This is an optimization exercise on Yosys and OpenROAD, whose aim is small area, a short achievable clock period and few clock cycles per item, not a production implementation. Where RTL was checked, it was by simulation tests only, not by an equivalence proof against the original. The series may have gaps, and a smaller design here may also do less where the tests do not look. The RTL of runs 3 and 4 was laid out without a check of its function.

==> design.v <==
module fm_3d_norm (
  i_s,
  i_e,
  i_f,
  o_b
);
    input         i_s;           
    input  [4:0]  i_e;           
    input  [16:0] i_f;           
    output [21:0] o_b;           
    wire        w_carry;        
    wire [3:0]  w_penc;         
    wire        w_c_zero;       
    wire        w_ce_zero;      
    wire [15:0] w_lshifted;     
    wire [4:0]  w_lshift_val;   
    wire [15:0] w_c_fraction;
    wire [15:0] w_c_frac;
    wire [4:0]  w_c_exp;        
    wire        w_c_sign;       
    wire [5:0]  w_incdec_out;   
    assign w_carry  = i_f[16];
    assign w_c_zero = (i_f == 17'h0);
    assign w_penc = f_prenc(i_f[15:0]);
    assign w_incdec_out = f_incdec(i_e, w_penc, w_carry);
    assign  w_lshift_val = w_penc;
    assign w_lshifted = i_f[15:0] << w_lshift_val;
    assign w_c_frac = (w_carry) ? i_f[16:1] : w_lshifted;
    assign w_c_exp = (w_c_zero|w_incdec_out[5]) ? 5'h0 : w_incdec_out[4:0];
    assign w_ce_zero = (w_c_exp == 5'h0);
    assign w_c_sign = i_s & !w_ce_zero;
    assign w_c_fraction = (w_ce_zero) ? 16'h0 : w_c_frac;
    assign o_b = {w_c_sign, w_c_exp, w_c_fraction};
function [3:0] f_prenc;
  input [15:0] mat;
  begin
    if (mat[15] == 1'b1) begin
      f_prenc = 4'h0;
    end else if (mat[14] == 1'b1) begin
      f_prenc = 4'h1;
    end else if (mat[13] == 1'b1) begin
      f_prenc = 4'h2;
    end else if (mat[12] == 1'b1) begin
      f_prenc = 4'h3;
    end else if (mat[11] == 1'b1) begin
      f_prenc = 4'h4;
    end else if (mat[10] == 1'b1) begin
      f_prenc = 4'h5;
    end else if (mat[9] == 1'b1) begin
      f_prenc = 4'h6;
    end else if (mat[8] == 1'b1) begin
      f_prenc = 4'h7;
    end else if (mat[7] == 1'b1) begin
      f_prenc = 4'h8;
    end else if (mat[6] == 1'b1) begin
      f_prenc = 4'h9;
    end else if (mat[5] == 1'b1) begin
      f_prenc = 4'ha;
    end else if (mat[4] == 1'b1) begin
      f_prenc = 4'hb;
    end else if (mat[3] == 1'b1) begin
      f_prenc = 4'hc;
    end else if (mat[2] == 1'b1) begin
      f_prenc = 4'hd;
    end else if (mat[1] == 1'b1) begin
      f_prenc = 4'he;
    end else begin
      f_prenc = 4'hf;
    end
  end
endfunction
function [5:0] f_incdec;
  input [4:0] a;
  input [3:0] b;
  input       inc;
  reg   [5:0] r_inc;
  reg   [5:0] r_dec;
  reg         r_1f_flag;
  begin
    r_1f_flag = (a == 5'h1f);
    r_inc = a + !r_1f_flag;
    r_dec = a - b;
    f_incdec = (inc) ? r_inc : r_dec;
  end
endfunction
endmodule
module fm_3d_fadd (
  clk_core,
  i_en,
  i_a,
  i_b,
  i_adsb,
  o_c
);
    input         clk_core;
    input         i_en;
    input  [21:0] i_a;           
    input  [21:0] i_b;           
    input         i_adsb;        
    output [21:0] o_c;           
    reg    [21:0] r_c;          
    reg           r_sign_1z;
    reg    [4:0]  r_exp_1z;
    reg           r_sign_2z;
    reg    [4:0]  r_exp_2z;
    reg    [16:0] r_mats;
    wire         w_a_sign;
    wire [15:0]  w_a_fraction;
    wire [4:0]   w_a_exp;
    wire         w_b_sign;
    wire [15:0]  w_b_fraction;
    wire [4:0]   w_b_exp;
    wire        w_mag_frac;    
    wire        w_mag_exp;     
    wire [4:0]  w_amb;         
    wire [4:0]  w_bma;         
    wire [4:0]  w_ex0;         
    wire [4:0]  w_exp_l;      
    wire        w_mag;         
    wire [15:0] w_f0;          
    wire [15:0] w_f1_sa;       
    wire [15:0] w_f1_sb;       
    wire [15:0] w_f1t;         
    wire        w_sign;        
    wire        w_sub;         
    wire [16:0] w_mats;        
    wire [21:0] w_c;
    assign w_a_sign = i_a[21];
    assign w_a_exp  = i_a[20:16];
    assign w_a_fraction = i_a[15:0];
    assign w_b_sign = i_b[21];
    assign w_b_exp  = i_b[20:16];
    assign w_b_fraction = i_b[15:0];
    assign o_c = r_c;
    assign w_mag_frac = (w_a_fraction <= w_b_fraction );
    assign w_mag_exp = (w_a_exp <= w_b_exp );
    assign w_exp_l = (w_mag_exp) ?  w_b_exp : w_a_exp;
    assign w_amb = w_a_exp - w_b_exp;
    assign w_bma = w_b_exp - w_a_exp;
    assign w_ex0 = (w_mag_exp) ? w_bma : w_amb;
    assign w_mag = (w_ex0 == 4'b0) ? w_mag_frac : w_mag_exp;
    assign w_f0 = (!w_mag) ? w_a_fraction : w_b_fraction;
    assign w_sign = ( w_mag == 1'b0) ? w_a_sign : (i_adsb ^ w_b_sign);
    assign w_sub = ((w_a_sign ^ w_b_sign) & !i_adsb) |
                   (!(w_a_sign ^ w_b_sign) & i_adsb) ;
    assign w_f1_sa = w_a_fraction >> w_ex0;
    assign w_f1_sb = w_b_fraction >> w_ex0;
    assign w_f1t = (w_mag) ? w_f1_sa : w_f1_sb;
    reg         r_sub;
    reg  [15:0] r_f0;
    reg  [15:0] r_f1t;
    always @(posedge clk_core) begin
        if (i_en) begin
            r_sign_1z <= w_sign;
            r_exp_1z <= w_exp_l;
            r_sub <= w_sub;
            r_f0 <= w_f0;
            r_f1t <= w_f1t;
        end
    end
    assign w_mats =  (!r_sub) ? (r_f0 + r_f1t) : (r_f0 - r_f1t);
    always @(posedge clk_core) begin
        if (i_en) begin
            r_sign_2z <= r_sign_1z;
            r_exp_2z <= r_exp_1z;
            r_mats <= w_mats;
        end
    end
    fm_3d_norm norm (
        .i_s(r_sign_2z),
        .i_e(r_exp_2z),
        .i_f(r_mats),
        .o_b(w_c)
    );
    always @(posedge clk_core) begin
        if (i_en) r_c <= w_c;
    end
endmodule
module fm_3d_fmul (
  clk_core,
  i_en,
  i_a,
  i_b,
  o_c
);
    input         clk_core;
    input         i_en;
    input  [21:0] i_a;
    input  [21:0] i_b;
    output [21:0] o_c;
    reg    [21:0] r_c;
    reg           r_sign_1z;
    reg           r_sign_2z;
    reg    [17:0] r_cf_tmp;
    reg    [4:0]  r_ce_tmp_1z;
    reg    [4:0]  r_ce_tmp_2z;
    reg    [16:0] r_cf_tmp2;
    wire        w_a_sign;
    wire [15:0] w_a_fraction;
    wire [4:0]  w_a_exp;
    wire        w_b_sign;
    wire [15:0] w_b_fraction;
    wire [4:0]  w_b_exp;
    wire [5:0]  w_adder_out;    
    wire        w_sign;
    wire [31:0] w_cf_tmp;       
    wire [16:0] w_cf_tmp2;      
    wire [4:0]  w_ce_tmp;       
    wire [21:0] w_c;
    assign w_a_sign = i_a[21];
    assign w_a_exp  = i_a[20:16];
    assign w_a_fraction = i_a[15:0];
    assign w_b_sign = i_b[21];
    assign w_b_exp  = i_b[20:16];
    assign w_b_fraction = i_b[15:0];
    wire [5:0] w_exp_add;
    assign w_exp_add = w_a_exp + w_b_exp;
    assign w_adder_out = w_exp_add -  4'hf;
    assign w_ce_tmp = (w_exp_add < 5'hf) ? 5'h00 :
                      (w_adder_out[5])   ? 5'h1f :
                                           w_adder_out[4:0];
    assign w_sign = w_a_sign ^ w_b_sign;
    assign w_cf_tmp = w_a_fraction * w_b_fraction;
    always @(posedge clk_core) begin
        if (i_en) begin
            r_sign_1z <= w_sign;
            r_cf_tmp <= w_cf_tmp[31:14];
            r_ce_tmp_1z <= w_ce_tmp;
        end
    end
    wire [16:0] w_rounded;
    assign w_rounded = r_cf_tmp[17:1] + 1'b1;
    assign w_cf_tmp2 = r_cf_tmp[0] ?  w_rounded :                
                                      r_cf_tmp[17:1];
    always @(posedge clk_core) begin
        if (i_en) begin
            r_sign_2z <= r_sign_1z;
            r_ce_tmp_2z <= r_ce_tmp_1z;
            r_cf_tmp2 <= w_cf_tmp2;
        end
    end
    fm_3d_norm norm (
        .i_s(r_sign_2z),
        .i_e(r_ce_tmp_2z),
        .i_f(r_cf_tmp2),
        .o_b(w_c)
    );
    always @(posedge clk_core) begin
        if (i_en) r_c <= w_c;
    end
    assign o_c = r_c;
endmodule
module fm_3d_frcp_rom (
  clk_core,
  i_a,
  o_c
);
    input         clk_core;
    input  [6:0]  i_a;
    output [31:0] o_c;
(*rom_style="distributed" *) reg    [31:0] r_c;
    assign o_c = r_c;
    always @(posedge clk_core) begin
(* parallel_case *) case (i_a)
            7'd0:   r_c <= 32'h800001fc;
            7'd1:   r_c <= 32'h7f0101f4;
            7'd2:   r_c <= 32'h7e0701ec;
            7'd3:   r_c <= 32'h7d1101e5;
            7'd4:   r_c <= 32'h7c1f01dd;
            7'd5:   r_c <= 32'h7b3001d6;
            7'd6:   r_c <= 32'h7a4401cf;
            7'd7:   r_c <= 32'h795c01c8;
            7'd8:   r_c <= 32'h787801c2;
            7'd9:   r_c <= 32'h779701bb;
            7'd10:  r_c <= 32'h76b901b5;
            7'd11:  r_c <= 32'h75de01af;
            7'd12:  r_c <= 32'h750701a8;
            7'd13:  r_c <= 32'h743201a2;
            7'd14:  r_c <= 32'h7361019d;
            7'd15:  r_c <= 32'h72920197;
            7'd16:  r_c <= 32'h71c70191;
            7'd17:  r_c <= 32'h70fe018c;
            7'd18:  r_c <= 32'h70380186;
            7'd19:  r_c <= 32'h6f740181;
            7'd20:  r_c <= 32'h6eb3017c;
            7'd21:  r_c <= 32'h6df50177;
            7'd22:  r_c <= 32'h6d3a0172;
            7'd23:  r_c <= 32'h6c80016d;
            7'd24:  r_c <= 32'h6bca0168;
            7'd25:  r_c <= 32'h6b150164;
            7'd26:  r_c <= 32'h6a63015f;
            7'd27:  r_c <= 32'h69b4015a;
            7'd28:  r_c <= 32'h69060156;
            7'd29:  r_c <= 32'h685b0152;
            7'd30:  r_c <= 32'h67b2014d;
            7'd31:  r_c <= 32'h670b0149;
            7'd32:  r_c <= 32'h66660145;
            7'd33:  r_c <= 32'h65c30141;
            7'd34:  r_c <= 32'h6522013d;
            7'd35:  r_c <= 32'h64830139;
            7'd36:  r_c <= 32'h63e70136;
            7'd37:  r_c <= 32'h634c0132;
            7'd38:  r_c <= 32'h62b2012e;
            7'd39:  r_c <= 32'h621b012a;
            7'd40:  r_c <= 32'h61860127;
            7'd41:  r_c <= 32'h60f20123;
            7'd42:  r_c <= 32'h60600120;
            7'd43:  r_c <= 32'h5fd0011d;
            7'd44:  r_c <= 32'h5f410119;
            7'd45:  r_c <= 32'h5eb40116;
            7'd46:  r_c <= 32'h5e290113;
            7'd47:  r_c <= 32'h5d9f0110;
            7'd48:  r_c <= 32'h5d17010d;
            7'd49:  r_c <= 32'h5c90010a;
            7'd50:  r_c <= 32'h5c0b0107;
            7'd51:  r_c <= 32'h5b870104;
            7'd52:  r_c <= 32'h5b050101;
            7'd53:  r_c <= 32'h5a8400fe;
            7'd54:  r_c <= 32'h5a0500fb;
            7'd55:  r_c <= 32'h598700f9;
            7'd56:  r_c <= 32'h590b00f6;
            7'd57:  r_c <= 32'h588f00f3;
            7'd58:  r_c <= 32'h581600f1;
            7'd59:  r_c <= 32'h579d00ee;
            7'd60:  r_c <= 32'h572600ec;
            7'd61:  r_c <= 32'h56b000e9;
            7'd62:  r_c <= 32'h563b00e7;
            7'd63:  r_c <= 32'h55c700e4;
            7'd64:  r_c <= 32'h555500e2;
            7'd65:  r_c <= 32'h54e400e0;
            7'd66:  r_c <= 32'h547400dd;
            7'd67:  r_c <= 32'h540500db;
            7'd68:  r_c <= 32'h539700d9;
            7'd69:  r_c <= 32'h532a00d7;
            7'd70:  r_c <= 32'h52bf00d4;
            7'd71:  r_c <= 32'h525400d2;
            7'd72:  r_c <= 32'h51eb00d0;
            7'd73:  r_c <= 32'h518300ce;
            7'd74:  r_c <= 32'h511b00cc;
            7'd75:  r_c <= 32'h50b500ca;
            7'd76:  r_c <= 32'h505000c8;
            7'd77:  r_c <= 32'h4fec00c6;
            7'd78:  r_c <= 32'h4f8800c4;
            7'd79:  r_c <= 32'h4f2600c2;
            7'd80:  r_c <= 32'h4ec400c0;
            7'd81:  r_c <= 32'h4e6400bf;
            7'd82:  r_c <= 32'h4e0400bd;
            7'd83:  r_c <= 32'h4da600bb;
            7'd84:  r_c <= 32'h4d4800b9;
            7'd85:  r_c <= 32'h4ceb00b8;
            7'd86:  r_c <= 32'h4c8f00b6;
            7'd87:  r_c <= 32'h4c3400b4;
            7'd88:  r_c <= 32'h4bda00b2;
            7'd89:  r_c <= 32'h4b8000b1;
            7'd90:  r_c <= 32'h4b2700af;
            7'd91:  r_c <= 32'h4ad000ae;
            7'd92:  r_c <= 32'h4a7900ac;
            7'd93:  r_c <= 32'h4a2200aa;
            7'd94:  r_c <= 32'h49cd00a9;
            7'd95:  r_c <= 32'h497800a7;
            7'd96:  r_c <= 32'h492400a6;
            7'd97:  r_c <= 32'h48d100a4;
            7'd98:  r_c <= 32'h487e00a3;
            7'd99:  r_c <= 32'h482d00a2;
            7'd100: r_c <= 32'h47dc00a0;
            7'd101: r_c <= 32'h478b009f;
            7'd102: r_c <= 32'h473c009d;
            7'd103: r_c <= 32'h46ed009c;
            7'd104: r_c <= 32'h469e009b;
            7'd105: r_c <= 32'h46510099;
            7'd106: r_c <= 32'h46040098;
            7'd107: r_c <= 32'h45b80097;
            7'd108: r_c <= 32'h456c0095;
            7'd109: r_c <= 32'h45210094;
            7'd110: r_c <= 32'h44d70093;
            7'd111: r_c <= 32'h448d0092;
            7'd112: r_c <= 32'h44440091;
            7'd113: r_c <= 32'h43fb008f;
            7'd114: r_c <= 32'h43b3008e;
            7'd115: r_c <= 32'h436c008d;
            7'd116: r_c <= 32'h4325008c;
            7'd117: r_c <= 32'h42df008b;
            7'd118: r_c <= 32'h429a008a;
            7'd119: r_c <= 32'h42540088;
            7'd120: r_c <= 32'h42100087;
            7'd121: r_c <= 32'h41cc0086;
            7'd122: r_c <= 32'h41890085;
            7'd123: r_c <= 32'h41460084;
            7'd124: r_c <= 32'h41040083;
            7'd125: r_c <= 32'h40c20082;
            7'd126: r_c <= 32'h40810081;
            7'd127: r_c <= 32'h40400080;
            default: r_c <= 32'h0;
        endcase
    end
endmodule
module fm_3d_frcp (
  clk_core,
  i_en,
  i_a,
  o_c
);
    input         clk_core;
    input         i_en;
    input  [21:0] i_a;           
    output [21:0] o_c;           
    reg    [21:0] r_c;            
    reg           r_a_sign;
    reg    [4:0]  r_ce_tmp;
    reg    [7:0]  r_a_frac_l;
    reg           r_zero_flag;
    wire          w_a_sign;
    wire   [4:0]  w_a_exp;
    wire   [15:0] w_a_fraction;
    wire   [4:0]  w_2bias;
    wire   [4:0]  w_ce_tmp;
    wire   [15:0] w_cf_tmp;
    wire   [31:0] w_rom_out;
    wire   [15:0] w_rom_base;
    wire   [15:0] w_rom_diff;
    wire   [6:0]  w_rom_address;
    wire   [7:0]  w_a_frac_l;
    wire   [23:0] w_rom_correct;
    wire   [21:0] w_c;
    wire          w_zero_flag;
    assign w_a_sign = i_a[21];
    assign w_a_exp = i_a[20:16];
    assign w_a_fraction = i_a[15:0];
    assign w_2bias = 5'h1e;   
    assign w_ce_tmp = w_2bias - w_a_exp;
    assign w_rom_address = w_a_fraction[14:8];
    assign w_a_frac_l = w_a_fraction[7:0];
    assign w_rom_base = w_rom_out[31:16];    
    assign w_rom_diff = w_rom_out[15:0];     
    assign w_rom_correct = w_rom_diff * r_a_frac_l;
    assign w_cf_tmp = w_rom_base - {1'b0,w_rom_correct[23:9]};
    assign w_zero_flag = (w_a_exp == 5'h0);
    assign o_c = r_c;
    always @(posedge clk_core) begin
        if (i_en) begin
            r_a_sign <= w_a_sign;
            r_ce_tmp <= w_ce_tmp;
            r_a_frac_l <= w_a_frac_l;
            r_zero_flag <= w_zero_flag;
        end
    end
    always @(posedge clk_core) begin
        if (i_en) begin
            r_c <= (r_zero_flag) ? 22'h0 : w_c;
        end
    end
    fm_3d_frcp_rom frcp_rom (
        .clk_core(clk_core),
        .i_a(w_rom_address),
        .o_c(w_rom_out)
    );
    fm_3d_norm norm (
        .i_s(r_a_sign),
        .i_e(r_ce_tmp),
        .i_f({1'b0,w_cf_tmp[15:0]}),
        .o_b(w_c)
    );
endmodule
module fm_3d_ru_outline_setup (
    clk_core,
    rst_x,
    i_aa_en,
    i_valid,
    o_ack,
    i_vtx0_x,
    i_vtx0_y,
    i_vtx1_x,
    i_vtx1_y,
    i_vtx2_x,
    i_vtx2_y,
    o_valid,
    o_is_first,
    o_is_second,
    o_aa_mode,
    o_idle,
    o_start_x_e0,
    o_start_x_05_e0,
    o_start_y_e0,
    o_end_y_e0,
    o_delta_e0,
    o_delta_t_e0,
    o_delta_a_e0,
    o_start_x_e1,
    o_start_x_05_e1,
    o_start_y_e1,
    o_end_y_e1,
    o_delta_e1,
    o_delta_t_e1,
    o_delta_a_e1,
    o_start_x_e2,
    o_start_x_05_e2,
    o_start_y_e2,
    o_end_y_e2,
    o_delta_e2,
    o_delta_t_e2,
    o_delta_a_e2,
    i_ack
);
    parameter P_IDLE  = 3'd0;
    parameter P_EDGE0 = 3'd1;
    parameter P_EDGE1 = 3'd2;
    parameter P_EDGE2 = 3'd3;
    parameter P_PROC  = 3'd4;
    parameter P_PROC_AA  = 3'd5;
    parameter P_ACK   = 3'd6;
    parameter P_SUB0 = 4'd0;
    parameter P_SUB1 = 4'd1;
    parameter P_SUB2 = 4'd2;
    parameter P_SUB3 = 4'd3;
    parameter P_SUB4 = 4'd4;
    parameter P_SUB5 = 4'd5;
    parameter P_SUB6 = 4'd6;
    parameter P_SUB7 = 4'd7;
    parameter P_SUB8 = 4'd8;
    input         clk_core;
    input         rst_x;
    input         i_aa_en;
    input         i_valid;
    output        o_ack;
    input  [20:0] i_vtx0_x;   
    input  [20:0] i_vtx0_y;
    input  [20:0] i_vtx1_x;
    input  [20:0] i_vtx1_y;
    input  [20:0] i_vtx2_x;
    input  [20:0] i_vtx2_y;
    output        o_is_first;
    output        o_is_second;
    output        o_valid;
    output        o_aa_mode;
    output        o_idle;
    output [20:0] o_start_x_e0;
    output [20:0] o_start_x_05_e0;
    output [20:0] o_start_y_e0;
    output [20:0] o_end_y_e0;
    output [21:0] o_delta_e0;
    output [21:0] o_delta_t_e0;
    output [21:0] o_delta_a_e0;
    output [20:0] o_start_x_e1;
    output [20:0] o_start_x_05_e1;
    output [20:0] o_start_y_e1;
    output [20:0] o_end_y_e1;
    output [21:0] o_delta_e1;
    output [21:0] o_delta_t_e1;
    output [21:0] o_delta_a_e1;
    output [20:0] o_start_x_e2;
    output [20:0] o_start_x_05_e2;
    output [20:0] o_start_y_e2;
    output [20:0] o_end_y_e2;
    output [21:0] o_delta_e2;
    output [21:0] o_delta_t_e2;
    output [21:0] o_delta_a_e2;
    input         i_ack;
    reg    [2:0]  r_state;
    reg    [3:0]  r_sub_state;
    reg    [20:0] r_delta_y;
    reg    [21:0] r_delta_e0;
    reg    [21:0] r_delta_e1;
    reg    [21:0] r_delta_e2;
    reg    [21:0] r_delta_t_e0;
    reg    [21:0] r_delta_t_e1;
    reg    [21:0] r_delta_t_e2;
    reg    [20:0] r_end_y_e0;
    reg    [20:0] r_end_y_e1;
    reg    [20:0] r_end_y_e2;
    reg           r_is_delta_y_zero_e0;
    reg           r_is_delta_y_zero_e1;
    reg           r_is_delta_y_zero_e2;
    reg    [20:0] r_start_x_05_vtx1;
    reg    [20:0] r_start_x_05_vtx2;
    wire   [21:0] w_adder_in_a;
    wire   [21:0] w_adder_in_b;
    wire   [21:0] w_adder_out;
    wire   [20:0] w_adder_out_clamped;
    wire   [21:0] w_recip_out;
    wire   [21:0] w_mul_out;
    wire          w_set_delta_y;
    wire          w_set_delta_e0;
    wire          w_set_delta_e1;
    wire          w_set_delta_e2;
    wire          w_set_delta_t_e0;
    wire          w_set_delta_t_e1;
    wire          w_set_delta_t_e2;
    wire          w_set_end_y_e0;
    wire          w_set_end_y_e1;
    wire          w_set_end_y_e2;
    wire          w_sub_start;
    wire  [21:0]  w_in_a_e0;
    wire  [21:0]  w_in_b_e0;
    wire  [21:0]  w_in_a_e1;
    wire  [21:0]  w_in_b_e1;
    wire  [21:0]  w_in_a_e2;
    wire  [21:0]  w_in_b_e2;
    wire  [21:0]  w_10;
    wire  [21:0]  w_05;
    wire  [21:0]  w_00;
    wire          w_is_zero;
    wire          w_set_dy_zero_e0;
    wire          w_set_dy_zero_e1;
    wire          w_set_dy_zero_e2;
    wire          w_set_x_05_vtx1;
    wire          w_set_x_05_vtx2;
    wire          w_adsb;
    wire          w_cancel;
    wire          w_y_one_line;
    wire          w_y_two_line;
    wire          w_only_aa;
    assign w_10 = 22'hf8000;
    assign w_05 = 22'he8000;
    assign w_00 = 22'h00000;
    assign o_is_first = (i_vtx2_y != i_vtx1_y);   
    assign o_is_second = (i_vtx1_y != i_vtx0_y);   
    assign w_is_zero = (w_adder_out == w_00);   
    assign w_in_a_e0 = (r_sub_state == P_SUB0) ? {1'b0,i_vtx0_y} :
                       (r_sub_state == P_SUB2) ? {1'b0,i_vtx0_x} :
                                                 {1'b0,i_vtx0_y};
    assign w_in_b_e0 = (r_sub_state == P_SUB0) ? {1'b0,i_vtx2_y} :
                       (r_sub_state == P_SUB2) ? {1'b0,i_vtx2_x} :
                                                  w_10;
    assign w_in_a_e1 = (r_sub_state == P_SUB0) ? {1'b0,i_vtx1_y} :
                       (r_sub_state == P_SUB2) ? {1'b0,i_vtx1_x} :
                       (r_sub_state == P_SUB3) ? w_05 :
                                                 {1'b0,i_vtx1_y};
    assign w_in_b_e1 = (r_sub_state == P_SUB0) ? {1'b0,i_vtx2_y} :
                       (r_sub_state == P_SUB2) ? {1'b0,i_vtx2_x} :
                       (r_sub_state == P_SUB3) ? {1'b0,i_vtx2_x} :
                                                 w_10;
    assign w_in_a_e2 = (r_sub_state == P_SUB0) ? {1'b0,i_vtx0_y} :
                       (r_sub_state == P_SUB2) ? {1'b0,i_vtx0_x} :
                       (r_sub_state == P_SUB3) ? w_05 :
                                                 {1'b0,i_vtx0_y};
    assign w_in_b_e2 = (r_sub_state == P_SUB0) ? {1'b0,i_vtx1_y} :
                       (r_sub_state == P_SUB2) ? {1'b0,i_vtx1_x} :
                       (r_sub_state == P_SUB3) ? {1'b0,i_vtx1_x} :
                                                 w_10;
    assign w_adder_in_a = (r_state == P_EDGE0) ? w_in_a_e0 :    
                          (r_state == P_EDGE1) ? w_in_a_e1 :    
                                                 w_in_a_e2 ;    
    assign w_adder_in_b = (r_state == P_EDGE0) ? w_in_b_e0 :    
                          (r_state == P_EDGE1) ? w_in_b_e1 :    
                                                 w_in_b_e2 ;    
    assign w_set_delta_y =  (r_state == P_EDGE0) & (r_sub_state == P_SUB3);
    assign w_set_delta_t_e0 = (r_state == P_EDGE0) & (r_sub_state == P_SUB5);
    assign w_set_delta_t_e1 = (r_state == P_EDGE1) & (r_sub_state == P_SUB5);
    assign w_set_delta_t_e2 = (r_state == P_EDGE2) & (r_sub_state == P_SUB5);
    assign w_set_delta_e0 = (r_state == P_EDGE0) & (r_sub_state == P_SUB8);
    assign w_set_delta_e1 = (r_state == P_EDGE1) & (r_sub_state == P_SUB8);
    assign w_set_delta_e2 = (r_state == P_EDGE2) & (r_sub_state == P_SUB8);
    assign w_set_end_y_e0 = (r_state == P_EDGE0) & (r_sub_state == P_SUB4);
    assign w_set_end_y_e1 = (r_state == P_EDGE1) & (r_sub_state == P_SUB4);
    assign w_set_end_y_e2 = (r_state == P_EDGE2) & (r_sub_state == P_SUB4);
    assign w_set_dy_zero_e0 = (r_state == P_EDGE0) & (r_sub_state == P_SUB3);
    assign w_set_dy_zero_e1 = (r_state == P_EDGE1) & (r_sub_state == P_SUB3);
    assign w_set_dy_zero_e2 = (r_state == P_EDGE2) & (r_sub_state == P_SUB3);
    assign w_set_x_05_vtx2 =  (r_state == P_EDGE1) & (r_sub_state == P_SUB6);
    assign w_set_x_05_vtx1 =  (r_state == P_EDGE2) & (r_sub_state == P_SUB6);
    assign w_sub_start = (r_state == P_EDGE0) | 
                         (r_state == P_EDGE1) |
                         (r_state == P_EDGE2) ;
    assign w_adder_out_clamped = w_adder_out[21] ? 21'h0: w_adder_out[20:0];
    assign w_adsb = !(r_sub_state == P_SUB3);
    assign w_y_one_line = (r_delta_y == w_00[20:0]);
    assign w_y_two_line = (r_delta_y == w_10[20:0]);
    assign w_cancel = w_y_one_line | (w_y_two_line & o_is_first & !i_aa_en);
    assign w_only_aa = (w_y_two_line & o_is_first & i_aa_en);
    assign o_ack = (r_state == P_ACK) | 
                   ((r_state == P_EDGE0)&w_set_delta_e0&w_cancel);
    assign o_delta_e0 = r_delta_e0;
    assign o_delta_e1 = r_delta_e1;
    assign o_delta_e2 = r_delta_e2;
    assign o_delta_t_e0 = r_delta_t_e0;
    assign o_delta_t_e1 = r_delta_t_e1;
    assign o_delta_t_e2 = r_delta_t_e2;
    assign o_start_x_e0 = i_vtx2_x;
    assign o_start_x_05_e0 = r_start_x_05_vtx2;
    assign o_start_y_e0 = i_vtx2_y;
    assign o_end_y_e0 = r_end_y_e0;
    assign o_start_x_e1 = i_vtx2_x;
    assign o_start_x_05_e1 = r_start_x_05_vtx2;
    assign o_start_y_e1 = i_vtx2_y;
    assign o_end_y_e1 = r_end_y_e1;
    assign o_start_x_e2 = i_vtx1_x;
    assign o_start_x_05_e2 = r_start_x_05_vtx1;
    assign o_start_y_e2 = i_vtx1_y;
    assign o_end_y_e2 = r_end_y_e2;
    assign o_delta_a_e0 = (r_is_delta_y_zero_e0) ? w_00 : w_05;
    assign o_delta_a_e1 = (r_is_delta_y_zero_e1) ? w_00 : w_05;
    assign o_delta_a_e2 = (r_is_delta_y_zero_e2) ? w_00 : w_05;
    assign o_valid = (r_state == P_PROC) | (r_state == P_PROC_AA);
    assign o_aa_mode = (r_state == P_PROC_AA);
    assign o_idle = (r_state == P_IDLE);
    always @(posedge clk_core or negedge rst_x) begin
        if (~rst_x) begin
            r_state <= P_IDLE;
        end else begin
            case (r_state)
                P_IDLE: begin
                    if (i_valid) r_state <= P_EDGE0;
                end
                P_EDGE0: begin
                    if (w_set_delta_e0) begin
                        if (w_cancel) r_state <= P_IDLE;
                        else r_state <= P_EDGE1;
                    end
                end
                P_EDGE1: begin
                    if (w_set_delta_e1) r_state <= P_EDGE2;
                end
                P_EDGE2: begin
                    if (w_set_delta_e2) begin
                     if (w_only_aa) r_state <= P_PROC_AA;
                     else r_state <= P_PROC;
                    end
                end
                P_PROC: begin
                    if (i_ack) begin
                        if (i_aa_en) r_state <= P_PROC_AA;
                        else r_state <= P_ACK;
                    end
                end
                P_PROC_AA: begin
                    if (i_ack) r_state <= P_ACK;
                end
                P_ACK: begin
                    r_state <= P_IDLE;
                end
            endcase
        end
    end
    always @(posedge clk_core or negedge rst_x) begin
        if (~rst_x) begin
            r_sub_state <= P_SUB0;
        end else begin
            case (r_sub_state)
                P_SUB0: if (w_sub_start) r_sub_state <= P_SUB1;
                P_SUB1: r_sub_state <= P_SUB2;
                P_SUB2: r_sub_state <= P_SUB3;
                P_SUB3: r_sub_state <= P_SUB4;
                P_SUB4: r_sub_state <= P_SUB5;
                P_SUB5: r_sub_state <= P_SUB6;
                P_SUB6: r_sub_state <= P_SUB7;
                P_SUB7: r_sub_state <= P_SUB8;
                P_SUB8: r_sub_state <= P_SUB0;
            endcase
        end
    end
    always @(posedge clk_core) begin
        if (w_set_delta_e0) r_delta_e0 <= w_mul_out;
        if (w_set_delta_e1) r_delta_e1 <= w_mul_out;
        if (w_set_delta_e2) r_delta_e2 <= w_mul_out;
        if (w_set_delta_t_e0) r_delta_t_e0 <= w_recip_out;
        if (w_set_delta_t_e1) r_delta_t_e1 <= w_recip_out;
        if (w_set_delta_t_e2) r_delta_t_e2 <= w_recip_out;
        if (w_set_end_y_e0) r_end_y_e0 <= w_adder_out_clamped[20:0];
        if (w_set_end_y_e1) r_end_y_e1 <= w_adder_out_clamped[20:0];
        if (w_set_end_y_e2) r_end_y_e2 <= w_adder_out_clamped[20:0];
        if (w_set_dy_zero_e0) r_is_delta_y_zero_e0 <= w_is_zero;
        if (w_set_dy_zero_e1) r_is_delta_y_zero_e1 <= w_is_zero;
        if (w_set_dy_zero_e2) r_is_delta_y_zero_e2 <= w_is_zero;
        if (w_set_x_05_vtx1) r_start_x_05_vtx1 <= w_adder_out[20:0];
        if (w_set_x_05_vtx2) r_start_x_05_vtx2 <= w_adder_out[20:0];
        if (w_set_delta_y) r_delta_y <= w_adder_out[20:0];
    end
    fm_3d_fadd fadd (
        .clk_core(clk_core),
        .i_en(1'b1),
        .i_a(w_adder_in_a),
        .i_b(w_adder_in_b),
        .i_adsb(w_adsb),
        .o_c(w_adder_out)
    );
    fm_3d_frcp frcp (
        .clk_core(clk_core),
        .i_en(1'b1),
        .i_a(w_adder_out),
        .o_c(w_recip_out)
    );
    fm_3d_fmul fmul (
        .clk_core(clk_core),
        .i_en(1'b1),
        .i_a(w_adder_out),
        .i_b(w_recip_out),
        .o_c(w_mul_out)
    );
endmodule
==> run.sh <==
#!/bin/bash
# synth_recipe.tcl (not shown) runs the flow's synth.tcl, then flattens the netlist and writes it again
# the make line also repeats each setting of config.mk as NAME=value (left out here)
make -C /OpenROAD-flow-scripts/flow DESIGN_CONFIG=/design/flow/config.mk WORK_HOME=/design/flow/orfs CLKGATE_MAP_FILE= SYNTH_SCRIPT=/design/flow/synth_recipe.tcl finish
==> config.mk <==
export PLATFORM = sky130hd
export DESIGN_NAME = fm_3d_ru_outline_setup
export DESIGN_NICKNAME = fm_3d_ru_outline_setup
export VERILOG_FILES = /design/flow/design.v
export SDC_FILE = /design/flow/constraint.sdc
export NUM_CORES = 4
export LEC_CHECK = 0
export CAP_MARGIN = 20
export CORE_MARGIN = 2
export CORE_UTILIZATION = 40
export PLACE_DENSITY = 0.6
export SLEW_MARGIN = 20
==> constraint.sdc <==
create_clock -name core_clock -period 10.0 [get_ports {clk_core}]
set_input_delay 2.0000 -clock core_clock [delete_from_list [all_inputs] [get_ports {clk_core}]]
set_output_delay 2.0000 -clock core_clock [all_outputs]
set_load 0.01 [all_outputs]
Figure 1. Routed clock nets over the placement (run 1).
The bar under the picture is 100 um long.
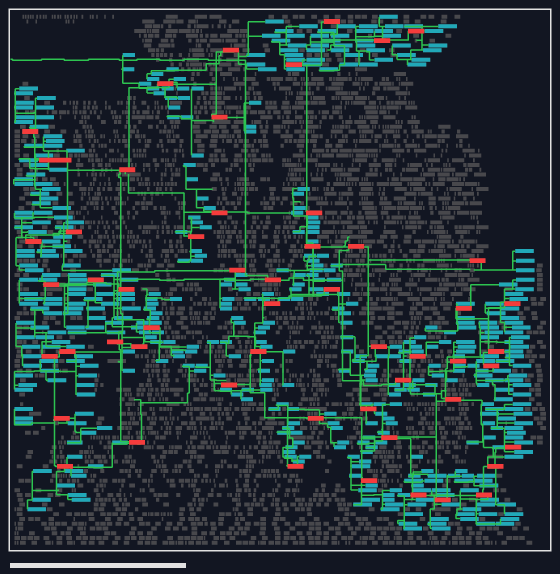
- red: clock-net drivers (count 55)
- cyan: flip-flops (count 483)
- green: clock wires (length 6680 um)
- routed clock nets: 56
- flops lie: widely spread
clock latency on the worst-skew pair: 660 ps
final clock skew: 40.33 ps

Figure 2. Wiring heat map (run 1).
The bar under the picture is 100 um long. The die is cut into 31 by 31 equal tiles; white is low, dark blue is high, scaled to the fullest tile. Values are wire area over tile area, all layers added.
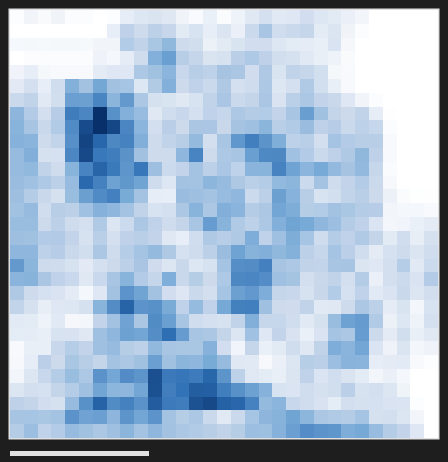
- emptiest ninth of the die: top right
- nearly empty tiles: 9.2%
- mean over tiles: 0.22
- fullest tile: 0.77
- densest ninth of the die: bottom middle

Figure 3. Local utilization (run 1).
The bar under the picture is 100 um long. The die is cut into 31 by 31 equal tiles; white is low, dark blue is high, 0 to 100% covered.
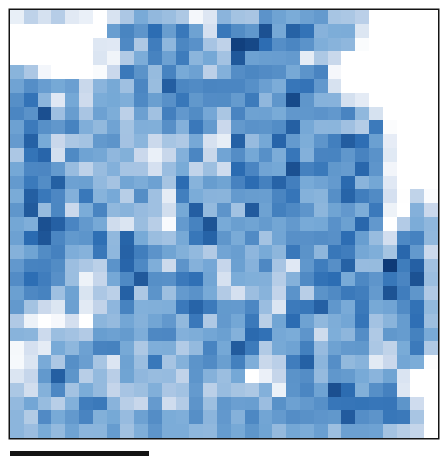
- nearly empty tiles: 10%
- tiles over 75% full: 6.2%
- mean over tiles: 45%
- fullest tile: 96%

Figure 4. Sequential cells colored by instance or generate block (run 1).
The bar under the picture is 100 um long. Other sequential cells in the stronger gray, the rest of the logic in the fainter gray.
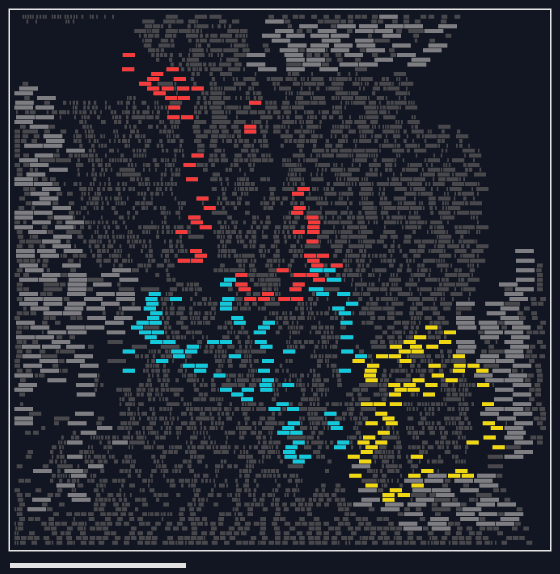
- cyan: fadd (sequential cells 84)
- red: frcp (sequential cells 62)
- yellow: fmul (sequential cells 69)
- not colored: 268

==> summary.md, run 1 <==
| Metric | Value |
|---|---|
| Status | `timing/DRC/antenna clean` |
| Post-Syn Area per Cell | `9.391 um^2` |
| Min-Delay Startpoint | `fmul.r_ce_tmp_1z[4]$_SDFF_PN0_` |
| Final Max Tran Viols | `0` |
| Slew headroom | `25.16%` |
| GR Layer Usage met2 | `40.67%` |
| Area contributors post-synth | `edfxtp_1 (21%), fa_1 (13%), dfxtp_1 (12%)` |
| DP Wirelength | `94080 um` |
| M1 wire length | `53300 um` |
| DRC | `0` |
| Die X | `307.1 um` |
| Sequential area share after synthesis | `33.52%` |
| CP max FO | `10` |
| Post-synthesis compound-gate area fraction | `13.93%` |
| Setup Fix Bufs, Post-CTS | `0` |
| R2R Setup Slk | `1000 ps` |
| Max-cap violations | `0` |
| Root Buffer | `clkbuf_16` |
| Clock buffer depth | `3` |
| Final ANT Viol Nets | `0` |
| Met2 routed WL | `56340 um` |
| Vias per cell | `5.525` |
| Vias post-DR | `30190` |
| Yosys reg bits | `483` |
| WHS Endpoint | `fmul.r_ce_tmp_2z[4]$_DFF_P_` |
| Slew @ Worst Pin | `1121 ps` |
| CP endpoint | `frcp.r_c[0]$_SDFF_PP0_` |
| Resize count post-CTS | `0` |
| Worst EP required | `10520 ps` |
| Yosys warns | `6` |
| Core ar. | `0.09139 mm^2` |
| Top_reg_cell synth | `edfxtp_1` |
| Global routing's busiest layer | `met2` |
| Asr flop ratio synth | `1.449%` |
| Place WS | `973.1 ps` |
| Critical path startpoint | `frcp.r_a_frac_l[2]$_DFF_P_` |
| Per-cell routed wire length | `22.83 um` |
| Synth Area in Adders | `21.08%` |
| Final RePlAce weighted congestion | `0.9918` |
| FF-to-FF path depth | `34` |
| Initial antenna violation count | `6` |
| Number of global-route vias before repair | `29620` |
| Multiplexer area fraction after synthesis | `2.795%` |
| GRT overflow | `0` |
| Origin of the critical flop-to-flop path | `frcp.r_a_frac_l[2]$_DFF_P_` |
| Cells on Worst Hold Path | `0` |
| Max reg flops | `25` |
| Final Cycle Share | `90.01%` |
| Commonest cells in the netlist | `nand2_1 (382), inv_1 (370), nor2_1 (262)` |
| RSZ-0062 raised after global routing | `no` |
| Met1 Use GR | `35.54%` |
| Post-synth cell types | `87` |
| Starting Density | `40.21%` |
| Pre-Repair DR Iteration Count | `6` |
| # nets final | `4834` |
| Top layer in use | `met5` |
| Clock transition at the registers of the reported paths | `60 ps` |
| Final Hold Vio Count | `0` |
| Reg2reg end | `frcp.r_c[0]$_SDFF_PP0_` |
| Setup violations, final | `0` |
| Top cell by count, worst path | `fa_1` |
| # clock sinks | `483` |
| Layout cells sized above 1 | `5.543%` |
| Largest net degree at the start of global routing | `77` |
| Simple-Gate Fraction of Synth Area | `15.11%` |
| Largest register by flop count | `frcp.frcp_rom.r_c` |
| IO buf count | `532` |
| CP max stage delay | `520 ps` |
| DR iter-0 viols | `2873` |
| Final setup margin | `998.6 ps` |
| Area leader, netlist | `edfxtp_1` |
| Min-delay worst type | `flop to flop` |
| XOR/XNOR Fraction of Synth Area | `3.592%` |
| Met3 wire length | `11590 um` |
| Die area | `0.09431 mm^2` |
| Slowest CP cell | `fa_1` |
| Yosys top cell area share | `21.33%` |
| I/O pins | `587` |
| Crit path time final | `9001 ps` |
| Die Y | `307.1 um` |
| CTS tree | `built` |
| Post-Syn Instances | `3913` |
| Post-synth EDFFs | `261` |
| First-pass GRT wire length | `186900 um` |
| Num rows | `111` |
| Most frequent cells in the layout | `clkdlybuf4s50_1 (532), nand2_1 (382), inv_1 (370)` |
| Mapped cell area | `0.03675 mm^2` |
| FMAX | `111.1 MHz` |
| Routed WL | `124700 um` |
| P&R area growth vs syn | `19.85%` |
| Overall Global Routing Usage | `25.95%` |
| Most common cell after layout, fill and taps aside | `clkdlybuf4s50_1` |
| Fin Setup TNS | `0 ps` |
| Max H-tree Level | `2` |
| Setup crit end kind | `flop` |
| Count leader, synth | `nand2_1` |
| CTS Buf Count | `55` |
| Crit Path Category | `flop to flop` |
| Main combinational cell family by area after synthesis | `adder cells` |
| CP Launch Type | `flop` |
| Hold_buf cts | `0` |
| M3 GR Usage | `6.602%` |
| Worst path arrival time | `9520 ps` |
Testbench counts for the RTL of run 1, summed over its fixed seeds: cycles 142,997, triangles 4,800.
## run 1: final cells by class
class / count / area (um^2)
timing repair buffer: 593 / 5796
clock inverter: 34 / 478.0
clock buffer: 70 / 1483
fill: 8772 / 47340
tap: 1186 / 1484
inverter: 375 / 1408
multi-input combinational: 2721 / 21060
sequential: 483 / 12330
antenna: 1 / 2.502
## run 1: stage by stage
stage	instance area (um^2)	cells	hold slack, ps	utilization [%]
after detailed placement	42050	5357	312.1	46.02
after floorplan	36950	3966	309.6	-
after global routing	44040	5462	304.4	48.19
after CTS	44010	5461	284.5	48.16
final	44040	5463	304.4	48.19
after global placement	42050	5357	310.3	46.02
## run 1: worst max-delay path, delay by kind of cell (launching register included)
kind / cells / cell delay [ps]
AOI/OAI and AO/OA: 13 / 3530
xor gates and xnor gates: 1 / 130
adders and majority gates: 7 / 2670
buffers and inverters: 4 / 480
DFF: 1 / 390
and+or+nand+nor: 9 / 1680
==> run 2: a larger rewrite; changed files in full <==
==> design.v <==
module fm_3d_norm (
  i_s,
  i_e,
  i_f,
  o_b
);
    input         i_s;           
    input  [4:0]  i_e;           
    input  [16:0] i_f;           
    output [21:0] o_b;           
    wire        w_carry;        
    wire [3:0]  w_penc;         
    wire        w_c_zero;       
    wire        w_ce_zero;      
    wire [15:0] w_lshifted;     
    wire [4:0]  w_lshift_val;   
    wire [15:0] w_c_fraction;
    wire [15:0] w_c_frac;
    wire [4:0]  w_c_exp;        
    wire        w_c_sign;       
    wire [5:0]  w_incdec_out;   
    assign w_carry  = i_f[16];
    assign w_c_zero = (i_f == 17'h0);
    assign w_penc = f_prenc(i_f[15:0]);
    assign w_incdec_out = f_incdec(i_e, w_penc, w_carry);
    assign  w_lshift_val = w_penc;
    assign w_lshifted = i_f[15:0] << w_lshift_val;
    assign w_c_frac = (w_carry) ? i_f[16:1] : w_lshifted;
    assign w_c_exp = (w_c_zero|w_incdec_out[5]) ? 5'h0 : w_incdec_out[4:0];
    assign w_ce_zero = (w_c_exp == 5'h0);
    assign w_c_sign = i_s & !w_ce_zero;
    assign w_c_fraction = (w_ce_zero) ? 16'h0 : w_c_frac;
    assign o_b = {w_c_sign, w_c_exp, w_c_fraction};
function [3:0] f_prenc;
  input [15:0] mat;
  begin
    if (mat[15] == 1'b1) begin
      f_prenc = 4'h0;
    end else if (mat[14] == 1'b1) begin
      f_prenc = 4'h1;
    end else if (mat[13] == 1'b1) begin
      f_prenc = 4'h2;
    end else if (mat[12] == 1'b1) begin
      f_prenc = 4'h3;
    end else if (mat[11] == 1'b1) begin
      f_prenc = 4'h4;
    end else if (mat[10] == 1'b1) begin
      f_prenc = 4'h5;
    end else if (mat[9] == 1'b1) begin
      f_prenc = 4'h6;
    end else if (mat[8] == 1'b1) begin
      f_prenc = 4'h7;
    end else if (mat[7] == 1'b1) begin
      f_prenc = 4'h8;
    end else if (mat[6] == 1'b1) begin
      f_prenc = 4'h9;
    end else if (mat[5] == 1'b1) begin
      f_prenc = 4'ha;
    end else if (mat[4] == 1'b1) begin
      f_prenc = 4'hb;
    end else if (mat[3] == 1'b1) begin
      f_prenc = 4'hc;
    end else if (mat[2] == 1'b1) begin
      f_prenc = 4'hd;
    end else if (mat[1] == 1'b1) begin
      f_prenc = 4'he;
    end else begin
      f_prenc = 4'hf;
    end
  end
endfunction
function [5:0] f_incdec;
  input [4:0] a;
  input [3:0] b;
  input       inc;
  reg   [5:0] r_inc;
  reg   [5:0] r_dec;
  reg         r_1f_flag;
  begin
    r_1f_flag = (a == 5'h1f);
    r_inc = a + !r_1f_flag;
    r_dec = a - b;
    f_incdec = (inc) ? r_inc : r_dec;
  end
endfunction
endmodule
module fm_3d_fadd_c (
  i_a,
  i_b,
  i_adsb,
  o_c
);
    input  [21:0] i_a;
    input  [21:0] i_b;
    input         i_adsb;    
    output [21:0] o_c;
    wire         w_a_sign = i_a[21];
    wire [4:0]   w_a_exp  = i_a[20:16];
    wire [15:0]  w_a_fraction = i_a[15:0];
    wire         w_b_sign = i_b[21];
    wire [4:0]   w_b_exp  = i_b[20:16];
    wire [15:0]  w_b_fraction = i_b[15:0];
    wire        w_mag_frac = (w_a_fraction <= w_b_fraction);
    wire        w_mag_exp = (w_a_exp <= w_b_exp);
    wire [4:0]  w_exp_l = (w_mag_exp) ? w_b_exp : w_a_exp;
    wire [4:0]  w_amb = w_a_exp - w_b_exp;
    wire [4:0]  w_bma = w_b_exp - w_a_exp;
    wire [4:0]  w_ex0 = (w_mag_exp) ? w_bma : w_amb;
    wire        w_mag = (w_ex0 == 5'b0) ? w_mag_frac : w_mag_exp;
    wire [15:0] w_f0 = (!w_mag) ? w_a_fraction : w_b_fraction;
    wire        w_sign = (w_mag == 1'b0) ? w_a_sign : (i_adsb ^ w_b_sign);
    wire        w_sub = ((w_a_sign ^ w_b_sign) & !i_adsb) |
                        (!(w_a_sign ^ w_b_sign) & i_adsb);
    wire [15:0] w_f1_sa = w_a_fraction >> w_ex0;
    wire [15:0] w_f1_sb = w_b_fraction >> w_ex0;
    wire [15:0] w_f1t = (w_mag) ? w_f1_sa : w_f1_sb;
    wire [16:0] w_mats = (!w_sub) ? (w_f0 + w_f1t) : (w_f0 - w_f1t);
    fm_3d_norm norm (
        .i_s(w_sign),
        .i_e(w_exp_l),
        .i_f(w_mats),
        .o_b(o_c)
    );
endmodule
module fm_3d_fsub2 (
  clk_core,
  i_en,
  i_a,
  i_b,
  o_c
);
    input         clk_core;
    input         i_en;
    input  [20:0] i_a;       
    input  [20:0] i_b;       
    output [21:0] o_c;       
    wire [4:0]   w_a_exp  = i_a[20:16];
    wire [15:0]  w_a_fraction = i_a[15:0];
    wire [4:0]   w_b_exp  = i_b[20:16];
    wire [15:0]  w_b_fraction = i_b[15:0];
    wire        w_mag_frac = (w_a_fraction <= w_b_fraction);
    wire        w_mag_exp = (w_a_exp <= w_b_exp);
    wire [4:0]  w_exp_l = (w_mag_exp) ? w_b_exp : w_a_exp;
    wire [4:0]  w_amb = w_a_exp - w_b_exp;
    wire [4:0]  w_bma = w_b_exp - w_a_exp;
    wire [4:0]  w_ex0 = (w_mag_exp) ? w_bma : w_amb;
    wire        w_mag = (w_ex0 == 5'b0) ? w_mag_frac : w_mag_exp;
    wire [15:0] w_f0 = (!w_mag) ? w_a_fraction : w_b_fraction;
    wire [15:0] w_f1_sa = w_a_fraction >> w_ex0;
    wire [15:0] w_f1_sb = w_b_fraction >> w_ex0;
    wire [15:0] w_f1t = (w_mag) ? w_f1_sa : w_f1_sb;
    reg         r_sign;
    reg  [4:0]  r_exp;
    reg  [15:0] r_f0;
    reg  [15:0] r_f1t;
    reg  [21:0] r_c;
    always @(posedge clk_core) begin
        if (i_en) begin
            r_sign <= w_mag;
            r_exp <= w_exp_l;
            r_f0 <= w_f0;
            r_f1t <= w_f1t;
        end
    end
    wire [16:0] w_mats = {1'b0, r_f0} - {1'b0, r_f1t};
    wire [21:0] w_c;
    fm_3d_norm norm (
        .i_s(r_sign),
        .i_e(r_exp),
        .i_f(w_mats),
        .o_b(w_c)
    );
    always @(posedge clk_core) begin
        if (i_en) r_c <= w_c;
    end
    assign o_c = r_c;
endmodule
module fm_3d_fmul (
  clk_core,
  i_en,
  i_a,
  i_b,
  o_c
);
    input         clk_core;
    input         i_en;
    input  [21:0] i_a;
    input  [21:0] i_b;
    output [21:0] o_c;
    reg           r_sign_1z;
    reg    [17:0] r_cf_tmp;
    reg    [4:0]  r_ce_tmp_1z;
    wire [4:0]  w_a_exp = i_a[20:16];
    wire [15:0] w_a_fraction = i_a[15:0];
    wire [4:0]  w_b_exp = i_b[20:16];
    wire [15:0] w_b_fraction = i_b[15:0];
    wire [5:0]  w_exp_add = w_a_exp + w_b_exp;
    wire [5:0]  w_adder_out = w_exp_add - 4'hf;
    wire [4:0]  w_ce_tmp = (w_exp_add < 5'hf) ? 5'h00 :
                           (w_adder_out[5])   ? 5'h1f :
                                                w_adder_out[4:0];
    wire [31:0] w_cf_tmp = w_a_fraction * w_b_fraction;
    always @(posedge clk_core) begin
        if (i_en) begin
            r_sign_1z <= i_a[21] ^ i_b[21];
            r_cf_tmp <= w_cf_tmp[31:14];
            r_ce_tmp_1z <= w_ce_tmp;
        end
    end
    wire [16:0] w_rounded = r_cf_tmp[17:1] + 1'b1;
    wire [16:0] w_cf_tmp2 = r_cf_tmp[0] ? w_rounded : r_cf_tmp[17:1];
    fm_3d_norm norm (
        .i_s(r_sign_1z),
        .i_e(r_ce_tmp_1z),
        .i_f(w_cf_tmp2),
        .o_b(o_c)
    );
endmodule
module fm_3d_frcp_rom (
  clk_core,
  i_en,
  i_a,
  o_c
);
    input         clk_core;
    input         i_en;
    input  [6:0]  i_a;
    output [31:0] o_c;
(*rom_style="distributed" *) reg    [31:0] r_c;
    assign o_c = r_c;
    always @(posedge clk_core) begin
        if (i_en)
(* parallel_case *) case (i_a)
            7'd0:   r_c <= 32'h800001fc;
            7'd1:   r_c <= 32'h7f0101f4;
            7'd2:   r_c <= 32'h7e0701ec;
            7'd3:   r_c <= 32'h7d1101e5;
            7'd4:   r_c <= 32'h7c1f01dd;
            7'd5:   r_c <= 32'h7b3001d6;
            7'd6:   r_c <= 32'h7a4401cf;
            7'd7:   r_c <= 32'h795c01c8;
            7'd8:   r_c <= 32'h787801c2;
            7'd9:   r_c <= 32'h779701bb;
            7'd10:  r_c <= 32'h76b901b5;
            7'd11:  r_c <= 32'h75de01af;
            7'd12:  r_c <= 32'h750701a8;
            7'd13:  r_c <= 32'h743201a2;
            7'd14:  r_c <= 32'h7361019d;
            7'd15:  r_c <= 32'h72920197;
            7'd16:  r_c <= 32'h71c70191;
            7'd17:  r_c <= 32'h70fe018c;
            7'd18:  r_c <= 32'h70380186;
            7'd19:  r_c <= 32'h6f740181;
            7'd20:  r_c <= 32'h6eb3017c;
            7'd21:  r_c <= 32'h6df50177;
            7'd22:  r_c <= 32'h6d3a0172;
            7'd23:  r_c <= 32'h6c80016d;
            7'd24:  r_c <= 32'h6bca0168;
            7'd25:  r_c <= 32'h6b150164;
            7'd26:  r_c <= 32'h6a63015f;
            7'd27:  r_c <= 32'h69b4015a;
            7'd28:  r_c <= 32'h69060156;
            7'd29:  r_c <= 32'h685b0152;
            7'd30:  r_c <= 32'h67b2014d;
            7'd31:  r_c <= 32'h670b0149;
            7'd32:  r_c <= 32'h66660145;
            7'd33:  r_c <= 32'h65c30141;
            7'd34:  r_c <= 32'h6522013d;
            7'd35:  r_c <= 32'h64830139;
            7'd36:  r_c <= 32'h63e70136;
            7'd37:  r_c <= 32'h634c0132;
            7'd38:  r_c <= 32'h62b2012e;
            7'd39:  r_c <= 32'h621b012a;
            7'd40:  r_c <= 32'h61860127;
            7'd41:  r_c <= 32'h60f20123;
            7'd42:  r_c <= 32'h60600120;
            7'd43:  r_c <= 32'h5fd0011d;
            7'd44:  r_c <= 32'h5f410119;
            7'd45:  r_c <= 32'h5eb40116;
            7'd46:  r_c <= 32'h5e290113;
            7'd47:  r_c <= 32'h5d9f0110;
            7'd48:  r_c <= 32'h5d17010d;
            7'd49:  r_c <= 32'h5c90010a;
            7'd50:  r_c <= 32'h5c0b0107;
            7'd51:  r_c <= 32'h5b870104;
            7'd52:  r_c <= 32'h5b050101;
            7'd53:  r_c <= 32'h5a8400fe;
            7'd54:  r_c <= 32'h5a0500fb;
            7'd55:  r_c <= 32'h598700f9;
            7'd56:  r_c <= 32'h590b00f6;
            7'd57:  r_c <= 32'h588f00f3;
            7'd58:  r_c <= 32'h581600f1;
            7'd59:  r_c <= 32'h579d00ee;
            7'd60:  r_c <= 32'h572600ec;
            7'd61:  r_c <= 32'h56b000e9;
            7'd62:  r_c <= 32'h563b00e7;
            7'd63:  r_c <= 32'h55c700e4;
            7'd64:  r_c <= 32'h555500e2;
            7'd65:  r_c <= 32'h54e400e0;
            7'd66:  r_c <= 32'h547400dd;
            7'd67:  r_c <= 32'h540500db;
            7'd68:  r_c <= 32'h539700d9;
            7'd69:  r_c <= 32'h532a00d7;
            7'd70:  r_c <= 32'h52bf00d4;
            7'd71:  r_c <= 32'h525400d2;
            7'd72:  r_c <= 32'h51eb00d0;
            7'd73:  r_c <= 32'h518300ce;
            7'd74:  r_c <= 32'h511b00cc;
            7'd75:  r_c <= 32'h50b500ca;
            7'd76:  r_c <= 32'h505000c8;
            7'd77:  r_c <= 32'h4fec00c6;
            7'd78:  r_c <= 32'h4f8800c4;
            7'd79:  r_c <= 32'h4f2600c2;
            7'd80:  r_c <= 32'h4ec400c0;
            7'd81:  r_c <= 32'h4e6400bf;
            7'd82:  r_c <= 32'h4e0400bd;
            7'd83:  r_c <= 32'h4da600bb;
            7'd84:  r_c <= 32'h4d4800b9;
            7'd85:  r_c <= 32'h4ceb00b8;
            7'd86:  r_c <= 32'h4c8f00b6;
            7'd87:  r_c <= 32'h4c3400b4;
            7'd88:  r_c <= 32'h4bda00b2;
            7'd89:  r_c <= 32'h4b8000b1;
            7'd90:  r_c <= 32'h4b2700af;
            7'd91:  r_c <= 32'h4ad000ae;
            7'd92:  r_c <= 32'h4a7900ac;
            7'd93:  r_c <= 32'h4a2200aa;
            7'd94:  r_c <= 32'h49cd00a9;
            7'd95:  r_c <= 32'h497800a7;
            7'd96:  r_c <= 32'h492400a6;
            7'd97:  r_c <= 32'h48d100a4;
            7'd98:  r_c <= 32'h487e00a3;
            7'd99:  r_c <= 32'h482d00a2;
            7'd100: r_c <= 32'h47dc00a0;
            7'd101: r_c <= 32'h478b009f;
            7'd102: r_c <= 32'h473c009d;
            7'd103: r_c <= 32'h46ed009c;
            7'd104: r_c <= 32'h469e009b;
            7'd105: r_c <= 32'h46510099;
            7'd106: r_c <= 32'h46040098;
            7'd107: r_c <= 32'h45b80097;
            7'd108: r_c <= 32'h456c0095;
            7'd109: r_c <= 32'h45210094;
            7'd110: r_c <= 32'h44d70093;
            7'd111: r_c <= 32'h448d0092;
            7'd112: r_c <= 32'h44440091;
            7'd113: r_c <= 32'h43fb008f;
            7'd114: r_c <= 32'h43b3008e;
            7'd115: r_c <= 32'h436c008d;
            7'd116: r_c <= 32'h4325008c;
            7'd117: r_c <= 32'h42df008b;
            7'd118: r_c <= 32'h429a008a;
            7'd119: r_c <= 32'h42540088;
            7'd120: r_c <= 32'h42100087;
            7'd121: r_c <= 32'h41cc0086;
            7'd122: r_c <= 32'h41890085;
            7'd123: r_c <= 32'h41460084;
            7'd124: r_c <= 32'h41040083;
            7'd125: r_c <= 32'h40c20082;
            7'd126: r_c <= 32'h40810081;
            7'd127: r_c <= 32'h40400080;
            default: r_c <= 32'h0;
        endcase
    end
endmodule
module fm_3d_frcp (
  clk_core,
  i_en,
  i_a,
  o_c,
  o_zero
);
    input         clk_core;
    input         i_en;
    input  [21:0] i_a;
    output [21:0] o_c;
    output        o_zero;
    reg    [21:0] r_c;
    reg           r_zo;
    reg           r_a_sign;
    reg    [4:0]  r_ce_tmp;
    reg    [7:0]  r_a_frac_l;
    reg           r_zero_flag;
    wire   [4:0]  w_a_exp = i_a[20:16];
    wire   [15:0] w_a_fraction = i_a[15:0];
    wire   [31:0] w_rom_out;
    wire   [15:0] w_rom_base = w_rom_out[31:16];    
    wire   [15:0] w_rom_diff = w_rom_out[15:0];     
    wire   [23:0] w_rom_correct = w_rom_diff * r_a_frac_l;
    wire   [15:0] w_cf_tmp = w_rom_base - {1'b0,w_rom_correct[23:9]};
    wire   [21:0] w_c;
    always @(posedge clk_core) begin
        if (i_en) begin
            r_a_sign <= i_a[21];
            r_ce_tmp <= 5'h1e - w_a_exp;
            r_a_frac_l <= w_a_fraction[7:0];
            r_zero_flag <= (w_a_exp == 5'h0);
        end
    end
    always @(posedge clk_core) begin
        if (i_en) begin
            r_c <= (r_zero_flag) ? 22'h0 : w_c;
            r_zo <= r_zero_flag;
        end
    end
    fm_3d_frcp_rom frcp_rom (
        .clk_core(clk_core),
        .i_en(i_en),
        .i_a(w_a_fraction[14:8]),
        .o_c(w_rom_out)
    );
    fm_3d_norm norm (
        .i_s(r_a_sign),
        .i_e(r_ce_tmp),
        .i_f({1'b0,w_cf_tmp[15:0]}),
        .o_b(w_c)
    );
    assign o_c = r_c;
    assign o_zero = r_zo;
endmodule
module fm_3d_ru_outline_setup (
    clk_core,
    rst_x,
    i_aa_en,
    i_valid,
    o_ack,
    i_vtx0_x,
    i_vtx0_y,
    i_vtx1_x,
    i_vtx1_y,
    i_vtx2_x,
    i_vtx2_y,
    o_valid,
    o_is_first,
    o_is_second,
    o_aa_mode,
    o_idle,
    o_start_x_e0,
    o_start_x_05_e0,
    o_start_y_e0,
    o_end_y_e0,
    o_delta_e0,
    o_delta_t_e0,
    o_delta_a_e0,
    o_start_x_e1,
    o_start_x_05_e1,
    o_start_y_e1,
    o_end_y_e1,
    o_delta_e1,
    o_delta_t_e1,
    o_delta_a_e1,
    o_start_x_e2,
    o_start_x_05_e2,
    o_start_y_e2,
    o_end_y_e2,
    o_delta_e2,
    o_delta_t_e2,
    o_delta_a_e2,
    i_ack
);
    input         clk_core;
    input         rst_x;
    input         i_aa_en;
    input         i_valid;
    output        o_ack;
    input  [20:0] i_vtx0_x;
    input  [20:0] i_vtx0_y;
    input  [20:0] i_vtx1_x;
    input  [20:0] i_vtx1_y;
    input  [20:0] i_vtx2_x;
    input  [20:0] i_vtx2_y;
    output        o_is_first;
    output        o_is_second;
    output        o_valid;
    output        o_aa_mode;
    output        o_idle;
    output [20:0] o_start_x_e0;
    output [20:0] o_start_x_05_e0;
    output [20:0] o_start_y_e0;
    output [20:0] o_end_y_e0;
    output [21:0] o_delta_e0;
    output [21:0] o_delta_t_e0;
    output [21:0] o_delta_a_e0;
    output [20:0] o_start_x_e1;
    output [20:0] o_start_x_05_e1;
    output [20:0] o_start_y_e1;
    output [20:0] o_end_y_e1;
    output [21:0] o_delta_e1;
    output [21:0] o_delta_t_e1;
    output [21:0] o_delta_a_e1;
    output [20:0] o_start_x_e2;
    output [20:0] o_start_x_05_e2;
    output [20:0] o_start_y_e2;
    output [20:0] o_end_y_e2;
    output [21:0] o_delta_e2;
    output [21:0] o_delta_t_e2;
    output [21:0] o_delta_a_e2;
    input         i_ack;
    localparam [21:0] W_10 = 22'h0f8000;
    localparam [21:0] W_05 = 22'h0e8000;
    reg    [2:0]  r_ph;         
    reg           r_stall;
    reg           r_fv;         
    reg           r_v1, r_rec1, r_aa1, r_oaa1;
    reg           r_rec2, r_aa2, r_oaa2;
    reg    [1:0]  r_pend;       
    reg           r_aa_mode;
    reg    [2:0]  r_cnt;        
    reg           r_idle;
    wire          w_adv = !r_stall;
    wire          w_ph0 = r_ph[0];
    wire          w_ph1 = r_ph[1];
    wire          w_ph2 = r_ph[2];
    reg    [20:0] r1_v0x, r1_v1x, r1_v2x, r1_v0y, r1_v1y, r1_v2y;
    reg           r1_isf, r1_iss;
    reg    [20:0] r2_v1x, r2_v2x, r2_v0y, r2_v1y, r2_v2y;
    reg           r2_isf, r2_iss;
    reg    [21:0] r_rca, r_rcb, r_rcc, r_rcd;
    reg           r_za, r_zb, r_zc, r_zd;
    reg    [21:0] r_dla, r_dlb;
    reg    [20:0] o_sx2, o_sy2, o_sx1, o_sy1;
    reg    [20:0] o_ey0, o_ey1, o_x052, o_x051;
    reg    [21:0] o_dl0, o_dl1, o_dl2;
    reg    [21:0] o_rc0, o_rc1, o_rc2;
    reg           o_z0, o_z1, o_z2;
    reg           o_isf, o_iss;
    wire   [20:0] w_dy_a = w_ph1 ? i_vtx1_y : i_vtx0_y;
    wire   [20:0] w_dy_b = w_ph2 ? i_vtx1_y : i_vtx2_y;
    wire   [21:0] w_dy;
    fm_3d_fsub2 u_dy (
        .clk_core(clk_core),
        .i_en(w_adv),
        .i_a(w_dy_a),
        .i_b(w_dy_b),
        .o_c(w_dy)
    );
    wire          w_isf = (i_vtx2_y != i_vtx1_y);
    wire          w_iss = (i_vtx1_y != i_vtx0_y);
    wire          w_one_line = (w_dy[20:0] == 21'h0);
    wire          w_two_line = (w_dy[20:0] == W_10[20:0]);
    wire          w_cancel = w_one_line | (w_two_line & w_isf & !i_aa_en);
    wire          w_only_aa = w_two_line & w_isf & i_aa_en;
    assign o_ack = w_ph2 & r_fv & w_adv;
    wire          w_accept = o_ack & i_valid;
    wire   [21:0] w_rc;
    wire          w_rz;
    fm_3d_frcp u_rcp (
        .clk_core(clk_core),
        .i_en(w_adv),
        .i_a(w_dy),
        .o_c(w_rc),
        .o_zero(w_rz)
    );
    wire   [20:0] w_dx_a = w_ph1 ? r1_v1x : r1_v0x;
    wire   [20:0] w_dx_b = w_ph2 ? r1_v1x : r1_v2x;
    wire   [21:0] w_dx;
    fm_3d_fsub2 u_dx (
        .clk_core(clk_core),
        .i_en(w_adv),
        .i_a(w_dx_a),
        .i_b(w_dx_b),
        .o_c(w_dx)
    );
    wire   [21:0] w_dl;
    fm_3d_fmul u_mul (
        .clk_core(clk_core),
        .i_en(w_adv),
        .i_a(w_dx),
        .i_b(r_rca),
        .o_c(w_dl)
    );
    wire   [21:0] w_ey0, w_ey1, w_x052, w_x051;
    fm_3d_fadd_c u_ey0 (.i_a({1'b0, r2_v0y}), .i_b(W_10), .i_adsb(1'b1), .o_c(w_ey0));
    fm_3d_fadd_c u_ey1 (.i_a({1'b0, r2_v1y}), .i_b(W_10), .i_adsb(1'b1), .o_c(w_ey1));
    fm_3d_fadd_c u_x2  (.i_a(W_05), .i_b({1'b0, r2_v2x}), .i_adsb(1'b0), .o_c(w_x052));
    fm_3d_fadd_c u_x1  (.i_a(W_05), .i_b({1'b0, r2_v1x}), .i_adsb(1'b0), .o_c(w_x051));
    wire          w_f1 = w_adv & w_ph2;     
    wire          w_wr = w_f1 & r_rec2;     
    always @(posedge clk_core) begin
        if (w_f1) begin
            r1_v0x <= i_vtx0_x;
            r1_v1x <= i_vtx1_x;
            r1_v2x <= i_vtx2_x;
            r1_v0y <= i_vtx0_y;
            r1_v1y <= i_vtx1_y;
            r1_v2y <= i_vtx2_y;
            r1_isf <= w_isf;
            r1_iss <= w_iss;
            r2_v1x <= r1_v1x;
            r2_v2x <= r1_v2x;
            r2_v0y <= r1_v0y;
            r2_v1y <= r1_v1y;
            r2_v2y <= r1_v2y;
            r2_isf <= r1_isf;
            r2_iss <= r1_iss;
        end
        if (w_adv) begin
            r_rca <= w_rc;
            r_rcb <= r_rca;
            r_rcc <= r_rcb;
            r_rcd <= r_rcc;
            r_za <= w_rz;
            r_zb <= r_za;
            r_zc <= r_zb;
            r_zd <= r_zc;
            r_dla <= w_dl;
            r_dlb <= r_dla;
        end
        if (w_wr) begin
            o_sx2 <= r2_v2x;
            o_sy2 <= r2_v2y;
            o_sx1 <= r2_v1x;
            o_sy1 <= r2_v1y;
            o_ey0 <= w_ey0[21] ? 21'h0 : w_ey0[20:0];
            o_ey1 <= w_ey1[21] ? 21'h0 : w_ey1[20:0];
            o_x052 <= w_x052[20:0];
            o_x051 <= w_x051[20:0];
            o_dl0 <= r_dlb;
            o_dl1 <= r_dla;
            o_dl2 <= w_dl;
            o_rc0 <= r_rcd;
            o_rc1 <= r_rcc;
            o_rc2 <= r_rcb;
            o_z0 <= r_zd;
            o_z1 <= r_zc;
            o_z2 <= r_zb;
            o_isf <= r2_isf;
            o_iss <= r2_iss;
        end
    end
    wire   [2:0]  w_ph_n = w_adv ? {r_ph[1:0], r_ph[2]} : r_ph;
    wire          w_rec2_n = w_f1 ? r_rec1 : r_rec2;
    wire          w_take = o_valid & i_ack;
    wire   [1:0]  w_pend_n = w_wr ? (r_oaa2 ? 2'd1 : r_aa2 ? 2'd2 : 2'd1) :
                             w_take ? r_pend - 2'd1 : r_pend;
    wire          w_stall_n = w_ph_n[2] & w_rec2_n & (w_pend_n != 2'd0);
    wire          w_last = w_take & (r_pend == 2'd1);
    wire   [2:0]  w_cnt_n = r_cnt + {2'b0, (w_accept & !w_cancel)} - {2'b0, w_last};
    always @(posedge clk_core or negedge rst_x) begin
        if (~rst_x) begin
            r_ph <= 3'b001;
            r_stall <= 1'b0;
            r_fv <= 1'b0;
            r_v1 <= 1'b0;
            r_rec1 <= 1'b0;
            r_aa1 <= 1'b0;
            r_oaa1 <= 1'b0;
            r_rec2 <= 1'b0;
            r_aa2 <= 1'b0;
            r_oaa2 <= 1'b0;
            r_pend <= 2'd0;
            r_aa_mode <= 1'b0;
            r_cnt <= 3'd0;
            r_idle <= 1'b1;
        end else begin
            r_ph <= w_ph_n;
            r_stall <= w_stall_n;
            if (w_adv & w_ph0) r_fv <= i_valid;
            if (w_f1) begin
                r_v1 <= r_fv;
                r_rec1 <= r_fv & !w_cancel;
                r_aa1 <= i_aa_en;
                r_oaa1 <= w_only_aa;
                r_rec2 <= r_rec1;
                r_aa2 <= r_aa1;
                r_oaa2 <= r_oaa1;
            end
            r_pend <= w_pend_n;
            if (w_wr) r_aa_mode <= r_oaa2;
            else if (w_take) r_aa_mode <= 1'b1;
            r_cnt <= w_cnt_n;
            r_idle <= !((i_valid & !w_accept) | (w_cnt_n != 3'd0));
        end
    end
    assign o_valid = (r_pend != 2'd0);
    assign o_aa_mode = r_aa_mode;
    assign o_idle = r_idle;
    assign o_is_first = o_isf;
    assign o_is_second = o_iss;
    assign o_start_x_e0 = o_sx2;
    assign o_start_x_05_e0 = o_x052;
    assign o_start_y_e0 = o_sy2;
    assign o_end_y_e0 = o_ey0;
    assign o_delta_e0 = o_dl0;
    assign o_delta_t_e0 = o_rc0;
    assign o_delta_a_e0 = o_z0 ? 22'h0 : W_05;
    assign o_start_x_e1 = o_sx2;
    assign o_start_x_05_e1 = o_x052;
    assign o_start_y_e1 = o_sy2;
    assign o_end_y_e1 = o_ey1;
    assign o_delta_e1 = o_dl1;
    assign o_delta_t_e1 = o_rc1;
    assign o_delta_a_e1 = o_z1 ? 22'h0 : W_05;
    assign o_start_x_e2 = o_sx1;
    assign o_start_x_05_e2 = o_x051;
    assign o_start_y_e2 = o_sy1;
    assign o_end_y_e2 = o_ey0;
    assign o_delta_e2 = o_dl2;
    assign o_delta_t_e2 = o_rc2;
    assign o_delta_a_e2 = o_z2 ? 22'h0 : W_05;
endmodule
Figure 5. Local utilization (run 2).
The bar under the picture is 100 um long. The die is cut into 21 by 21 equal tiles; white is low, dark blue is high, 0 to 100% covered.
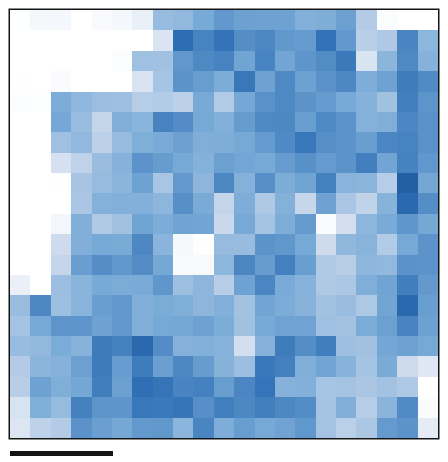
- nearly empty tiles: 10%
- fullest tile: 81%
- mean over tiles: 44%
- emptiest ninth of the die: top left
- tiles over 75% full: 1.1%

Figure 6. Wiring heat map (run 2).
The bar under the picture is 100 um long. The die is cut into 21 by 21 equal tiles; white is low, dark blue is high, scaled to the fullest tile. Values are wire area over tile area, all layers added.
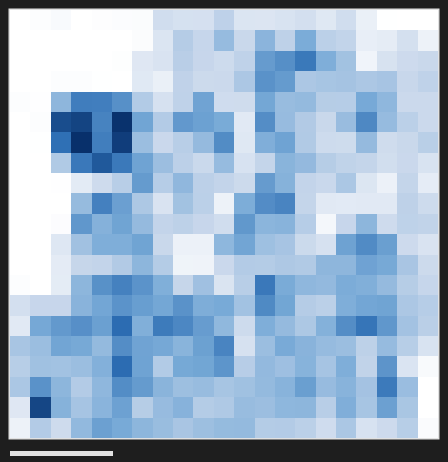
- mean over tiles: 0.18
- nearly empty tiles: 12%
- tiles over half the peak: 21%
- fullest tile: 0.54
- emptiest ninth of the die: top left

==> run 2 against run 1 <==
Net effect:
- utilization is 1.8 points lower
- area after synthesis is 84% higher
- via count up 74%
- cell count is 71% higher
- sequential cell count rose by 418
- die area rose by 83%
- critical path type unchanged
==> summary.md, run 2 <==
| Metric | Value |
|---|---|
| DRC | `0 (unchanged)` |
| WHS Endpoint | `r_rca[13]$_DFFE_PN_ (was fmul.r_ce_tmp_2z[4]$_DFF_P_)` |
| Status | `timing/DRC/antenna clean (unchanged)` |
| # nets final | `7817 (was 4834)` |
| Post-synth cell types | `123 (was 87)` |
| Min-delay worst type | `flop to flop (unchanged)` |
| Min-Delay Startpoint | `u_rcp.r_c[13]$_SDFFCE_PP0N_ (was fmul.r_ce_tmp_1z[4]$_SDFF_PN0_)` |
| Mapped cell area | `0.06755 mm^2 (was 0.03675 mm^2)` |
| Met3 wire length | `9577 um (was 11590 um)` |
| Crit path time final | `9380 ps (was 9001 ps)` |
| WHS | `405.2 ps (was 304.4 ps)` |
| GRT overflow | `0 (unchanged)` |
| DP Wirelength | `147800 um (was 94080 um)` |
| Top cell by count, worst path | `fa_1 (unchanged)` |
| WP buf/inv | `3 (was 4)` |
| Final clock skew | `33.25 ps (was 40.33 ps)` |
| Per-cell routed wire length | `20.81 um (was 22.83 um)` |
| First-pass GRT wire length | `303000 um (was 186900 um)` |
| Place WS | `145.2 ps (was 973.1 ps)` |
| Seq. cell area | `0.02697 mm^2 (was 0.01233 mm^2)` |
| Post-synth EDFFs | `883 (was 261)` |
| Origin of the critical flop-to-flop path | `u_rcp.frcp_rom.r_c[3]$_DFFE_PN_ (was frcp.r_a_frac_l[2]$_DFF_P_)` |
| Area contributors post-synth | `edfxtp_1 (39%), fa_1 (7.6%), ha_1 (7.1%) (was edfxtp_1 (21%), fa_1 (13%), dfxtp_1 (12%))` |
| Fin area | `0.07772 mm^2 (was 0.04404 mm^2)` |
| Initial antenna violation count | `7 (was 6)` |
| Most frequent cells in the layout | `edfxtp_1 (883), nand2_1 (558), clkdlybuf4s50_1 (532) (was clkdlybuf4s50_1 (532), nand2_1 (382), inv_1 (370))` |
| Yosys warns | `6 (unchanged)` |
| Most common cell after layout, fill and taps aside | `edfxtp_1 (was clkdlybuf4s50_1)` |
| Vias post-DR | `52460 (was 30190)` |
| # clock sinks | `901 (was 483)` |
| CTS tree | `built (unchanged)` |
| Starting Density | `40.35% (was 40.21%)` |
| Final ANT Viol Nets | `0 (unchanged)` |
| Reg2reg end | `u_rcp.r_c[12]$_SDFFCE_PP0N_ (was frcp.r_c[0]$_SDFF_PP0_)` |
| Root Buffer | `clkbuf_16 (unchanged)` |
| DR iter-0 viols | `4388 (was 2873)` |
| Commonest cells in the netlist | `edfxtp_1 (883), nand2_1 (558), nor2_1 (514) (was nand2_1 (382), inv_1 (370), nor2_1 (262))` |
| Yosys reg bits | `901 (was 483)` |
| Worst path arrival time | `9820 ps (was 9520 ps)` |
| CTS Buf Count | `98 (was 55)` |
| Die area | `0.1722 mm^2 (was 0.09431 mm^2)` |
| Largest net degree at the start of global routing | `155 (was 77)` |
| Core ar. | `0.1674 mm^2 (was 0.09139 mm^2)` |
| Vias per cell | `5.625 (was 5.525)` |
| Setup crit end kind | `flop (unchanged)` |
| Routed WL | `194100 um (was 124700 um)` |
| Max H-tree Level | `3 (was 2)` |
| FF-to-FF path depth | `36 (was 34)` |
| Clock transition at the registers of the reported paths | `70 ps (was 60 ps)` |
| Final Cycle Share | `93.80% (was 90.01%)` |
| Resize count post-CTS | `0 (unchanged)` |
| Non-Filler Instances | `9326 (was 5463)` |
| Placed cell area | `0.07436 mm^2 (was 0.04205 mm^2)` |
| Final Max Tran Viols | `0 (unchanged)` |
| Final RePlAce weighted congestion | `0.9235 (was 0.9918)` |
| Clock buffer depth | `3 (unchanged)` |
| FMAX | `106.6 MHz (was 111.1 MHz)` |
| Overall Global Routing Usage | `22.05% (was 25.95%)` |
| Layout cells sized above 1 | `6.251% (was 5.543%)` |
| Post-Syn Area per Cell | `10.11 um^2 (was 9.391 um^2)` |
| Final core utilization | `46.43% (was 48.19%)` |
| Fin Setup TNS | `0 ps (unchanged)` |
| Levels on crit path | `36 (was 34)` |
| Multi-input logic area | `0.03675 mm^2 (was 0.02106 mm^2)` |
| Slowest CP cell | `fa_1 (unchanged)` |
| CP max stage delay | `530 ps (was 520 ps)` |
| CP endpoint | `u_rcp.r_c[12]$_SDFFCE_PP0N_ (was frcp.r_c[0]$_SDFF_PP0_)` |
| Fill cell count | `15650 (was 8772)` |
| Num rows | `150 (was 111)` |
| Critical path startpoint | `u_rcp.frcp_rom.r_c[3]$_DFFE_PN_ (was frcp.r_a_frac_l[2]$_DFF_P_)` |
| M3 GR Usage | `2.646% (was 6.602%)` |
| RSZ-0062 raised after global routing | `no (unchanged)` |
Testbench counts for the RTL of run 2, summed over its fixed seeds: cycles 14,475, triangles 4,800.
Figure 7. Routed clock nets over the placement (run 2).
The bar under the picture is 100 um long.
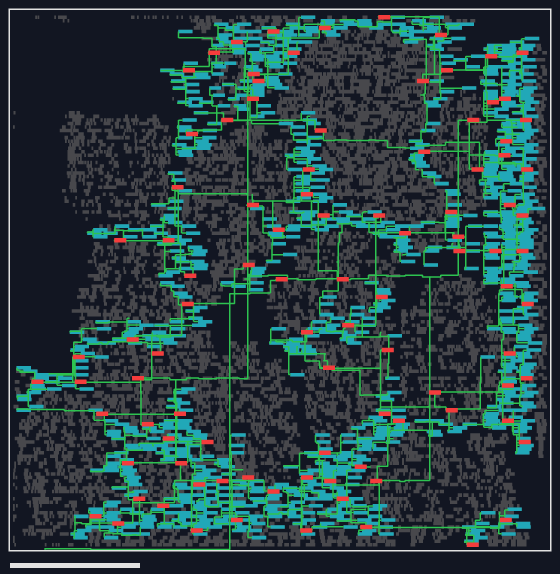
- red: clock-net drivers (count 98)
- cyan: flip-flops (count 901)
- green: clock wires (length 12100 um)
- routed clock nets: 99

Figure 8. Ports around the boundary (run 2).
Pins as bars across the die edge, other pins in gray.
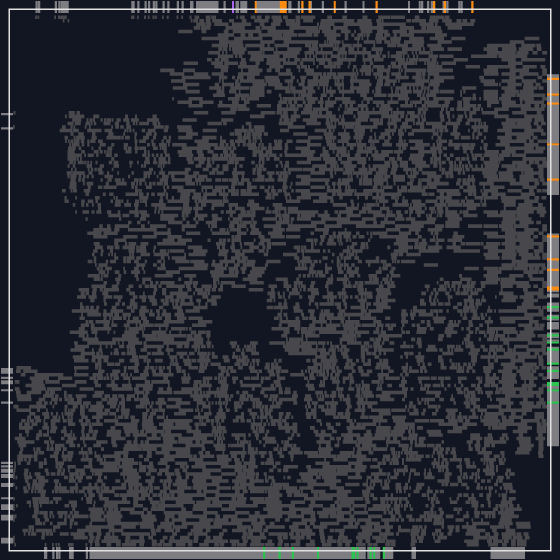
- purple: o_idle (pins 1; direction output; edge top)
- green: i_vtx1_x (pins 21; direction input; edge 11 right, 10 bottom)
- orange: o_delta_t_e0 (pins 22; direction output; edge 12 top, 10 right)
- all pins by edge: 286 bottom, 173 right, 100 top, 28 left
Die Y: 415.0 um
Die X: 415.0 um
IO buf count: 532

run 2: changes by cell type after synthesis, moves of 112 or more:
cell / before / now
nor2_1: 262 / 514
a21oi_1: 206 / 421
dfxtp_1: 215 / 0
o21ai_0: 176 / 288
mux2i_1: 77 / 289
edfxtp_1: 261 / 883
nand2_1: 382 / 558
ha_1: 232 / 385
run 2: layout make-up:
class | instances | area share, %
Tap cell | 2204 | 3.548
Multi-Input combinational cell | 4925 | 47.29
Clock buffer | 110 | 3.241
Timing Repair Buffer | 631 | 7.824
Clock inverter | 63 | 1.008
Inverter | 489 | 2.381
Sequential cell | 901 | 34.70
Antenna cell | 3 | 0.009659
run 2: cells by family after synthesis:
family                     Yosys count  synth area share (%)
and+or+nand+nor                   2036                 14.66
AOI/OAI and AO/OA                 1580                 15.56
buffers and inverters              911                 6.070
DFF                                901                 39.92
adders and majority gates          640                 14.69
muxes                              374                 5.933
xor gates and xnor gates           241                 3.164
other                                1              0.005551
## Run 3: files that changed since run 2, shown whole
==> design.v <==
module fm_3d_norm (
  i_s,
  i_e,
  i_f,
  o_b
);
    input         i_s;           
    input  [4:0]  i_e;           
    input  [16:0] i_f;           
    output [21:0] o_b;           
    wire        w_carry;        
    wire [3:0]  w_penc;         
    wire        w_c_zero;       
    wire        w_ce_zero;      
    wire [15:0] w_lshifted;     
    wire [4:0]  w_lshift_val;   
    wire [15:0] w_c_fraction;
    wire [15:0] w_c_frac;
    wire [4:0]  w_c_exp;        
    wire        w_c_sign;       
    wire [5:0]  w_incdec_out;   
    assign w_carry  = i_f[16];
    assign w_c_zero = (i_f == 17'h0);
    assign w_penc = f_prenc(i_f[15:0]);
    assign w_incdec_out = f_incdec(i_e, w_penc, w_carry);
    assign  w_lshift_val = w_penc;
    assign w_lshifted = i_f[15:0] << w_lshift_val;
    assign w_c_frac = (w_carry) ? i_f[16:1] : w_lshifted;
    assign w_c_exp = (w_c_zero|w_incdec_out[5]) ? 5'h0 : w_incdec_out[4:0];
    assign w_ce_zero = (w_c_exp == 5'h0);
    assign w_c_sign = i_s & !w_ce_zero;
    assign w_c_fraction = (w_ce_zero) ? 16'h0 : w_c_frac;
    assign o_b = {w_c_sign, w_c_exp, w_c_fraction};
function [3:0] f_prenc;
  input [15:0] mat;
  begin
    if (mat[15] == 1'b1) begin
      f_prenc = 4'h0;
    end else if (mat[14] == 1'b1) begin
      f_prenc = 4'h1;
    end else if (mat[13] == 1'b1) begin
      f_prenc = 4'h2;
    end else if (mat[12] == 1'b1) begin
      f_prenc = 4'h3;
    end else if (mat[11] == 1'b1) begin
      f_prenc = 4'h4;
    end else if (mat[10] == 1'b1) begin
      f_prenc = 4'h5;
    end else if (mat[9] == 1'b1) begin
      f_prenc = 4'h6;
    end else if (mat[8] == 1'b1) begin
      f_prenc = 4'h7;
    end else if (mat[7] == 1'b1) begin
      f_prenc = 4'h8;
    end else if (mat[6] == 1'b1) begin
      f_prenc = 4'h9;
    end else if (mat[5] == 1'b1) begin
      f_prenc = 4'ha;
    end else if (mat[4] == 1'b1) begin
      f_prenc = 4'hb;
    end else if (mat[3] == 1'b1) begin
      f_prenc = 4'hc;
    end else if (mat[2] == 1'b1) begin
      f_prenc = 4'hd;
    end else if (mat[1] == 1'b1) begin
      f_prenc = 4'he;
    end else begin
      f_prenc = 4'hf;
    end
  end
endfunction
function [5:0] f_incdec;
  input [4:0] a;
  input [3:0] b;
  input       inc;
  reg   [5:0] r_inc;
  reg   [5:0] r_dec;
  reg         r_1f_flag;
  begin
    r_1f_flag = (a == 5'h1f);
    r_inc = a + !r_1f_flag;
    r_dec = a - b;
    f_incdec = (inc) ? r_inc : r_dec;
  end
endfunction
endmodule
module fm_3d_fadd_c (
  i_a,
  i_b,
  i_adsb,
  o_c
);
    input  [21:0] i_a;
    input  [21:0] i_b;
    input         i_adsb;    
    output [21:0] o_c;
    wire         w_a_sign = i_a[21];
    wire [4:0]   w_a_exp  = i_a[20:16];
    wire [15:0]  w_a_fraction = i_a[15:0];
    wire         w_b_sign = i_b[21];
    wire [4:0]   w_b_exp  = i_b[20:16];
    wire [15:0]  w_b_fraction = i_b[15:0];
    wire        w_mag_frac = (w_a_fraction <= w_b_fraction);
    wire        w_mag_exp = (w_a_exp <= w_b_exp);
    wire [4:0]  w_exp_l = (w_mag_exp) ? w_b_exp : w_a_exp;
    wire [4:0]  w_amb = w_a_exp - w_b_exp;
    wire [4:0]  w_bma = w_b_exp - w_a_exp;
    wire [4:0]  w_ex0 = (w_mag_exp) ? w_bma : w_amb;
    wire        w_mag = (w_ex0 == 5'b0) ? w_mag_frac : w_mag_exp;
    wire [15:0] w_f0 = (!w_mag) ? w_a_fraction : w_b_fraction;
    wire        w_sign = (w_mag == 1'b0) ? w_a_sign : (i_adsb ^ w_b_sign);
    wire        w_sub = ((w_a_sign ^ w_b_sign) & !i_adsb) |
                        (!(w_a_sign ^ w_b_sign) & i_adsb);
    wire [15:0] w_f1_sa = w_a_fraction >> w_ex0;
    wire [15:0] w_f1_sb = w_b_fraction >> w_ex0;
    wire [15:0] w_f1t = (w_mag) ? w_f1_sa : w_f1_sb;
    wire [16:0] w_mats = (!w_sub) ? (w_f0 + w_f1t) : (w_f0 - w_f1t);
    fm_3d_norm norm (
        .i_s(w_sign),
        .i_e(w_exp_l),
        .i_f(w_mats),
        .o_b(o_c)
    );
endmodule
module fm_3d_fsub2 (
  clk_core,
  i_en,
  i_a,
  i_b,
  o_c
);
    input         clk_core;
    input         i_en;
    input  [20:0] i_a;       
    input  [20:0] i_b;       
    output [21:0] o_c;       
    wire [4:0]   w_a_exp  = i_a[20:16];
    wire [15:0]  w_a_fraction = i_a[15:0];
    wire [4:0]   w_b_exp  = i_b[20:16];
    wire [15:0]  w_b_fraction = i_b[15:0];
    wire        w_mag_frac = (w_a_fraction <= w_b_fraction);
    wire        w_mag_exp = (w_a_exp <= w_b_exp);
    wire [4:0]  w_exp_l = (w_mag_exp) ? w_b_exp : w_a_exp;
    wire [4:0]  w_amb = w_a_exp - w_b_exp;
    wire [4:0]  w_bma = w_b_exp - w_a_exp;
    wire [4:0]  w_ex0 = (w_mag_exp) ? w_bma : w_amb;
    wire        w_mag = (w_ex0 == 5'b0) ? w_mag_frac : w_mag_exp;
    wire [15:0] w_f0 = (!w_mag) ? w_a_fraction : w_b_fraction;
    wire [15:0] w_f1_sa = w_a_fraction >> w_ex0;
    wire [15:0] w_f1_sb = w_b_fraction >> w_ex0;
    wire [15:0] w_f1t = (w_mag) ? w_f1_sa : w_f1_sb;
    reg         r_sign;
    reg  [4:0]  r_exp;
    reg  [15:0] r_f0;
    reg  [15:0] r_f1t;
    reg  [21:0] r_c;
    always @(posedge clk_core) begin
        if (i_en) begin
            r_sign <= w_mag;
            r_exp <= w_exp_l;
            r_f0 <= w_f0;
            r_f1t <= w_f1t;
        end
    end
    wire [16:0] w_mats = {1'b0, r_f0} - {1'b0, r_f1t};
    wire [21:0] w_c;
    fm_3d_norm norm (
        .i_s(r_sign),
        .i_e(r_exp),
        .i_f(w_mats),
        .o_b(w_c)
    );
    always @(posedge clk_core) begin
        if (i_en) r_c <= w_c;
    end
    assign o_c = r_c;
endmodule
module fm_3d_fsub1_c (
  i_a,
  o_c
);
    input  [20:0] i_a;
    output [20:0] o_c;
    wire [4:0]  w_e = i_a[20:16];
    wire [15:0] w_f = i_a[15:0];
    wire [15:0] w_d15 = {1'b0, w_f[14:0]};
    wire [3:0]  w_pe = f_prenc(w_d15);
    wire [4:0]  w_e15 = 5'd15 - {1'b0, w_pe};
    wire [15:0] w_f15 = w_d15 << w_pe;
    wire        w_z15 = (w_d15 == 16'h0) | (w_e15 == 5'd0);
    wire [4:0]  w_k = w_e - 5'd15;
    wire [15:0] w_sh = 16'h8000 >> w_k;
    wire [15:0] w_dh = w_f - w_sh;
    wire [20:0] w_rh = w_dh[15] ? {w_e, w_dh} : {w_e - 5'd1, w_dh[14:0], 1'b0};
    assign o_c = (w_e < 5'd15) ? 21'h0 :
                 (w_e == 5'd15) ? (w_z15 ? 21'h0 : {w_e15, w_f15}) :
                                  w_rh;
function [3:0] f_prenc;
  input [15:0] mat;
  integer i;
  begin
    f_prenc = 4'hf;
    for (i = 1; i < 16; i = i + 1)
      if (mat[i]) f_prenc = 4'd15 - i[3:0];
  end
endfunction
endmodule
module fm_3d_fadd05_c (
  i_a,
  o_c
);
    input  [20:0] i_a;
    output [20:0] o_c;
    wire [4:0]  w_e = i_a[20:16];
    wire [15:0] w_f = i_a[15:0];
    wire [4:0]  w_s = 5'd14 - w_e;
    wire [15:0] w_fl = 16'h8000 | (w_f >> w_s);
    wire [4:0]  w_k = w_e - 5'd14;
    wire [16:0] w_sum = {1'b0, w_f} + {1'b0, 16'h8000 >> w_k};
    wire [4:0]  w_ei = w_e + {4'd0, (w_e != 5'h1f)};
    wire [20:0] w_rh = w_sum[16] ? {w_ei, w_sum[16:1]} : {w_e, w_sum[15:0]};
    assign o_c = (w_e == 5'd0) ? {5'd14, 16'h8000} :
                 (w_e < 5'd14) ? {5'd14, w_fl} : w_rh;
endmodule
module fm_3d_fmul (
  clk_core,
  i_en,
  i_a,
  i_b,
  o_c
);
    input         clk_core;
    input         i_en;
    input  [21:0] i_a;
    input  [21:0] i_b;
    output [21:0] o_c;
    reg           r_sign_1z;
    reg    [17:0] r_cf_tmp;
    reg    [4:0]  r_ce_tmp_1z;
    wire [4:0]  w_a_exp = i_a[20:16];
    wire [15:0] w_a_fraction = i_a[15:0];
    wire [4:0]  w_b_exp = i_b[20:16];
    wire [15:0] w_b_fraction = i_b[15:0];
    wire [5:0]  w_exp_add = w_a_exp + w_b_exp;
    wire [5:0]  w_adder_out = w_exp_add - 4'hf;
    wire [4:0]  w_ce_tmp = (w_exp_add < 5'hf) ? 5'h00 :
                           (w_adder_out[5])   ? 5'h1f :
                                                w_adder_out[4:0];
    wire [31:0] w_cf_tmp = w_a_fraction * w_b_fraction;
    always @(posedge clk_core) begin
        if (i_en) begin
            r_sign_1z <= i_a[21] ^ i_b[21];
            r_cf_tmp <= w_cf_tmp[31:14];
            r_ce_tmp_1z <= w_ce_tmp;
        end
    end
    wire [16:0] w_rounded = r_cf_tmp[17:1] + 1'b1;
    wire [16:0] w_cf_tmp2 = r_cf_tmp[0] ? w_rounded : r_cf_tmp[17:1];
    wire        w_carry = w_cf_tmp2[16];
    wire [4:0]  w_ce = (w_cf_tmp2 == 17'h0) ? 5'h0 :
                       (w_carry & (r_ce_tmp_1z != 5'h1f)) ? r_ce_tmp_1z + 5'h1 :
                                                           r_ce_tmp_1z;
    wire [15:0] w_cf = w_carry ? w_cf_tmp2[16:1] : w_cf_tmp2[15:0];
    assign o_c = (w_ce == 5'h0) ? 22'h0 : {r_sign_1z, w_ce, w_cf};
endmodule
module fm_3d_frcp_rom (
  i_a,
  o_c
);
    input  [6:0]  i_a;
    output [31:0] o_c;
    wire   [4095:0] w_tab = {
        32'h40400080, 32'h40810081, 32'h40c20082, 32'h41040083, 32'h41460084, 32'h41890085, 32'h41cc0086, 32'h42100087,
        32'h42540088, 32'h429a008a, 32'h42df008b, 32'h4325008c, 32'h436c008d, 32'h43b3008e, 32'h43fb008f, 32'h44440091,
        32'h448d0092, 32'h44d70093, 32'h45210094, 32'h456c0095, 32'h45b80097, 32'h46040098, 32'h46510099, 32'h469e009b,
        32'h46ed009c, 32'h473c009d, 32'h478b009f, 32'h47dc00a0, 32'h482d00a2, 32'h487e00a3, 32'h48d100a4, 32'h492400a6,
        32'h497800a7, 32'h49cd00a9, 32'h4a2200aa, 32'h4a7900ac, 32'h4ad000ae, 32'h4b2700af, 32'h4b8000b1, 32'h4bda00b2,
        32'h4c3400b4, 32'h4c8f00b6, 32'h4ceb00b8, 32'h4d4800b9, 32'h4da600bb, 32'h4e0400bd, 32'h4e6400bf, 32'h4ec400c0,
        32'h4f2600c2, 32'h4f8800c4, 32'h4fec00c6, 32'h505000c8, 32'h50b500ca, 32'h511b00cc, 32'h518300ce, 32'h51eb00d0,
        32'h525400d2, 32'h52bf00d4, 32'h532a00d7, 32'h539700d9, 32'h540500db, 32'h547400dd, 32'h54e400e0, 32'h555500e2,
        32'h55c700e4, 32'h563b00e7, 32'h56b000e9, 32'h572600ec, 32'h579d00ee, 32'h581600f1, 32'h588f00f3, 32'h590b00f6,
        32'h598700f9, 32'h5a0500fb, 32'h5a8400fe, 32'h5b050101, 32'h5b870104, 32'h5c0b0107, 32'h5c90010a, 32'h5d17010d,
        32'h5d9f0110, 32'h5e290113, 32'h5eb40116, 32'h5f410119, 32'h5fd0011d, 32'h60600120, 32'h60f20123, 32'h61860127,
        32'h621b012a, 32'h62b2012e, 32'h634c0132, 32'h63e70136, 32'h64830139, 32'h6522013d, 32'h65c30141, 32'h66660145,
        32'h670b0149, 32'h67b2014d, 32'h685b0152, 32'h69060156, 32'h69b4015a, 32'h6a63015f, 32'h6b150164, 32'h6bca0168,
        32'h6c80016d, 32'h6d3a0172, 32'h6df50177, 32'h6eb3017c, 32'h6f740181, 32'h70380186, 32'h70fe018c, 32'h71c70191,
        32'h72920197, 32'h7361019d, 32'h743201a2, 32'h750701a8, 32'h75de01af, 32'h76b901b5, 32'h779701bb, 32'h787801c2,
        32'h795c01c8, 32'h7a4401cf, 32'h7b3001d6, 32'h7c1f01dd, 32'h7d1101e5, 32'h7e0701ec, 32'h7f0101f4, 32'h800001fc
    };
    assign o_c = w_tab[{i_a, 5'd0} +: 32];
endmodule
module fm_3d_frcp (
  clk_core,
  i_en,
  i_a,
  o_c,
  o_zero
);
    input         clk_core;
    input         i_en;
    input  [21:0] i_a;
    output [21:0] o_c;
    output        o_zero;
    reg    [21:0] r_c;
    reg           r_zo;
    reg           r_a_sign;
    reg    [4:0]  r_ce_tmp;
    reg           r_zero_flag;
    reg    [15:0] r_base;
    reg    [7:0]  r_corr;
    wire   [4:0]  w_a_exp = i_a[20:16];
    wire   [15:0] w_a_fraction = i_a[15:0];
    wire   [31:0] w_rom_out;
    wire   [15:0] w_rom_base = w_rom_out[31:16];    
    wire   [8:0]  w_rom_diff = w_rom_out[8:0];      
    wire   [16:0] w_rom_correct = w_rom_diff * w_a_fraction[7:0];
    always @(posedge clk_core) begin
        if (i_en) begin
            r_a_sign <= i_a[21];
            r_ce_tmp <= 5'h1e - w_a_exp;
            r_zero_flag <= (w_a_exp == 5'h0);
            r_base <= w_rom_base;
            r_corr <= w_rom_correct[16:9];
        end
    end
    wire   [15:0] w_cf_tmp = r_base - {8'h0, r_corr};
    wire          w_sh = !w_cf_tmp[15];
    wire   [5:0]  w_ce = {1'b0, r_ce_tmp} - {5'h0, w_sh};
    wire          w_cz = w_ce[5] | (w_ce[4:0] == 5'h0);
    wire   [15:0] w_cf = w_sh ? {w_cf_tmp[14:0], 1'b0} : w_cf_tmp;
    wire   [21:0] w_c = w_cz ? 22'h0 : {r_a_sign, w_ce[4:0], w_cf};
    always @(posedge clk_core) begin
        if (i_en) begin
            r_c <= (r_zero_flag) ? 22'h0 : w_c;
            r_zo <= r_zero_flag;
        end
    end
    fm_3d_frcp_rom frcp_rom (
        .i_a(w_a_fraction[14:8]),
        .o_c(w_rom_out)
    );
    assign o_c = r_c;
    assign o_zero = r_zo;
endmodule
module fm_3d_ru_outline_setup (
    clk_core,
    rst_x,
    i_aa_en,
    i_valid,
    o_ack,
    i_vtx0_x,
    i_vtx0_y,
    i_vtx1_x,
    i_vtx1_y,
    i_vtx2_x,
    i_vtx2_y,
    o_valid,
    o_is_first,
    o_is_second,
    o_aa_mode,
    o_idle,
    o_start_x_e0,
    o_start_x_05_e0,
    o_start_y_e0,
    o_end_y_e0,
    o_delta_e0,
    o_delta_t_e0,
    o_delta_a_e0,
    o_start_x_e1,
    o_start_x_05_e1,
    o_start_y_e1,
    o_end_y_e1,
    o_delta_e1,
    o_delta_t_e1,
    o_delta_a_e1,
    o_start_x_e2,
    o_start_x_05_e2,
    o_start_y_e2,
    o_end_y_e2,
    o_delta_e2,
    o_delta_t_e2,
    o_delta_a_e2,
    i_ack
);
    input         clk_core;
    input         rst_x;
    input         i_aa_en;
    input         i_valid;
    output        o_ack;
    input  [20:0] i_vtx0_x;
    input  [20:0] i_vtx0_y;
    input  [20:0] i_vtx1_x;
    input  [20:0] i_vtx1_y;
    input  [20:0] i_vtx2_x;
    input  [20:0] i_vtx2_y;
    output        o_is_first;
    output        o_is_second;
    output        o_valid;
    output        o_aa_mode;
    output        o_idle;
    output [20:0] o_start_x_e0;
    output [20:0] o_start_x_05_e0;
    output [20:0] o_start_y_e0;
    output [20:0] o_end_y_e0;
    output [21:0] o_delta_e0;
    output [21:0] o_delta_t_e0;
    output [21:0] o_delta_a_e0;
    output [20:0] o_start_x_e1;
    output [20:0] o_start_x_05_e1;
    output [20:0] o_start_y_e1;
    output [20:0] o_end_y_e1;
    output [21:0] o_delta_e1;
    output [21:0] o_delta_t_e1;
    output [21:0] o_delta_a_e1;
    output [20:0] o_start_x_e2;
    output [20:0] o_start_x_05_e2;
    output [20:0] o_start_y_e2;
    output [20:0] o_end_y_e2;
    output [21:0] o_delta_e2;
    output [21:0] o_delta_t_e2;
    output [21:0] o_delta_a_e2;
    input         i_ack;
    localparam [21:0] W_10 = 22'h0f8000;
    localparam [21:0] W_05 = 22'h0e8000;
    reg    [2:0]  r_ph;         
    reg           r_stall;
    reg           r_fv;         
    reg           r_v1, r_rec1, r_aa1, r_oaa1;
    reg           r_rec2, r_aa2, r_oaa2;
    reg    [1:0]  r_pend;       
    reg           r_aa_mode;
    reg    [2:0]  r_cnt;        
    reg           r_idle;
    wire          w_adv = !r_stall;
    wire          w_ph0 = r_ph[0];
    wire          w_ph1 = r_ph[1];
    wire          w_ph2 = r_ph[2];
    reg    [20:0] r1_v0x, r1_v1x, r1_v2x, r1_v0y, r1_v1y, r1_v2y;
    reg           r1_isf, r1_iss;
    reg    [20:0] r2_v1x, r2_v2x, r2_v0y, r2_v1y, r2_v2y;
    reg           r2_isf, r2_iss;
    reg    [21:0] r_rca, r_rcb, r_rcc, r_rcd;
    reg           r_za, r_zb, r_zc, r_zd;
    reg    [21:0] r_dla, r_dlb;
    reg    [20:0] o_sx2, o_sy2, o_sx1, o_sy1;
    reg    [20:0] o_ey0, o_ey1, o_x052, o_x051;
    reg    [21:0] o_dl0, o_dl1, o_dl2;
    reg    [21:0] o_rc0, o_rc1, o_rc2;
    reg           o_z0, o_z1, o_z2;
    reg           o_isf, o_iss;
    wire   [20:0] w_dy_a = w_ph1 ? i_vtx1_y : i_vtx0_y;
    wire   [20:0] w_dy_b = w_ph2 ? i_vtx1_y : i_vtx2_y;
    wire   [21:0] w_dy;
    fm_3d_fsub2 u_dy (
        .clk_core(clk_core),
        .i_en(w_adv),
        .i_a(w_dy_a),
        .i_b(w_dy_b),
        .o_c(w_dy)
    );
    wire          w_isf = (i_vtx2_y != i_vtx1_y);
    wire          w_iss = (i_vtx1_y != i_vtx0_y);
    wire          w_one_line = (w_dy[20:0] == 21'h0);
    wire          w_two_line = (w_dy[20:0] == W_10[20:0]);
    wire          w_cancel = w_one_line | (w_two_line & w_isf & !i_aa_en);
    wire          w_only_aa = w_two_line & w_isf & i_aa_en;
    assign o_ack = w_ph2 & r_fv & w_adv;
    wire          w_accept = o_ack & i_valid;
    wire   [21:0] w_rc;
    wire          w_rz;
    fm_3d_frcp u_rcp (
        .clk_core(clk_core),
        .i_en(w_adv),
        .i_a(w_dy),
        .o_c(w_rc),
        .o_zero(w_rz)
    );
    wire   [20:0] w_dx_a = w_ph1 ? r1_v1x : r1_v0x;
    wire   [20:0] w_dx_b = w_ph2 ? r1_v1x : r1_v2x;
    wire   [21:0] w_dx;
    fm_3d_fsub2 u_dx (
        .clk_core(clk_core),
        .i_en(w_adv),
        .i_a(w_dx_a),
        .i_b(w_dx_b),
        .o_c(w_dx)
    );
    wire   [21:0] w_dl;
    fm_3d_fmul u_mul (
        .clk_core(clk_core),
        .i_en(w_adv),
        .i_a(w_dx),
        .i_b(r_rca),
        .o_c(w_dl)
    );
    wire   [20:0] w_ey, w_x05;
    reg    [20:0] r_ey0, r_x052;
    fm_3d_fsub1_c  u_ey  (.i_a(w_ph2 ? r2_v1y : r2_v0y), .o_c(w_ey));
    fm_3d_fadd05_c u_x05 (.i_a(w_ph2 ? r2_v1x : r2_v2x), .o_c(w_x05));
    wire          w_f1 = w_adv & w_ph2;     
    wire          w_wr = w_f1 & r_rec2;     
    always @(posedge clk_core) begin
        if (w_f1) begin
            r1_v0x <= i_vtx0_x;
            r1_v1x <= i_vtx1_x;
            r1_v2x <= i_vtx2_x;
            r1_v0y <= i_vtx0_y;
            r1_v1y <= i_vtx1_y;
            r1_v2y <= i_vtx2_y;
            r1_isf <= w_isf;
            r1_iss <= w_iss;
            r2_v1x <= r1_v1x;
            r2_v2x <= r1_v2x;
            r2_v0y <= r1_v0y;
            r2_v1y <= r1_v1y;
            r2_v2y <= r1_v2y;
            r2_isf <= r1_isf;
            r2_iss <= r1_iss;
        end
        if (w_adv & w_ph1) begin
            r_ey0 <= w_ey;
            r_x052 <= w_x05;
        end
        if (w_adv) begin
            r_rca <= w_rc;
            r_rcb <= r_rca;
            r_rcc <= r_rcb;
            r_rcd <= r_rcc;
            r_za <= w_rz;
            r_zb <= r_za;
            r_zc <= r_zb;
            r_zd <= r_zc;
            r_dla <= w_dl;
            r_dlb <= r_dla;
        end
        if (w_wr) begin
            o_sx2 <= r2_v2x;
            o_sy2 <= r2_v2y;
            o_sx1 <= r2_v1x;
            o_sy1 <= r2_v1y;
            o_ey0 <= r_ey0;
            o_ey1 <= w_ey;
            o_x052 <= r_x052;
            o_x051 <= w_x05;
            o_dl0 <= r_dlb;
            o_dl1 <= r_dla;
            o_dl2 <= w_dl;
            o_rc0 <= r_rcd;
            o_rc1 <= r_rcc;
            o_rc2 <= r_rcb;
            o_z0 <= r_zd;
            o_z1 <= r_zc;
            o_z2 <= r_zb;
            o_isf <= r2_isf;
            o_iss <= r2_iss;
        end
    end
    wire   [2:0]  w_ph_n = w_adv ? {r_ph[1:0], r_ph[2]} : r_ph;
    wire          w_rec2_n = w_f1 ? r_rec1 : r_rec2;
    wire          w_take = o_valid & i_ack;
    wire   [1:0]  w_pend_n = w_wr ? (r_oaa2 ? 2'd1 : r_aa2 ? 2'd2 : 2'd1) :
                             w_take ? r_pend - 2'd1 : r_pend;
    wire          w_stall_n = w_ph_n[2] & w_rec2_n & (w_pend_n != 2'd0);
    wire          w_last = w_take & (r_pend == 2'd1);
    wire   [2:0]  w_cnt_n = r_cnt + {2'b0, (w_accept & !w_cancel)} - {2'b0, w_last};
    always @(posedge clk_core or negedge rst_x) begin
        if (~rst_x) begin
            r_ph <= 3'b001;
            r_stall <= 1'b0;
            r_fv <= 1'b0;
            r_v1 <= 1'b0;
            r_rec1 <= 1'b0;
            r_aa1 <= 1'b0;
            r_oaa1 <= 1'b0;
            r_rec2 <= 1'b0;
            r_aa2 <= 1'b0;
            r_oaa2 <= 1'b0;
            r_pend <= 2'd0;
            r_aa_mode <= 1'b0;
            r_cnt <= 3'd0;
            r_idle <= 1'b1;
        end else begin
            r_ph <= w_ph_n;
            r_stall <= w_stall_n;
            if (w_adv & w_ph0) r_fv <= i_valid;
            if (w_f1) begin
                r_v1 <= r_fv;
                r_rec1 <= r_fv & !w_cancel;
                r_aa1 <= i_aa_en;
                r_oaa1 <= w_only_aa;
                r_rec2 <= r_rec1;
                r_aa2 <= r_aa1;
                r_oaa2 <= r_oaa1;
            end
            r_pend <= w_pend_n;
            if (w_wr) r_aa_mode <= r_oaa2;
            else if (w_take) r_aa_mode <= 1'b1;
            r_cnt <= w_cnt_n;
            r_idle <= !((i_valid & !w_accept) | (w_cnt_n != 3'd0));
        end
    end
    assign o_valid = (r_pend != 2'd0);
    assign o_aa_mode = r_aa_mode;
    assign o_idle = r_idle;
    assign o_is_first = o_isf;
    assign o_is_second = o_iss;
    assign o_start_x_e0 = o_sx2;
    assign o_start_x_05_e0 = o_x052;
    assign o_start_y_e0 = o_sy2;
    assign o_end_y_e0 = o_ey0;
    assign o_delta_e0 = o_dl0;
    assign o_delta_t_e0 = o_rc0;
    assign o_delta_a_e0 = o_z0 ? 22'h0 : W_05;
    assign o_start_x_e1 = o_sx2;
    assign o_start_x_05_e1 = o_x052;
    assign o_start_y_e1 = o_sy2;
    assign o_end_y_e1 = o_ey1;
    assign o_delta_e1 = o_dl1;
    assign o_delta_t_e1 = o_rc1;
    assign o_delta_a_e1 = o_z1 ? 22'h0 : W_05;
    assign o_start_x_e2 = o_sx1;
    assign o_start_x_05_e2 = o_x051;
    assign o_start_y_e2 = o_sy1;
    assign o_end_y_e2 = o_ey0;
    assign o_delta_e2 = o_dl2;
    assign o_delta_t_e2 = o_rc2;
    assign o_delta_a_e2 = o_z2 ? 22'h0 : W_05;
endmodule
==> config.mk <==
export PLATFORM = sky130hd
export DESIGN_NAME = fm_3d_ru_outline_setup
export DESIGN_NICKNAME = fm_3d_ru_outline_setup
export VERILOG_FILES = /design/flow/design.v
export SDC_FILE = /design/flow/constraint.sdc
export NUM_CORES = 4
export LEC_CHECK = 0
export ABC_CLOCK_PERIOD_IN_PS = 4000
export CAP_MARGIN = 20
export CORE_MARGIN = 2
export CORE_UTILIZATION = 40
export PLACE_DENSITY = 0.6
export SETUP_SLACK_MARGIN = 5
export SLEW_MARGIN = 20
Figure 9. Wiring heat map (run 3).
The bar under the picture is 100 um long. The die is cut into 39 by 39 equal tiles; white is low, dark blue is high, scaled to the fullest tile. Values are wire area over tile area, all layers added.
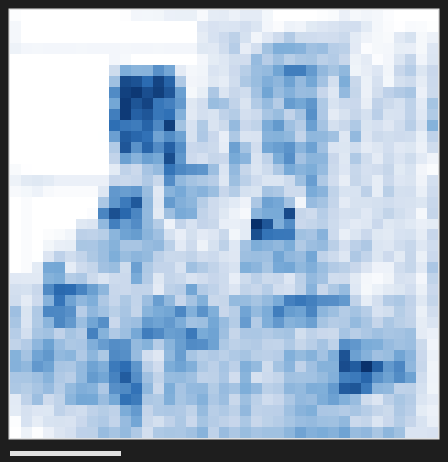
- mean over tiles: 0.18
- emptiest ninth of the die: top left
- tiles over half the peak: 14%
- nearly empty tiles: 13%

Figure 10. Ports around the boundary (run 3).
Pins as bars across the die edge, other pins in gray.
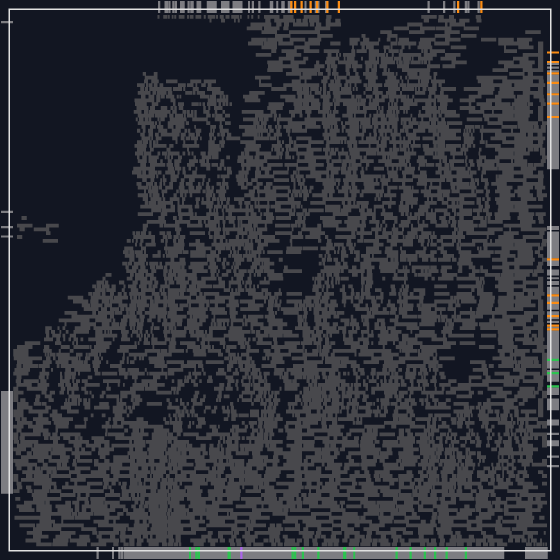
- purple: o_idle (pins 1; direction output; edge bottom)
- orange: o_delta_t_e0 (pins 22; direction output; edge 13 right, 9 top)
- green: i_vtx1_x (pins 21; direction input; edge 18 bottom, 3 right)
- all pins by edge: 317 bottom, 148 right, 64 top, 58 left
Die X: 387.1 um
Die Y: 387.1 um

==> run 3 against run 2 <==
Net effect:
- still clean on timing, DRC and antenna
- wire length shrank 12%
- critical path depth fell by 12
- via count is 18% lower
- sequential cell count rose by 33
- first-iteration DRC count down 21%
- global-route usage decreased by 0.20 points
- cell area is 1.9% lower
- fmax increased by 43%
- non-clock buffer count up 371
- critical path type unchanged
- critical endpoint is now u_mul.r_cf_tmp[17]$_DFFE_PN_
==> summary.md, run 3 <==
| Metric | Value |
|---|---|
| Seq_cells | `934 (was 901)` |
| Area contributors post-synth | `edfxtp_1 (47%), fa_1 (8.5%), ha_1 (6.9%) (was edfxtp_1 (39%), fa_1 (7.6%), ha_1 (7.1%))` |
| Buffers, non-clock | `1002 (was 631)` |
| Post-synthesis compound-gate area fraction | `11.02% (was 15.56%)` |
| IO buf count | `532 (unchanged)` |
| DRC | `0 (unchanged)` |
| Die area | `0.1499 mm^2 (was 0.1722 mm^2)` |
| Seq/total area | `36.69% (was 34.70%)` |
| Global routing's busiest layer | `met2 (unchanged)` |
| M3 GR Usage | `2.815% (was 2.646%)` |
| Post-Syn Area per Cell | `11.31 um^2 (was 10.11 um^2)` |
| Fin Setup TNS | `0 ps (unchanged)` |
| Cells on Worst Hold Path | `0 (unchanged)` |
| Met1 Use GR | `29.19% (was 29.07%)` |
| Clock buffer depth | `3 (unchanged)` |
| Asr flop ratio synth | `1.927% (was 1.998%)` |
| Final RePlAce weighted congestion | `0.9039 (was 0.9235)` |
| Yosys reg bits | `934 (was 901)` |
| M1 wire length | `72960 um (was 84200 um)` |
| Met2 routed WL | `83510 um (was 94610 um)` |
| Final clock skew | `80.22 ps (was 33.25 ps)` |
| WHS Endpoint | `r2_isf$_DFFE_PP_ (was r_rca[13]$_DFFE_PN_)` |
| WHS | `371.5 ps (was 405.2 ps)` |
| Per-cell routed wire length | `21.24 um (was 20.81 um)` |
| Crit path time final | `6542 ps (was 9380 ps)` |
| Non-clk invs | `508 (was 489)` |
| Count leader, synth | `edfxtp_1 (unchanged)` |
| Yosys warns | `6 (unchanged)` |
| Reg2reg end | `u_mul.r_cf_tmp[17]$_DFFE_PN_ (was u_rcp.r_c[12]$_SDFFCE_PP0N_)` |
| Slew @ Worst Pin | `1148 ps (was 1121 ps)` |
| Mapped cell area | `0.05872 mm^2 (was 0.06755 mm^2)` |
| Slowest CP cell | `fa_2 (was fa_1)` |
| GRT overflow | `0 (unchanged)` |
| Largest net degree at the start of global routing | `165 (was 155)` |
| Max H-tree Level | `3 (unchanged)` |
| Multi-input logic area | `0.03059 mm^2 (was 0.03675 mm^2)` |
| P&R area growth vs syn | `29.80% (was 15.06%)` |
| Most frequent cells in the layout | `edfxtp_1 (916), clkdlybuf4s50_1 (504), inv_1 (454) (was edfxtp_1 (883), nand2_1 (558), clkdlybuf4s50_1 (532))` |
| Pre-Repair DR Iteration Count | `6 (unchanged)` |
| Top layer in use | `met4 (was met5)` |
| CTS Buf Count | `103 (was 98)` |
| Vias post-DR | `43220 (was 52460)` |
| Fill cell count | `12690 (was 15650)` |
| DR iter-0 viols | `3465 (was 4388)` |
| #MultiIn Comb | `3461 (was 4925)` |
| XOR/XNOR Fraction of Synth Area | `2.819% (was 3.164%)` |
| Area-dominant class | `multi-input gates (unchanged)` |
| CP Launch Type | `flop (unchanged)` |
| Min-Delay Startpoint | `r1_isf$_DFFE_PP_ (was u_rcp.r_c[13]$_SDFFCE_PP0N_)` |
| Main combinational cell family by area after synthesis | `adder cells (was compound AO/OA/AOI/OAI gates)` |
| RSZ-0062 raised after global routing | `yes (was no)` |
| Root Buffer | `clkbuf_16 (unchanged)` |
| Worst path arrival time | `7070 ps (was 9820 ps)` |
| Dpl cells | `7393 (was 9148)` |
| Slew headroom | `23.45% (was 25.24%)` |
| Clock transition at the registers of the reported paths | `60 ps (was 70 ps)` |
| Number of global-route vias before repair | `42780 (was 51760)` |
| Multi-input combinational area share | `40.14% (was 47.29%)` |
| Status | `timing/DRC/antenna clean (unchanged)` |
| CTS tree | `built (unchanged)` |
| Place WS | `1894 ps (was 145.2 ps)` |
| Num rows | `140 (was 150)` |
| Post-Syn Instances | `5193 (was 6684)` |
| CP max stage delay | `630 ps (was 530 ps)` |
| Seq. cell area | `0.02797 mm^2 (was 0.02697 mm^2)` |
| Worst EP required | `10530 ps (was 10440 ps)` |
| Area leader, netlist | `edfxtp_1 (unchanged)` |
| Setup violations, final | `0 (unchanged)` |
| # clock sinks | `934 (was 901)` |
| Synth Area in Adders | `15.42% (was 14.69%)` |
| Buffering overhead | `12.84% (was 7.824%)` |
| GR Layer Usage met2 | `36.91% (was 37.55%)` |
| Yosys top cell area share | `46.85% (was 39.25%)` |
| Clock latency on the worst-skew pair | `760 ps (was 740 ps)` |
| CP endpoint | `u_mul.r_cf_tmp[17]$_DFFE_PN_ (was u_rcp.r_c[12]$_SDFFCE_PP0N_)` |
| R2R Setup Slk | `3460 ps (was 620 ps)` |
| Overall Global Routing Usage | `21.84% (was 22.05%)` |
| Final Max Tran Viols | `0 (unchanged)` |
| Crit Path Category | `flop to flop (unchanged)` |
| ClkCell Share | `4.469% (was 4.248%)` |
| Min-delay worst type | `flop to flop (unchanged)` |
| FF-to-FF path depth | `24 (was 36)` |
| Setup crit end kind | `flop (unchanged)` |
| Top cell by count, worst path | `fa_1 (unchanged)` |
| FMAX | `152.9 MHz (was 106.6 MHz)` |
| DP Wirelength | `116900 um (was 147800 um)` |
| Met3 wire length | `9077 um (was 9577 um)` |
| Critical path startpoint | `u_dx.r_c[13]$_SDFFCE_PN0N_ (was u_rcp.frcp_rom.r_c[3]$_DFFE_PN_)` |
| Layout cells sized above 1 | `20.57% (was 6.251%)` |
| Commonest cells in the netlist | `edfxtp_1 (916), inv_1 (493), nand2_1 (420) (was edfxtp_1 (883), nand2_1 (558), nor2_1 (514))` |
Figure 11. Routed clock nets over the placement (run 3).
The bar under the picture is 100 um long.
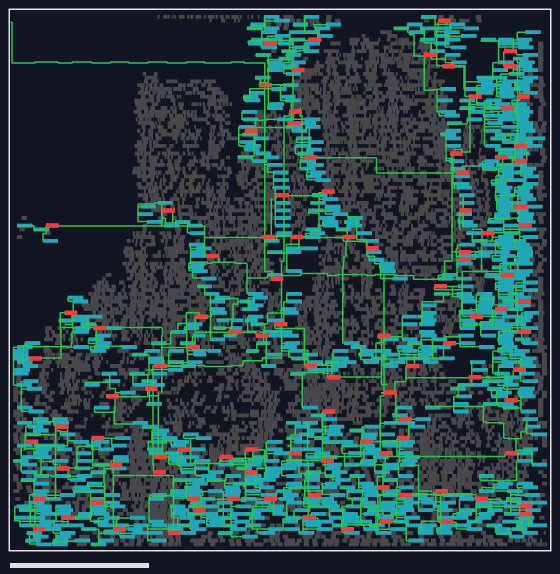
- green: clock wires (length 12200 um)
- red: clock-net drivers (count 103)
- cyan: flip-flops (count 934)
- flops lie: widely spread
- routed clock nets: 104

Figure 12. Local utilization (run 3).
The bar under the picture is 100 um long. The die is cut into 39 by 39 equal tiles; white is low, dark blue is high, 0 to 100% covered.
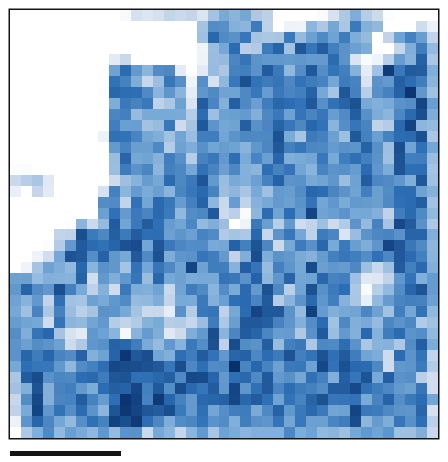
- emptiest ninth of the die: top left
- tiles over 75% full: 16%
- fullest tile: 100%
Starting Density: 40.29%
Core ar.: 0.1457 mm^2

-- run 3: cell types whose count changed after synthesis, sizes merged, moves of 43 or more --
| cell | change |
|---|---|
| mux2i | -77 |
| and2 | -66 |
| xor2 | -47 |
| clkbuf | -43 |
| o21ai | -151 |
| a21oi | -143 |
| ha | -60 |
| nand3 | -53 |
| nor2 | -171 |
| nand2 | -139 |
-- run 3: per-stage QoR --
step | utilization, % | cell area [um^2]
4_1_cts | 50.56 | 73690
6_report | 52.29 | 76210
3_3_place_gp | 44.86 | 65380
5_1_grt | 52.29 | 76210
2_1_floorplan | - | 59370
3_5_place_dp | 44.86 | 65380
-- run 3: timing repair --
action                                  4_1_cts  5_1_grt
hold buffers                                  0        0
endpoints found under the setup margin      210      177
cloned                                       15        5
pin swaps                                   162      164
resized for setup                           544      388
buffers inserted                            320       89
-- run 3: critical path: cells and delay by family, from the launching register on --
kind            cells  cell delay [ps]
fa+ha+maj           7             3280
compound gates      7             1470
buf+inv             5              610
flops               1              520
simple gates        5              520
==> inputs of run 4 (changes only) <==
--- a/design.v
+++ b/design.v
@@ -123,15 +123,17 @@
     );
 endmodule
-module fm_3d_fsub2 (
+module fm_3d_fsub3 (
   clk_core,
   i_en,
   i_a,
   i_b,
+  o_n,
   o_c
 );
     input         clk_core;
     input         i_en;
-    input  [20:0] i_a;       
-    input  [20:0] i_b;       
+    input  [20:0] i_a;
+    input  [20:0] i_b;
+    output [21:0] o_n;       
     output [21:0] o_c;       
     wire [4:0]   w_a_exp  = i_a[20:16];
@@ -146,31 +148,38 @@
     wire [4:0]  w_ex0 = (w_mag_exp) ? w_bma : w_amb;
     wire        w_mag = (w_ex0 == 5'b0) ? w_mag_frac : w_mag_exp;
-    wire [15:0] w_f0 = (!w_mag) ? w_a_fraction : w_b_fraction;
-    wire [15:0] w_f1_sa = w_a_fraction >> w_ex0;
-    wire [15:0] w_f1_sb = w_b_fraction >> w_ex0;
-    wire [15:0] w_f1t = (w_mag) ? w_f1_sa : w_f1_sb;
-    reg         r_sign;
-    reg  [4:0]  r_exp;
+    reg         r_sign1;
+    reg  [4:0]  r_exp1;
+    reg  [4:0]  r_ex0;
     reg  [15:0] r_f0;
-    reg  [15:0] r_f1t;
+    reg  [15:0] r_f1;
+    reg         r_sign2;
+    reg  [4:0]  r_exp2;
+    reg  [16:0] r_mats;
     reg  [21:0] r_c;
     always @(posedge clk_core) begin
         if (i_en) begin
-            r_sign <= w_mag;
-            r_exp <= w_exp_l;
-            r_f0 <= w_f0;
-            r_f1t <= w_f1t;
+            r_sign1 <= w_mag;
+            r_exp1 <= w_exp_l;
+            r_ex0 <= w_ex0;
+            r_f0 <= w_mag ? w_b_fraction : w_a_fraction;
+            r_f1 <= w_mag ? w_a_fraction : w_b_fraction;
+        end
+    end
+    wire [15:0] w_f1t = r_f1 >> r_ex0;
+    always @(posedge clk_core) begin
+        if (i_en) begin
+            r_sign2 <= r_sign1;
+            r_exp2 <= r_exp1;
+            r_mats <= {1'b0, r_f0} - {1'b0, w_f1t};
         end
     end
-    wire [16:0] w_mats = {1'b0, r_f0} - {1'b0, r_f1t};
-    wire [21:0] w_c;
     fm_3d_norm norm (
-        .i_s(r_sign),
-        .i_e(r_exp),
-        .i_f(w_mats),
-        .o_b(w_c)
+        .i_s(r_sign2),
+        .i_e(r_exp2),
+        .i_f(r_mats),
+        .o_b(o_n)
     );
     always @(posedge clk_core) begin
-        if (i_en) r_c <= w_c;
+        if (i_en) r_c <= o_n;
     end
     assign o_c = r_c;
@@ -236,5 +245,6 @@
     output [21:0] o_c;
     reg           r_sign_1z;
-    reg    [17:0] r_cf_tmp;
+    reg    [23:0] r_h;
+    reg    [15:0] r_l;
     reg    [4:0]  r_ce_tmp_1z;
     wire [4:0]  w_a_exp = i_a[20:16];
@@ -243,18 +253,20 @@
     wire [15:0] w_b_fraction = i_b[15:0];
     wire [5:0]  w_exp_add = w_a_exp + w_b_exp;
-    wire [5:0]  w_adder_out = w_exp_add - 4'hf;
+    wire [5:0]  w_adder_out = w_exp_add -  4'hf;
     wire [4:0]  w_ce_tmp = (w_exp_add < 5'hf) ? 5'h00 :
                            (w_adder_out[5])   ? 5'h1f :
                                                 w_adder_out[4:0];
-    wire [31:0] w_cf_tmp = w_a_fraction * w_b_fraction;
+    wire [23:0] w_h = w_a_fraction * w_b_fraction[15:8];
+    wire [23:0] w_l = w_a_fraction * w_b_fraction[7:0];
     always @(posedge clk_core) begin
         if (i_en) begin
             r_sign_1z <= i_a[21] ^ i_b[21];
-            r_cf_tmp <= w_cf_tmp[31:14];
+            r_h <= w_h;
+            r_l <= w_l[23:8];
             r_ce_tmp_1z <= w_ce_tmp;
         end
     end
-    wire [16:0] w_rounded = r_cf_tmp[17:1] + 1'b1;
-    wire [16:0] w_cf_tmp2 = r_cf_tmp[0] ? w_rounded : r_cf_tmp[17:1];
+    wire [24:0] w_x = {1'b0, r_h} + {9'h0, r_l} + 25'd64;
+    wire [16:0] w_cf_tmp2 = w_x[23:7];
     wire        w_carry = w_cf_tmp2[16];
     wire [4:0]  w_ce = (w_cf_tmp2 == 17'h0) ? 5'h0 :
@@ -440,6 +452,6 @@
     reg    [20:0] r2_v1x, r2_v2x, r2_v0y, r2_v1y, r2_v2y;
     reg           r2_isf, r2_iss;
-    reg    [21:0] r_rca, r_rcb, r_rcc, r_rcd;
-    reg           r_za, r_zb, r_zc, r_zd;
+    reg    [21:0] r_rcb, r_rcc, r_rcd;
+    reg           r_zb, r_zc, r_zd;
     reg    [21:0] r_dla, r_dlb;
     reg    [20:0] o_sx2, o_sy2, o_sx1, o_sy1;
@@ -452,15 +464,17 @@
     wire   [20:0] w_dy_b = w_ph2 ? i_vtx1_y : i_vtx2_y;
     wire   [21:0] w_dy;
-    fm_3d_fsub2 u_dy (
+    wire   [21:0] w_dy_n;
+    fm_3d_fsub3 u_dy (
         .clk_core(clk_core),
         .i_en(w_adv),
         .i_a(w_dy_a),
         .i_b(w_dy_b),
+        .o_n(w_dy_n),
         .o_c(w_dy)
     );
     wire          w_isf = (i_vtx2_y != i_vtx1_y);
     wire          w_iss = (i_vtx1_y != i_vtx0_y);
-    wire          w_one_line = (w_dy[20:0] == 21'h0);
-    wire          w_two_line = (w_dy[20:0] == W_10[20:0]);
+    wire          w_one_line = (w_dy_n[20:0] == 21'h0);
+    wire          w_two_line = (w_dy_n[20:0] == W_10[20:0]);
     wire          w_cancel = w_one_line | (w_two_line & w_isf & !i_aa_en);
     wire          w_only_aa = w_two_line & w_isf & i_aa_en;
@@ -476,12 +490,14 @@
         .o_zero(w_rz)
     );
-    wire   [20:0] w_dx_a = w_ph1 ? r1_v1x : r1_v0x;
-    wire   [20:0] w_dx_b = w_ph2 ? r1_v1x : r1_v2x;
+    wire   [20:0] w_dx_a = w_ph2 ? i_vtx0_x : w_ph0 ? r1_v1x : r1_v0x;
+    wire   [20:0] w_dx_b = w_ph2 ? i_vtx2_x : w_ph0 ? r1_v2x : r1_v1x;
     wire   [21:0] w_dx;
-    fm_3d_fsub2 u_dx (
+    wire   [21:0] w_dx_n;
+    fm_3d_fsub3 u_dx (
         .clk_core(clk_core),
         .i_en(w_adv),
         .i_a(w_dx_a),
         .i_b(w_dx_b),
+        .o_n(w_dx_n),
         .o_c(w_dx)
     );
@@ -491,5 +507,5 @@
         .i_en(w_adv),
         .i_a(w_dx),
-        .i_b(r_rca),
+        .i_b(w_rc),
         .o_c(w_dl)
     );
@@ -523,10 +539,8 @@
         end
         if (w_adv) begin
-            r_rca <= w_rc;
-            r_rcb <= r_rca;
+            r_rcb <= w_rc;
             r_rcc <= r_rcb;
             r_rcd <= r_rcc;
-            r_za <= w_rz;
-            r_zb <= r_za;
+            r_zb <= w_rz;
             r_zc <= r_zb;
             r_zd <= r_zc;
Figure 13. Local utilization (run 4).
The bar under the picture is 100 um long. The die is cut into 39 by 39 equal tiles; white is low, dark blue is high, 0 to 100% covered.
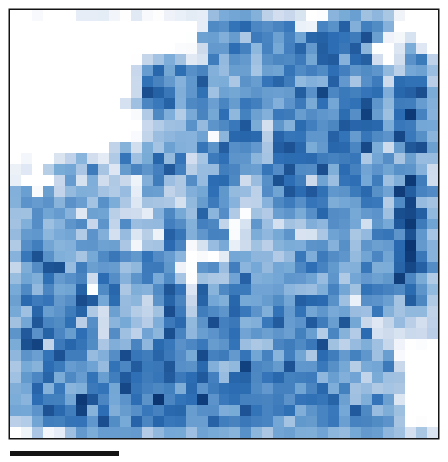
- mean over tiles: 47%
- nearly empty tiles: 14%
- emptiest ninth of the die: top left
Core ar.: 0.1498 mm^2
Starting Density: 40.25%
final core utilization: 50.03%

Figure 14. Sequential cells colored by instance or generate block (run 4).
The bar under the picture is 100 um long. Other sequential cells in the stronger gray, the rest of the logic in the fainter gray.
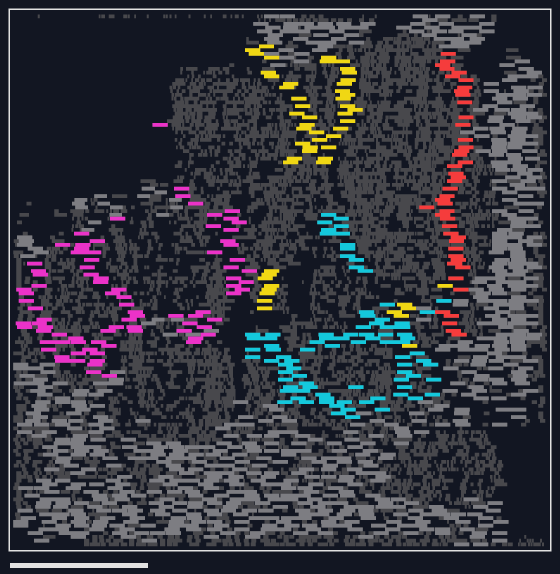
- red: u_mul (sequential cells 46)
- cyan: u_dx (sequential cells 88)
- magenta: u_dy (sequential cells 87; where left middle)
- yellow: u_rcp (sequential cells 54)
die area: 0.1538 mm^2
Non-Filler Instances: 8056

==> run 4 against run 3 <==
Net effect:
- clock-buffer cell count increased by 10
- sequential cell count increased by 54
- cell area decreased by 1.7%
- still clean on timing, DRC and antenna
- first-iteration DRC count about the same
- critical path type unchanged
- worst setup slack improved by 580 ps
==> summary.md, run 4 <==
| Metric | Value |
|---|---|
| Top cell by count, worst path | `fa_1 (unchanged)` |
| Largest net degree at the start of global routing | `165 (unchanged)` |
| Die Y | `392.2 um (was 387.1 um)` |
| Initial antenna violation count | `11 (unchanged)` |
| Number of global-route vias before repair | `42070 (was 42780)` |
| Levels on crit path | `25 (was 24)` |
| WP buf/inv | `6 (was 5)` |
| Pre-Repair DR Iteration Count | `6 (unchanged)` |
| Worst EP required | `10420 ps (was 10530 ps)` |
| Post-synth EDFFs | `970 (was 916)` |
| Placed cell area | `0.06699 mm^2 (was 0.06538 mm^2)` |
| Root Buffer | `clkbuf_16 (unchanged)` |
| Clock transition at the registers of the reported paths | `60 ps (about the same)` |
| Overall Global Routing Usage | `21.32% (was 21.84%)` |
| Global routing's busiest layer | `met2 (unchanged)` |
| Setup Fix Bufs, Post-CTS | `191 (was 320)` |
| WHS | `384.7 ps (was 371.5 ps)` |
| Place WS | `2722 ps (was 1894 ps)` |
| Layout cells sized above 1 | `14.46% (was 20.57%)` |
| Critical path startpoint | `u_dy.r_c[8]$_DFFE_PN_ (was u_dx.r_c[13]$_SDFFCE_PN0N_)` |
| DP Wirelength | `119100 um (was 116900 um)` |
| Mapped cell area | `0.06028 mm^2 (was 0.05872 mm^2)` |
| Most common cell after layout, fill and taps aside | `edfxtp_1 (unchanged)` |
| Final Cycle Share | `59.67% (was 65.42%)` |
| Vias post-DR | `42770 (was 43220)` |
| # nets final | `6646 (was 6715)` |
| Dpl cells | `7583 (was 7393)` |
| Reg2reg end | `u_rcp.r_corr[2]$_DFFE_PN_ (was u_mul.r_cf_tmp[17]$_DFFE_PN_)` |
| Final Hold Vio Count | `0 (unchanged)` |
| Num rows | `142 (was 140)` |
| Slowest CP cell | `fa_1 (was fa_2)` |
| I/O pins | `587 (unchanged)` |
| CP Launch Type | `flop (unchanged)` |
| Setup violations, final | `0 (unchanged)` |
| Min-Delay Startpoint | `r_rcd[8]$_DFFE_PN_ (was r1_isf$_DFFE_PP_)` |
| Asr flop ratio synth | `1.822% (was 1.927%)` |
| Setup crit end kind | `flop (unchanged)` |
| Final RePlAce weighted congestion | `0.8952 (was 0.9039)` |
| FMAX | `167.6 MHz (was 152.9 MHz)` |
| Max-cap violations | `0 (unchanged)` |
| P&R area growth vs syn | `24.30% (was 29.80%)` |
| Cells on Worst Hold Path | `0 (unchanged)` |
| Sequential area share after synthesis | `49.07% (was 47.62%)` |
| Met1 Use GR | `28.54% (was 29.19%)` |
| Area leader, netlist | `edfxtp_1 (unchanged)` |
| CTS Buf Count | `107 (was 103)` |
| Fin area | `0.07493 mm^2 (was 0.07621 mm^2)` |
| Post-Syn Area per Cell | `11.37 um^2 (was 11.31 um^2)` |
| CTS tree | `built (unchanged)` |
| Area contributors post-synth | `edfxtp_1 (48%), fa_1 (7.5%), ha_1 (7.1%) (was edfxtp_1 (47%), fa_1 (8.5%), ha_1 (6.9%))` |
| Yosys warns | `6 (unchanged)` |
| Resize count post-CTS | `252 (was 544)` |
| Delay-heaviest family, CP | `adder cells (unchanged)` |
| Max reg flops | `24` |
| Vias per cell | `5.309 (was 5.390)` |
| Commonest cells in the netlist | `edfxtp_1 (970), nand2_1 (455), inv_1 (418) (was edfxtp_1 (916), inv_1 (493), nand2_1 (420))` |
| CP max FO | `5 (was 3)` |
| R2R Setup Slk | `4030 ps (was 3460 ps)` |
| Status | `timing/DRC/antenna clean (unchanged)` |
| Final setup margin | `4033 ps (was 3458 ps)` |
| Fin Setup TNS | `0 ps (unchanged)` |
| WHS Endpoint | `o_rc0[8]$_DFFE_PP_ (was r2_isf$_DFFE_PP_)` |
| Crit path time final | `5967 ps (was 6542 ps)` |
| CP endpoint | `u_rcp.r_corr[2]$_DFFE_PN_ (was u_mul.r_cf_tmp[17]$_DFFE_PN_)` |
| Post-synth cell types | `103 (was 98)` |
| DR iter-0 viols | `3468 (was 3465)` |
| Die X | `392.2 um (was 387.1 um)` |
| IO buf count | `532 (unchanged)` |
| Largest register by flop count | `u_mul.r_h` |
| Hold_buf cts | `0 (unchanged)` |
| Per-cell routed wire length | `20.96 um (was 21.24 um)` |
| M3 GR Usage | `2.988% (was 2.815%)` |
| Final ANT Viol Nets | `0 (unchanged)` |
| GRT overflow | `0 (unchanged)` |
| CP max stage delay | `540 ps (was 630 ps)` |
| Fill cell count | `13260 (was 12690)` |
| Min-delay worst type | `flop to flop (unchanged)` |
| Max H-tree Level | `3 (unchanged)` |
| Slew headroom | `32.06% (was 23.45%)` |
| Slew @ Worst Pin | `1014 ps (was 1148 ps)` |
| Origin of the critical flop-to-flop path | `u_dy.r_c[8]$_DFFE_PN_ (was u_dx.r_c[13]$_SDFFCE_PN0N_)` |
| First-pass GRT wire length | `253000 um (was 256500 um)` |
| DRC | `0 (unchanged)` |
| Count leader, synth | `edfxtp_1 (unchanged)` |
| GR Layer Usage met2 | `36.36% (was 36.91%)` |
| Yosys reg bits | `988 (was 934)` |
| Crit Path Category | `flop to flop (unchanged)` |
| Post-Syn Instances | `5304 (was 5193)` |
| Worst path arrival time | `6390 ps (was 7070 ps)` |
| Routed WL | `168800 um (was 170300 um)` |
Figure 15. The clock network (run 4).
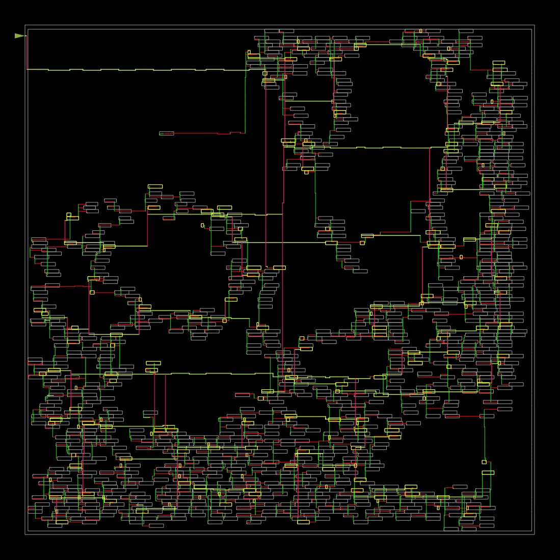
final clock skew: 91.92 ps
seq_cells: 988
# clock sinks: 988
clock latency on the worst-skew pair: 780 ps

Figure 16. Wiring heat map (run 4).
The bar under the picture is 100 um long. The die is cut into 39 by 39 equal tiles; white is low, dark blue is high, scaled to the fullest tile. Values are wire area over tile area, all layers added.
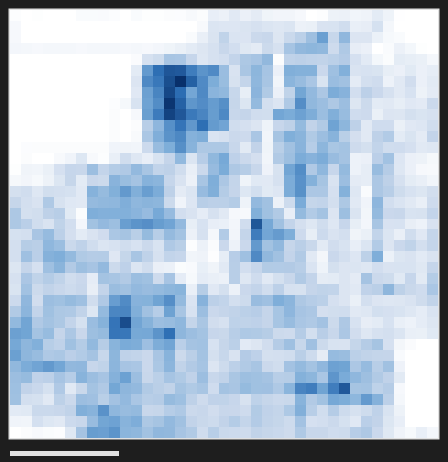
- mean over tiles: 0.17
- fullest tile: 0.70
- tiles over half the peak: 7.4%
- emptiest ninth of the die: top left
- nearly empty tiles: 12%

==> run 4: final cells by class <==
cell class                 instances  area (um^2)  share of cell area, %
timing repair buffer             847         8213                  10.96
tap                             2016         2522                  3.366
inverter                         427         1675                  2.236
timing repair inverter             3        26.28                0.03507
clock buffer                     130         2814                  3.755
antenna                            3        7.507                0.01002
sequential                       988        29590                  39.48
multi-input combinational       3573        29280                  39.08
clock inverter                    69        804.5                  1.074
==> run 4: cell families (layout without fill, tap and decap cells) <==
kind of cell    after synthesis  after routing  share of synthesized area [%]
compound gates             1003           1004                          10.63
xor+xnor                    187            187                          2.742
fa+ha+maj                   568            568                          14.59
buf+inv                     802           1476                          6.050
flops                       988            988                          49.07
mux                         313            318                          5.550
other cells                   1             57                       0.006221
simple gates               1442           1442                          11.36
==> run 4: per-layer routing <==
| layer | part of all wire (%) | wire length (um) |
|---|---|---|
| met5 | 0.023 | 39 |
| met4 | 2.3 | 3883 |
| met3 | 5.2 | 8759 |
| met2 | 49 | 82860 |
| met1 | 43 | 73280 |

-- separate check: timing with driven ports --
In the flow no input, the clock included, has a driving cell. The finished layouts below were timed again as built, in two steps. Step 1 assumes that a clkbuf_16 drives the clock port and a buf_2 every other input. Step 2 moves the port delays by t, midway between the first and last clock arrival at a register: inputs arrive t later, outputs are due t later. That takes back most of the time a late clock gives input paths. Slacks: no drivers / after step 1 / after step 2; pairs: no drivers / after step 1.
| run | t, ns | slack for setup (ns) | worst slew at a driven data input, ns | pins driven straight from the clock port |
|---|---|---|---|---|
| run 1 | 0.707 | 0.999 / 0.999 / 0.999 | 0.15 | 1 |
| run 2 | 0.804 | 0.620 / 0.620 / 0.620 | 0.08 | 1 |
| run 3 | 0.797 | 3.458 / 3.458 / 3.458 | 0.14 | 1 |
| run 4 | 0.799 | 4.033 / 4.033 / 3.635 | 0.17 | 1 |
After both steps every run listed still meets setup and hold. The setup slack of run 4, which loses most, moves by 0.000 ns with the drivers and by -0.398 ns with both steps.
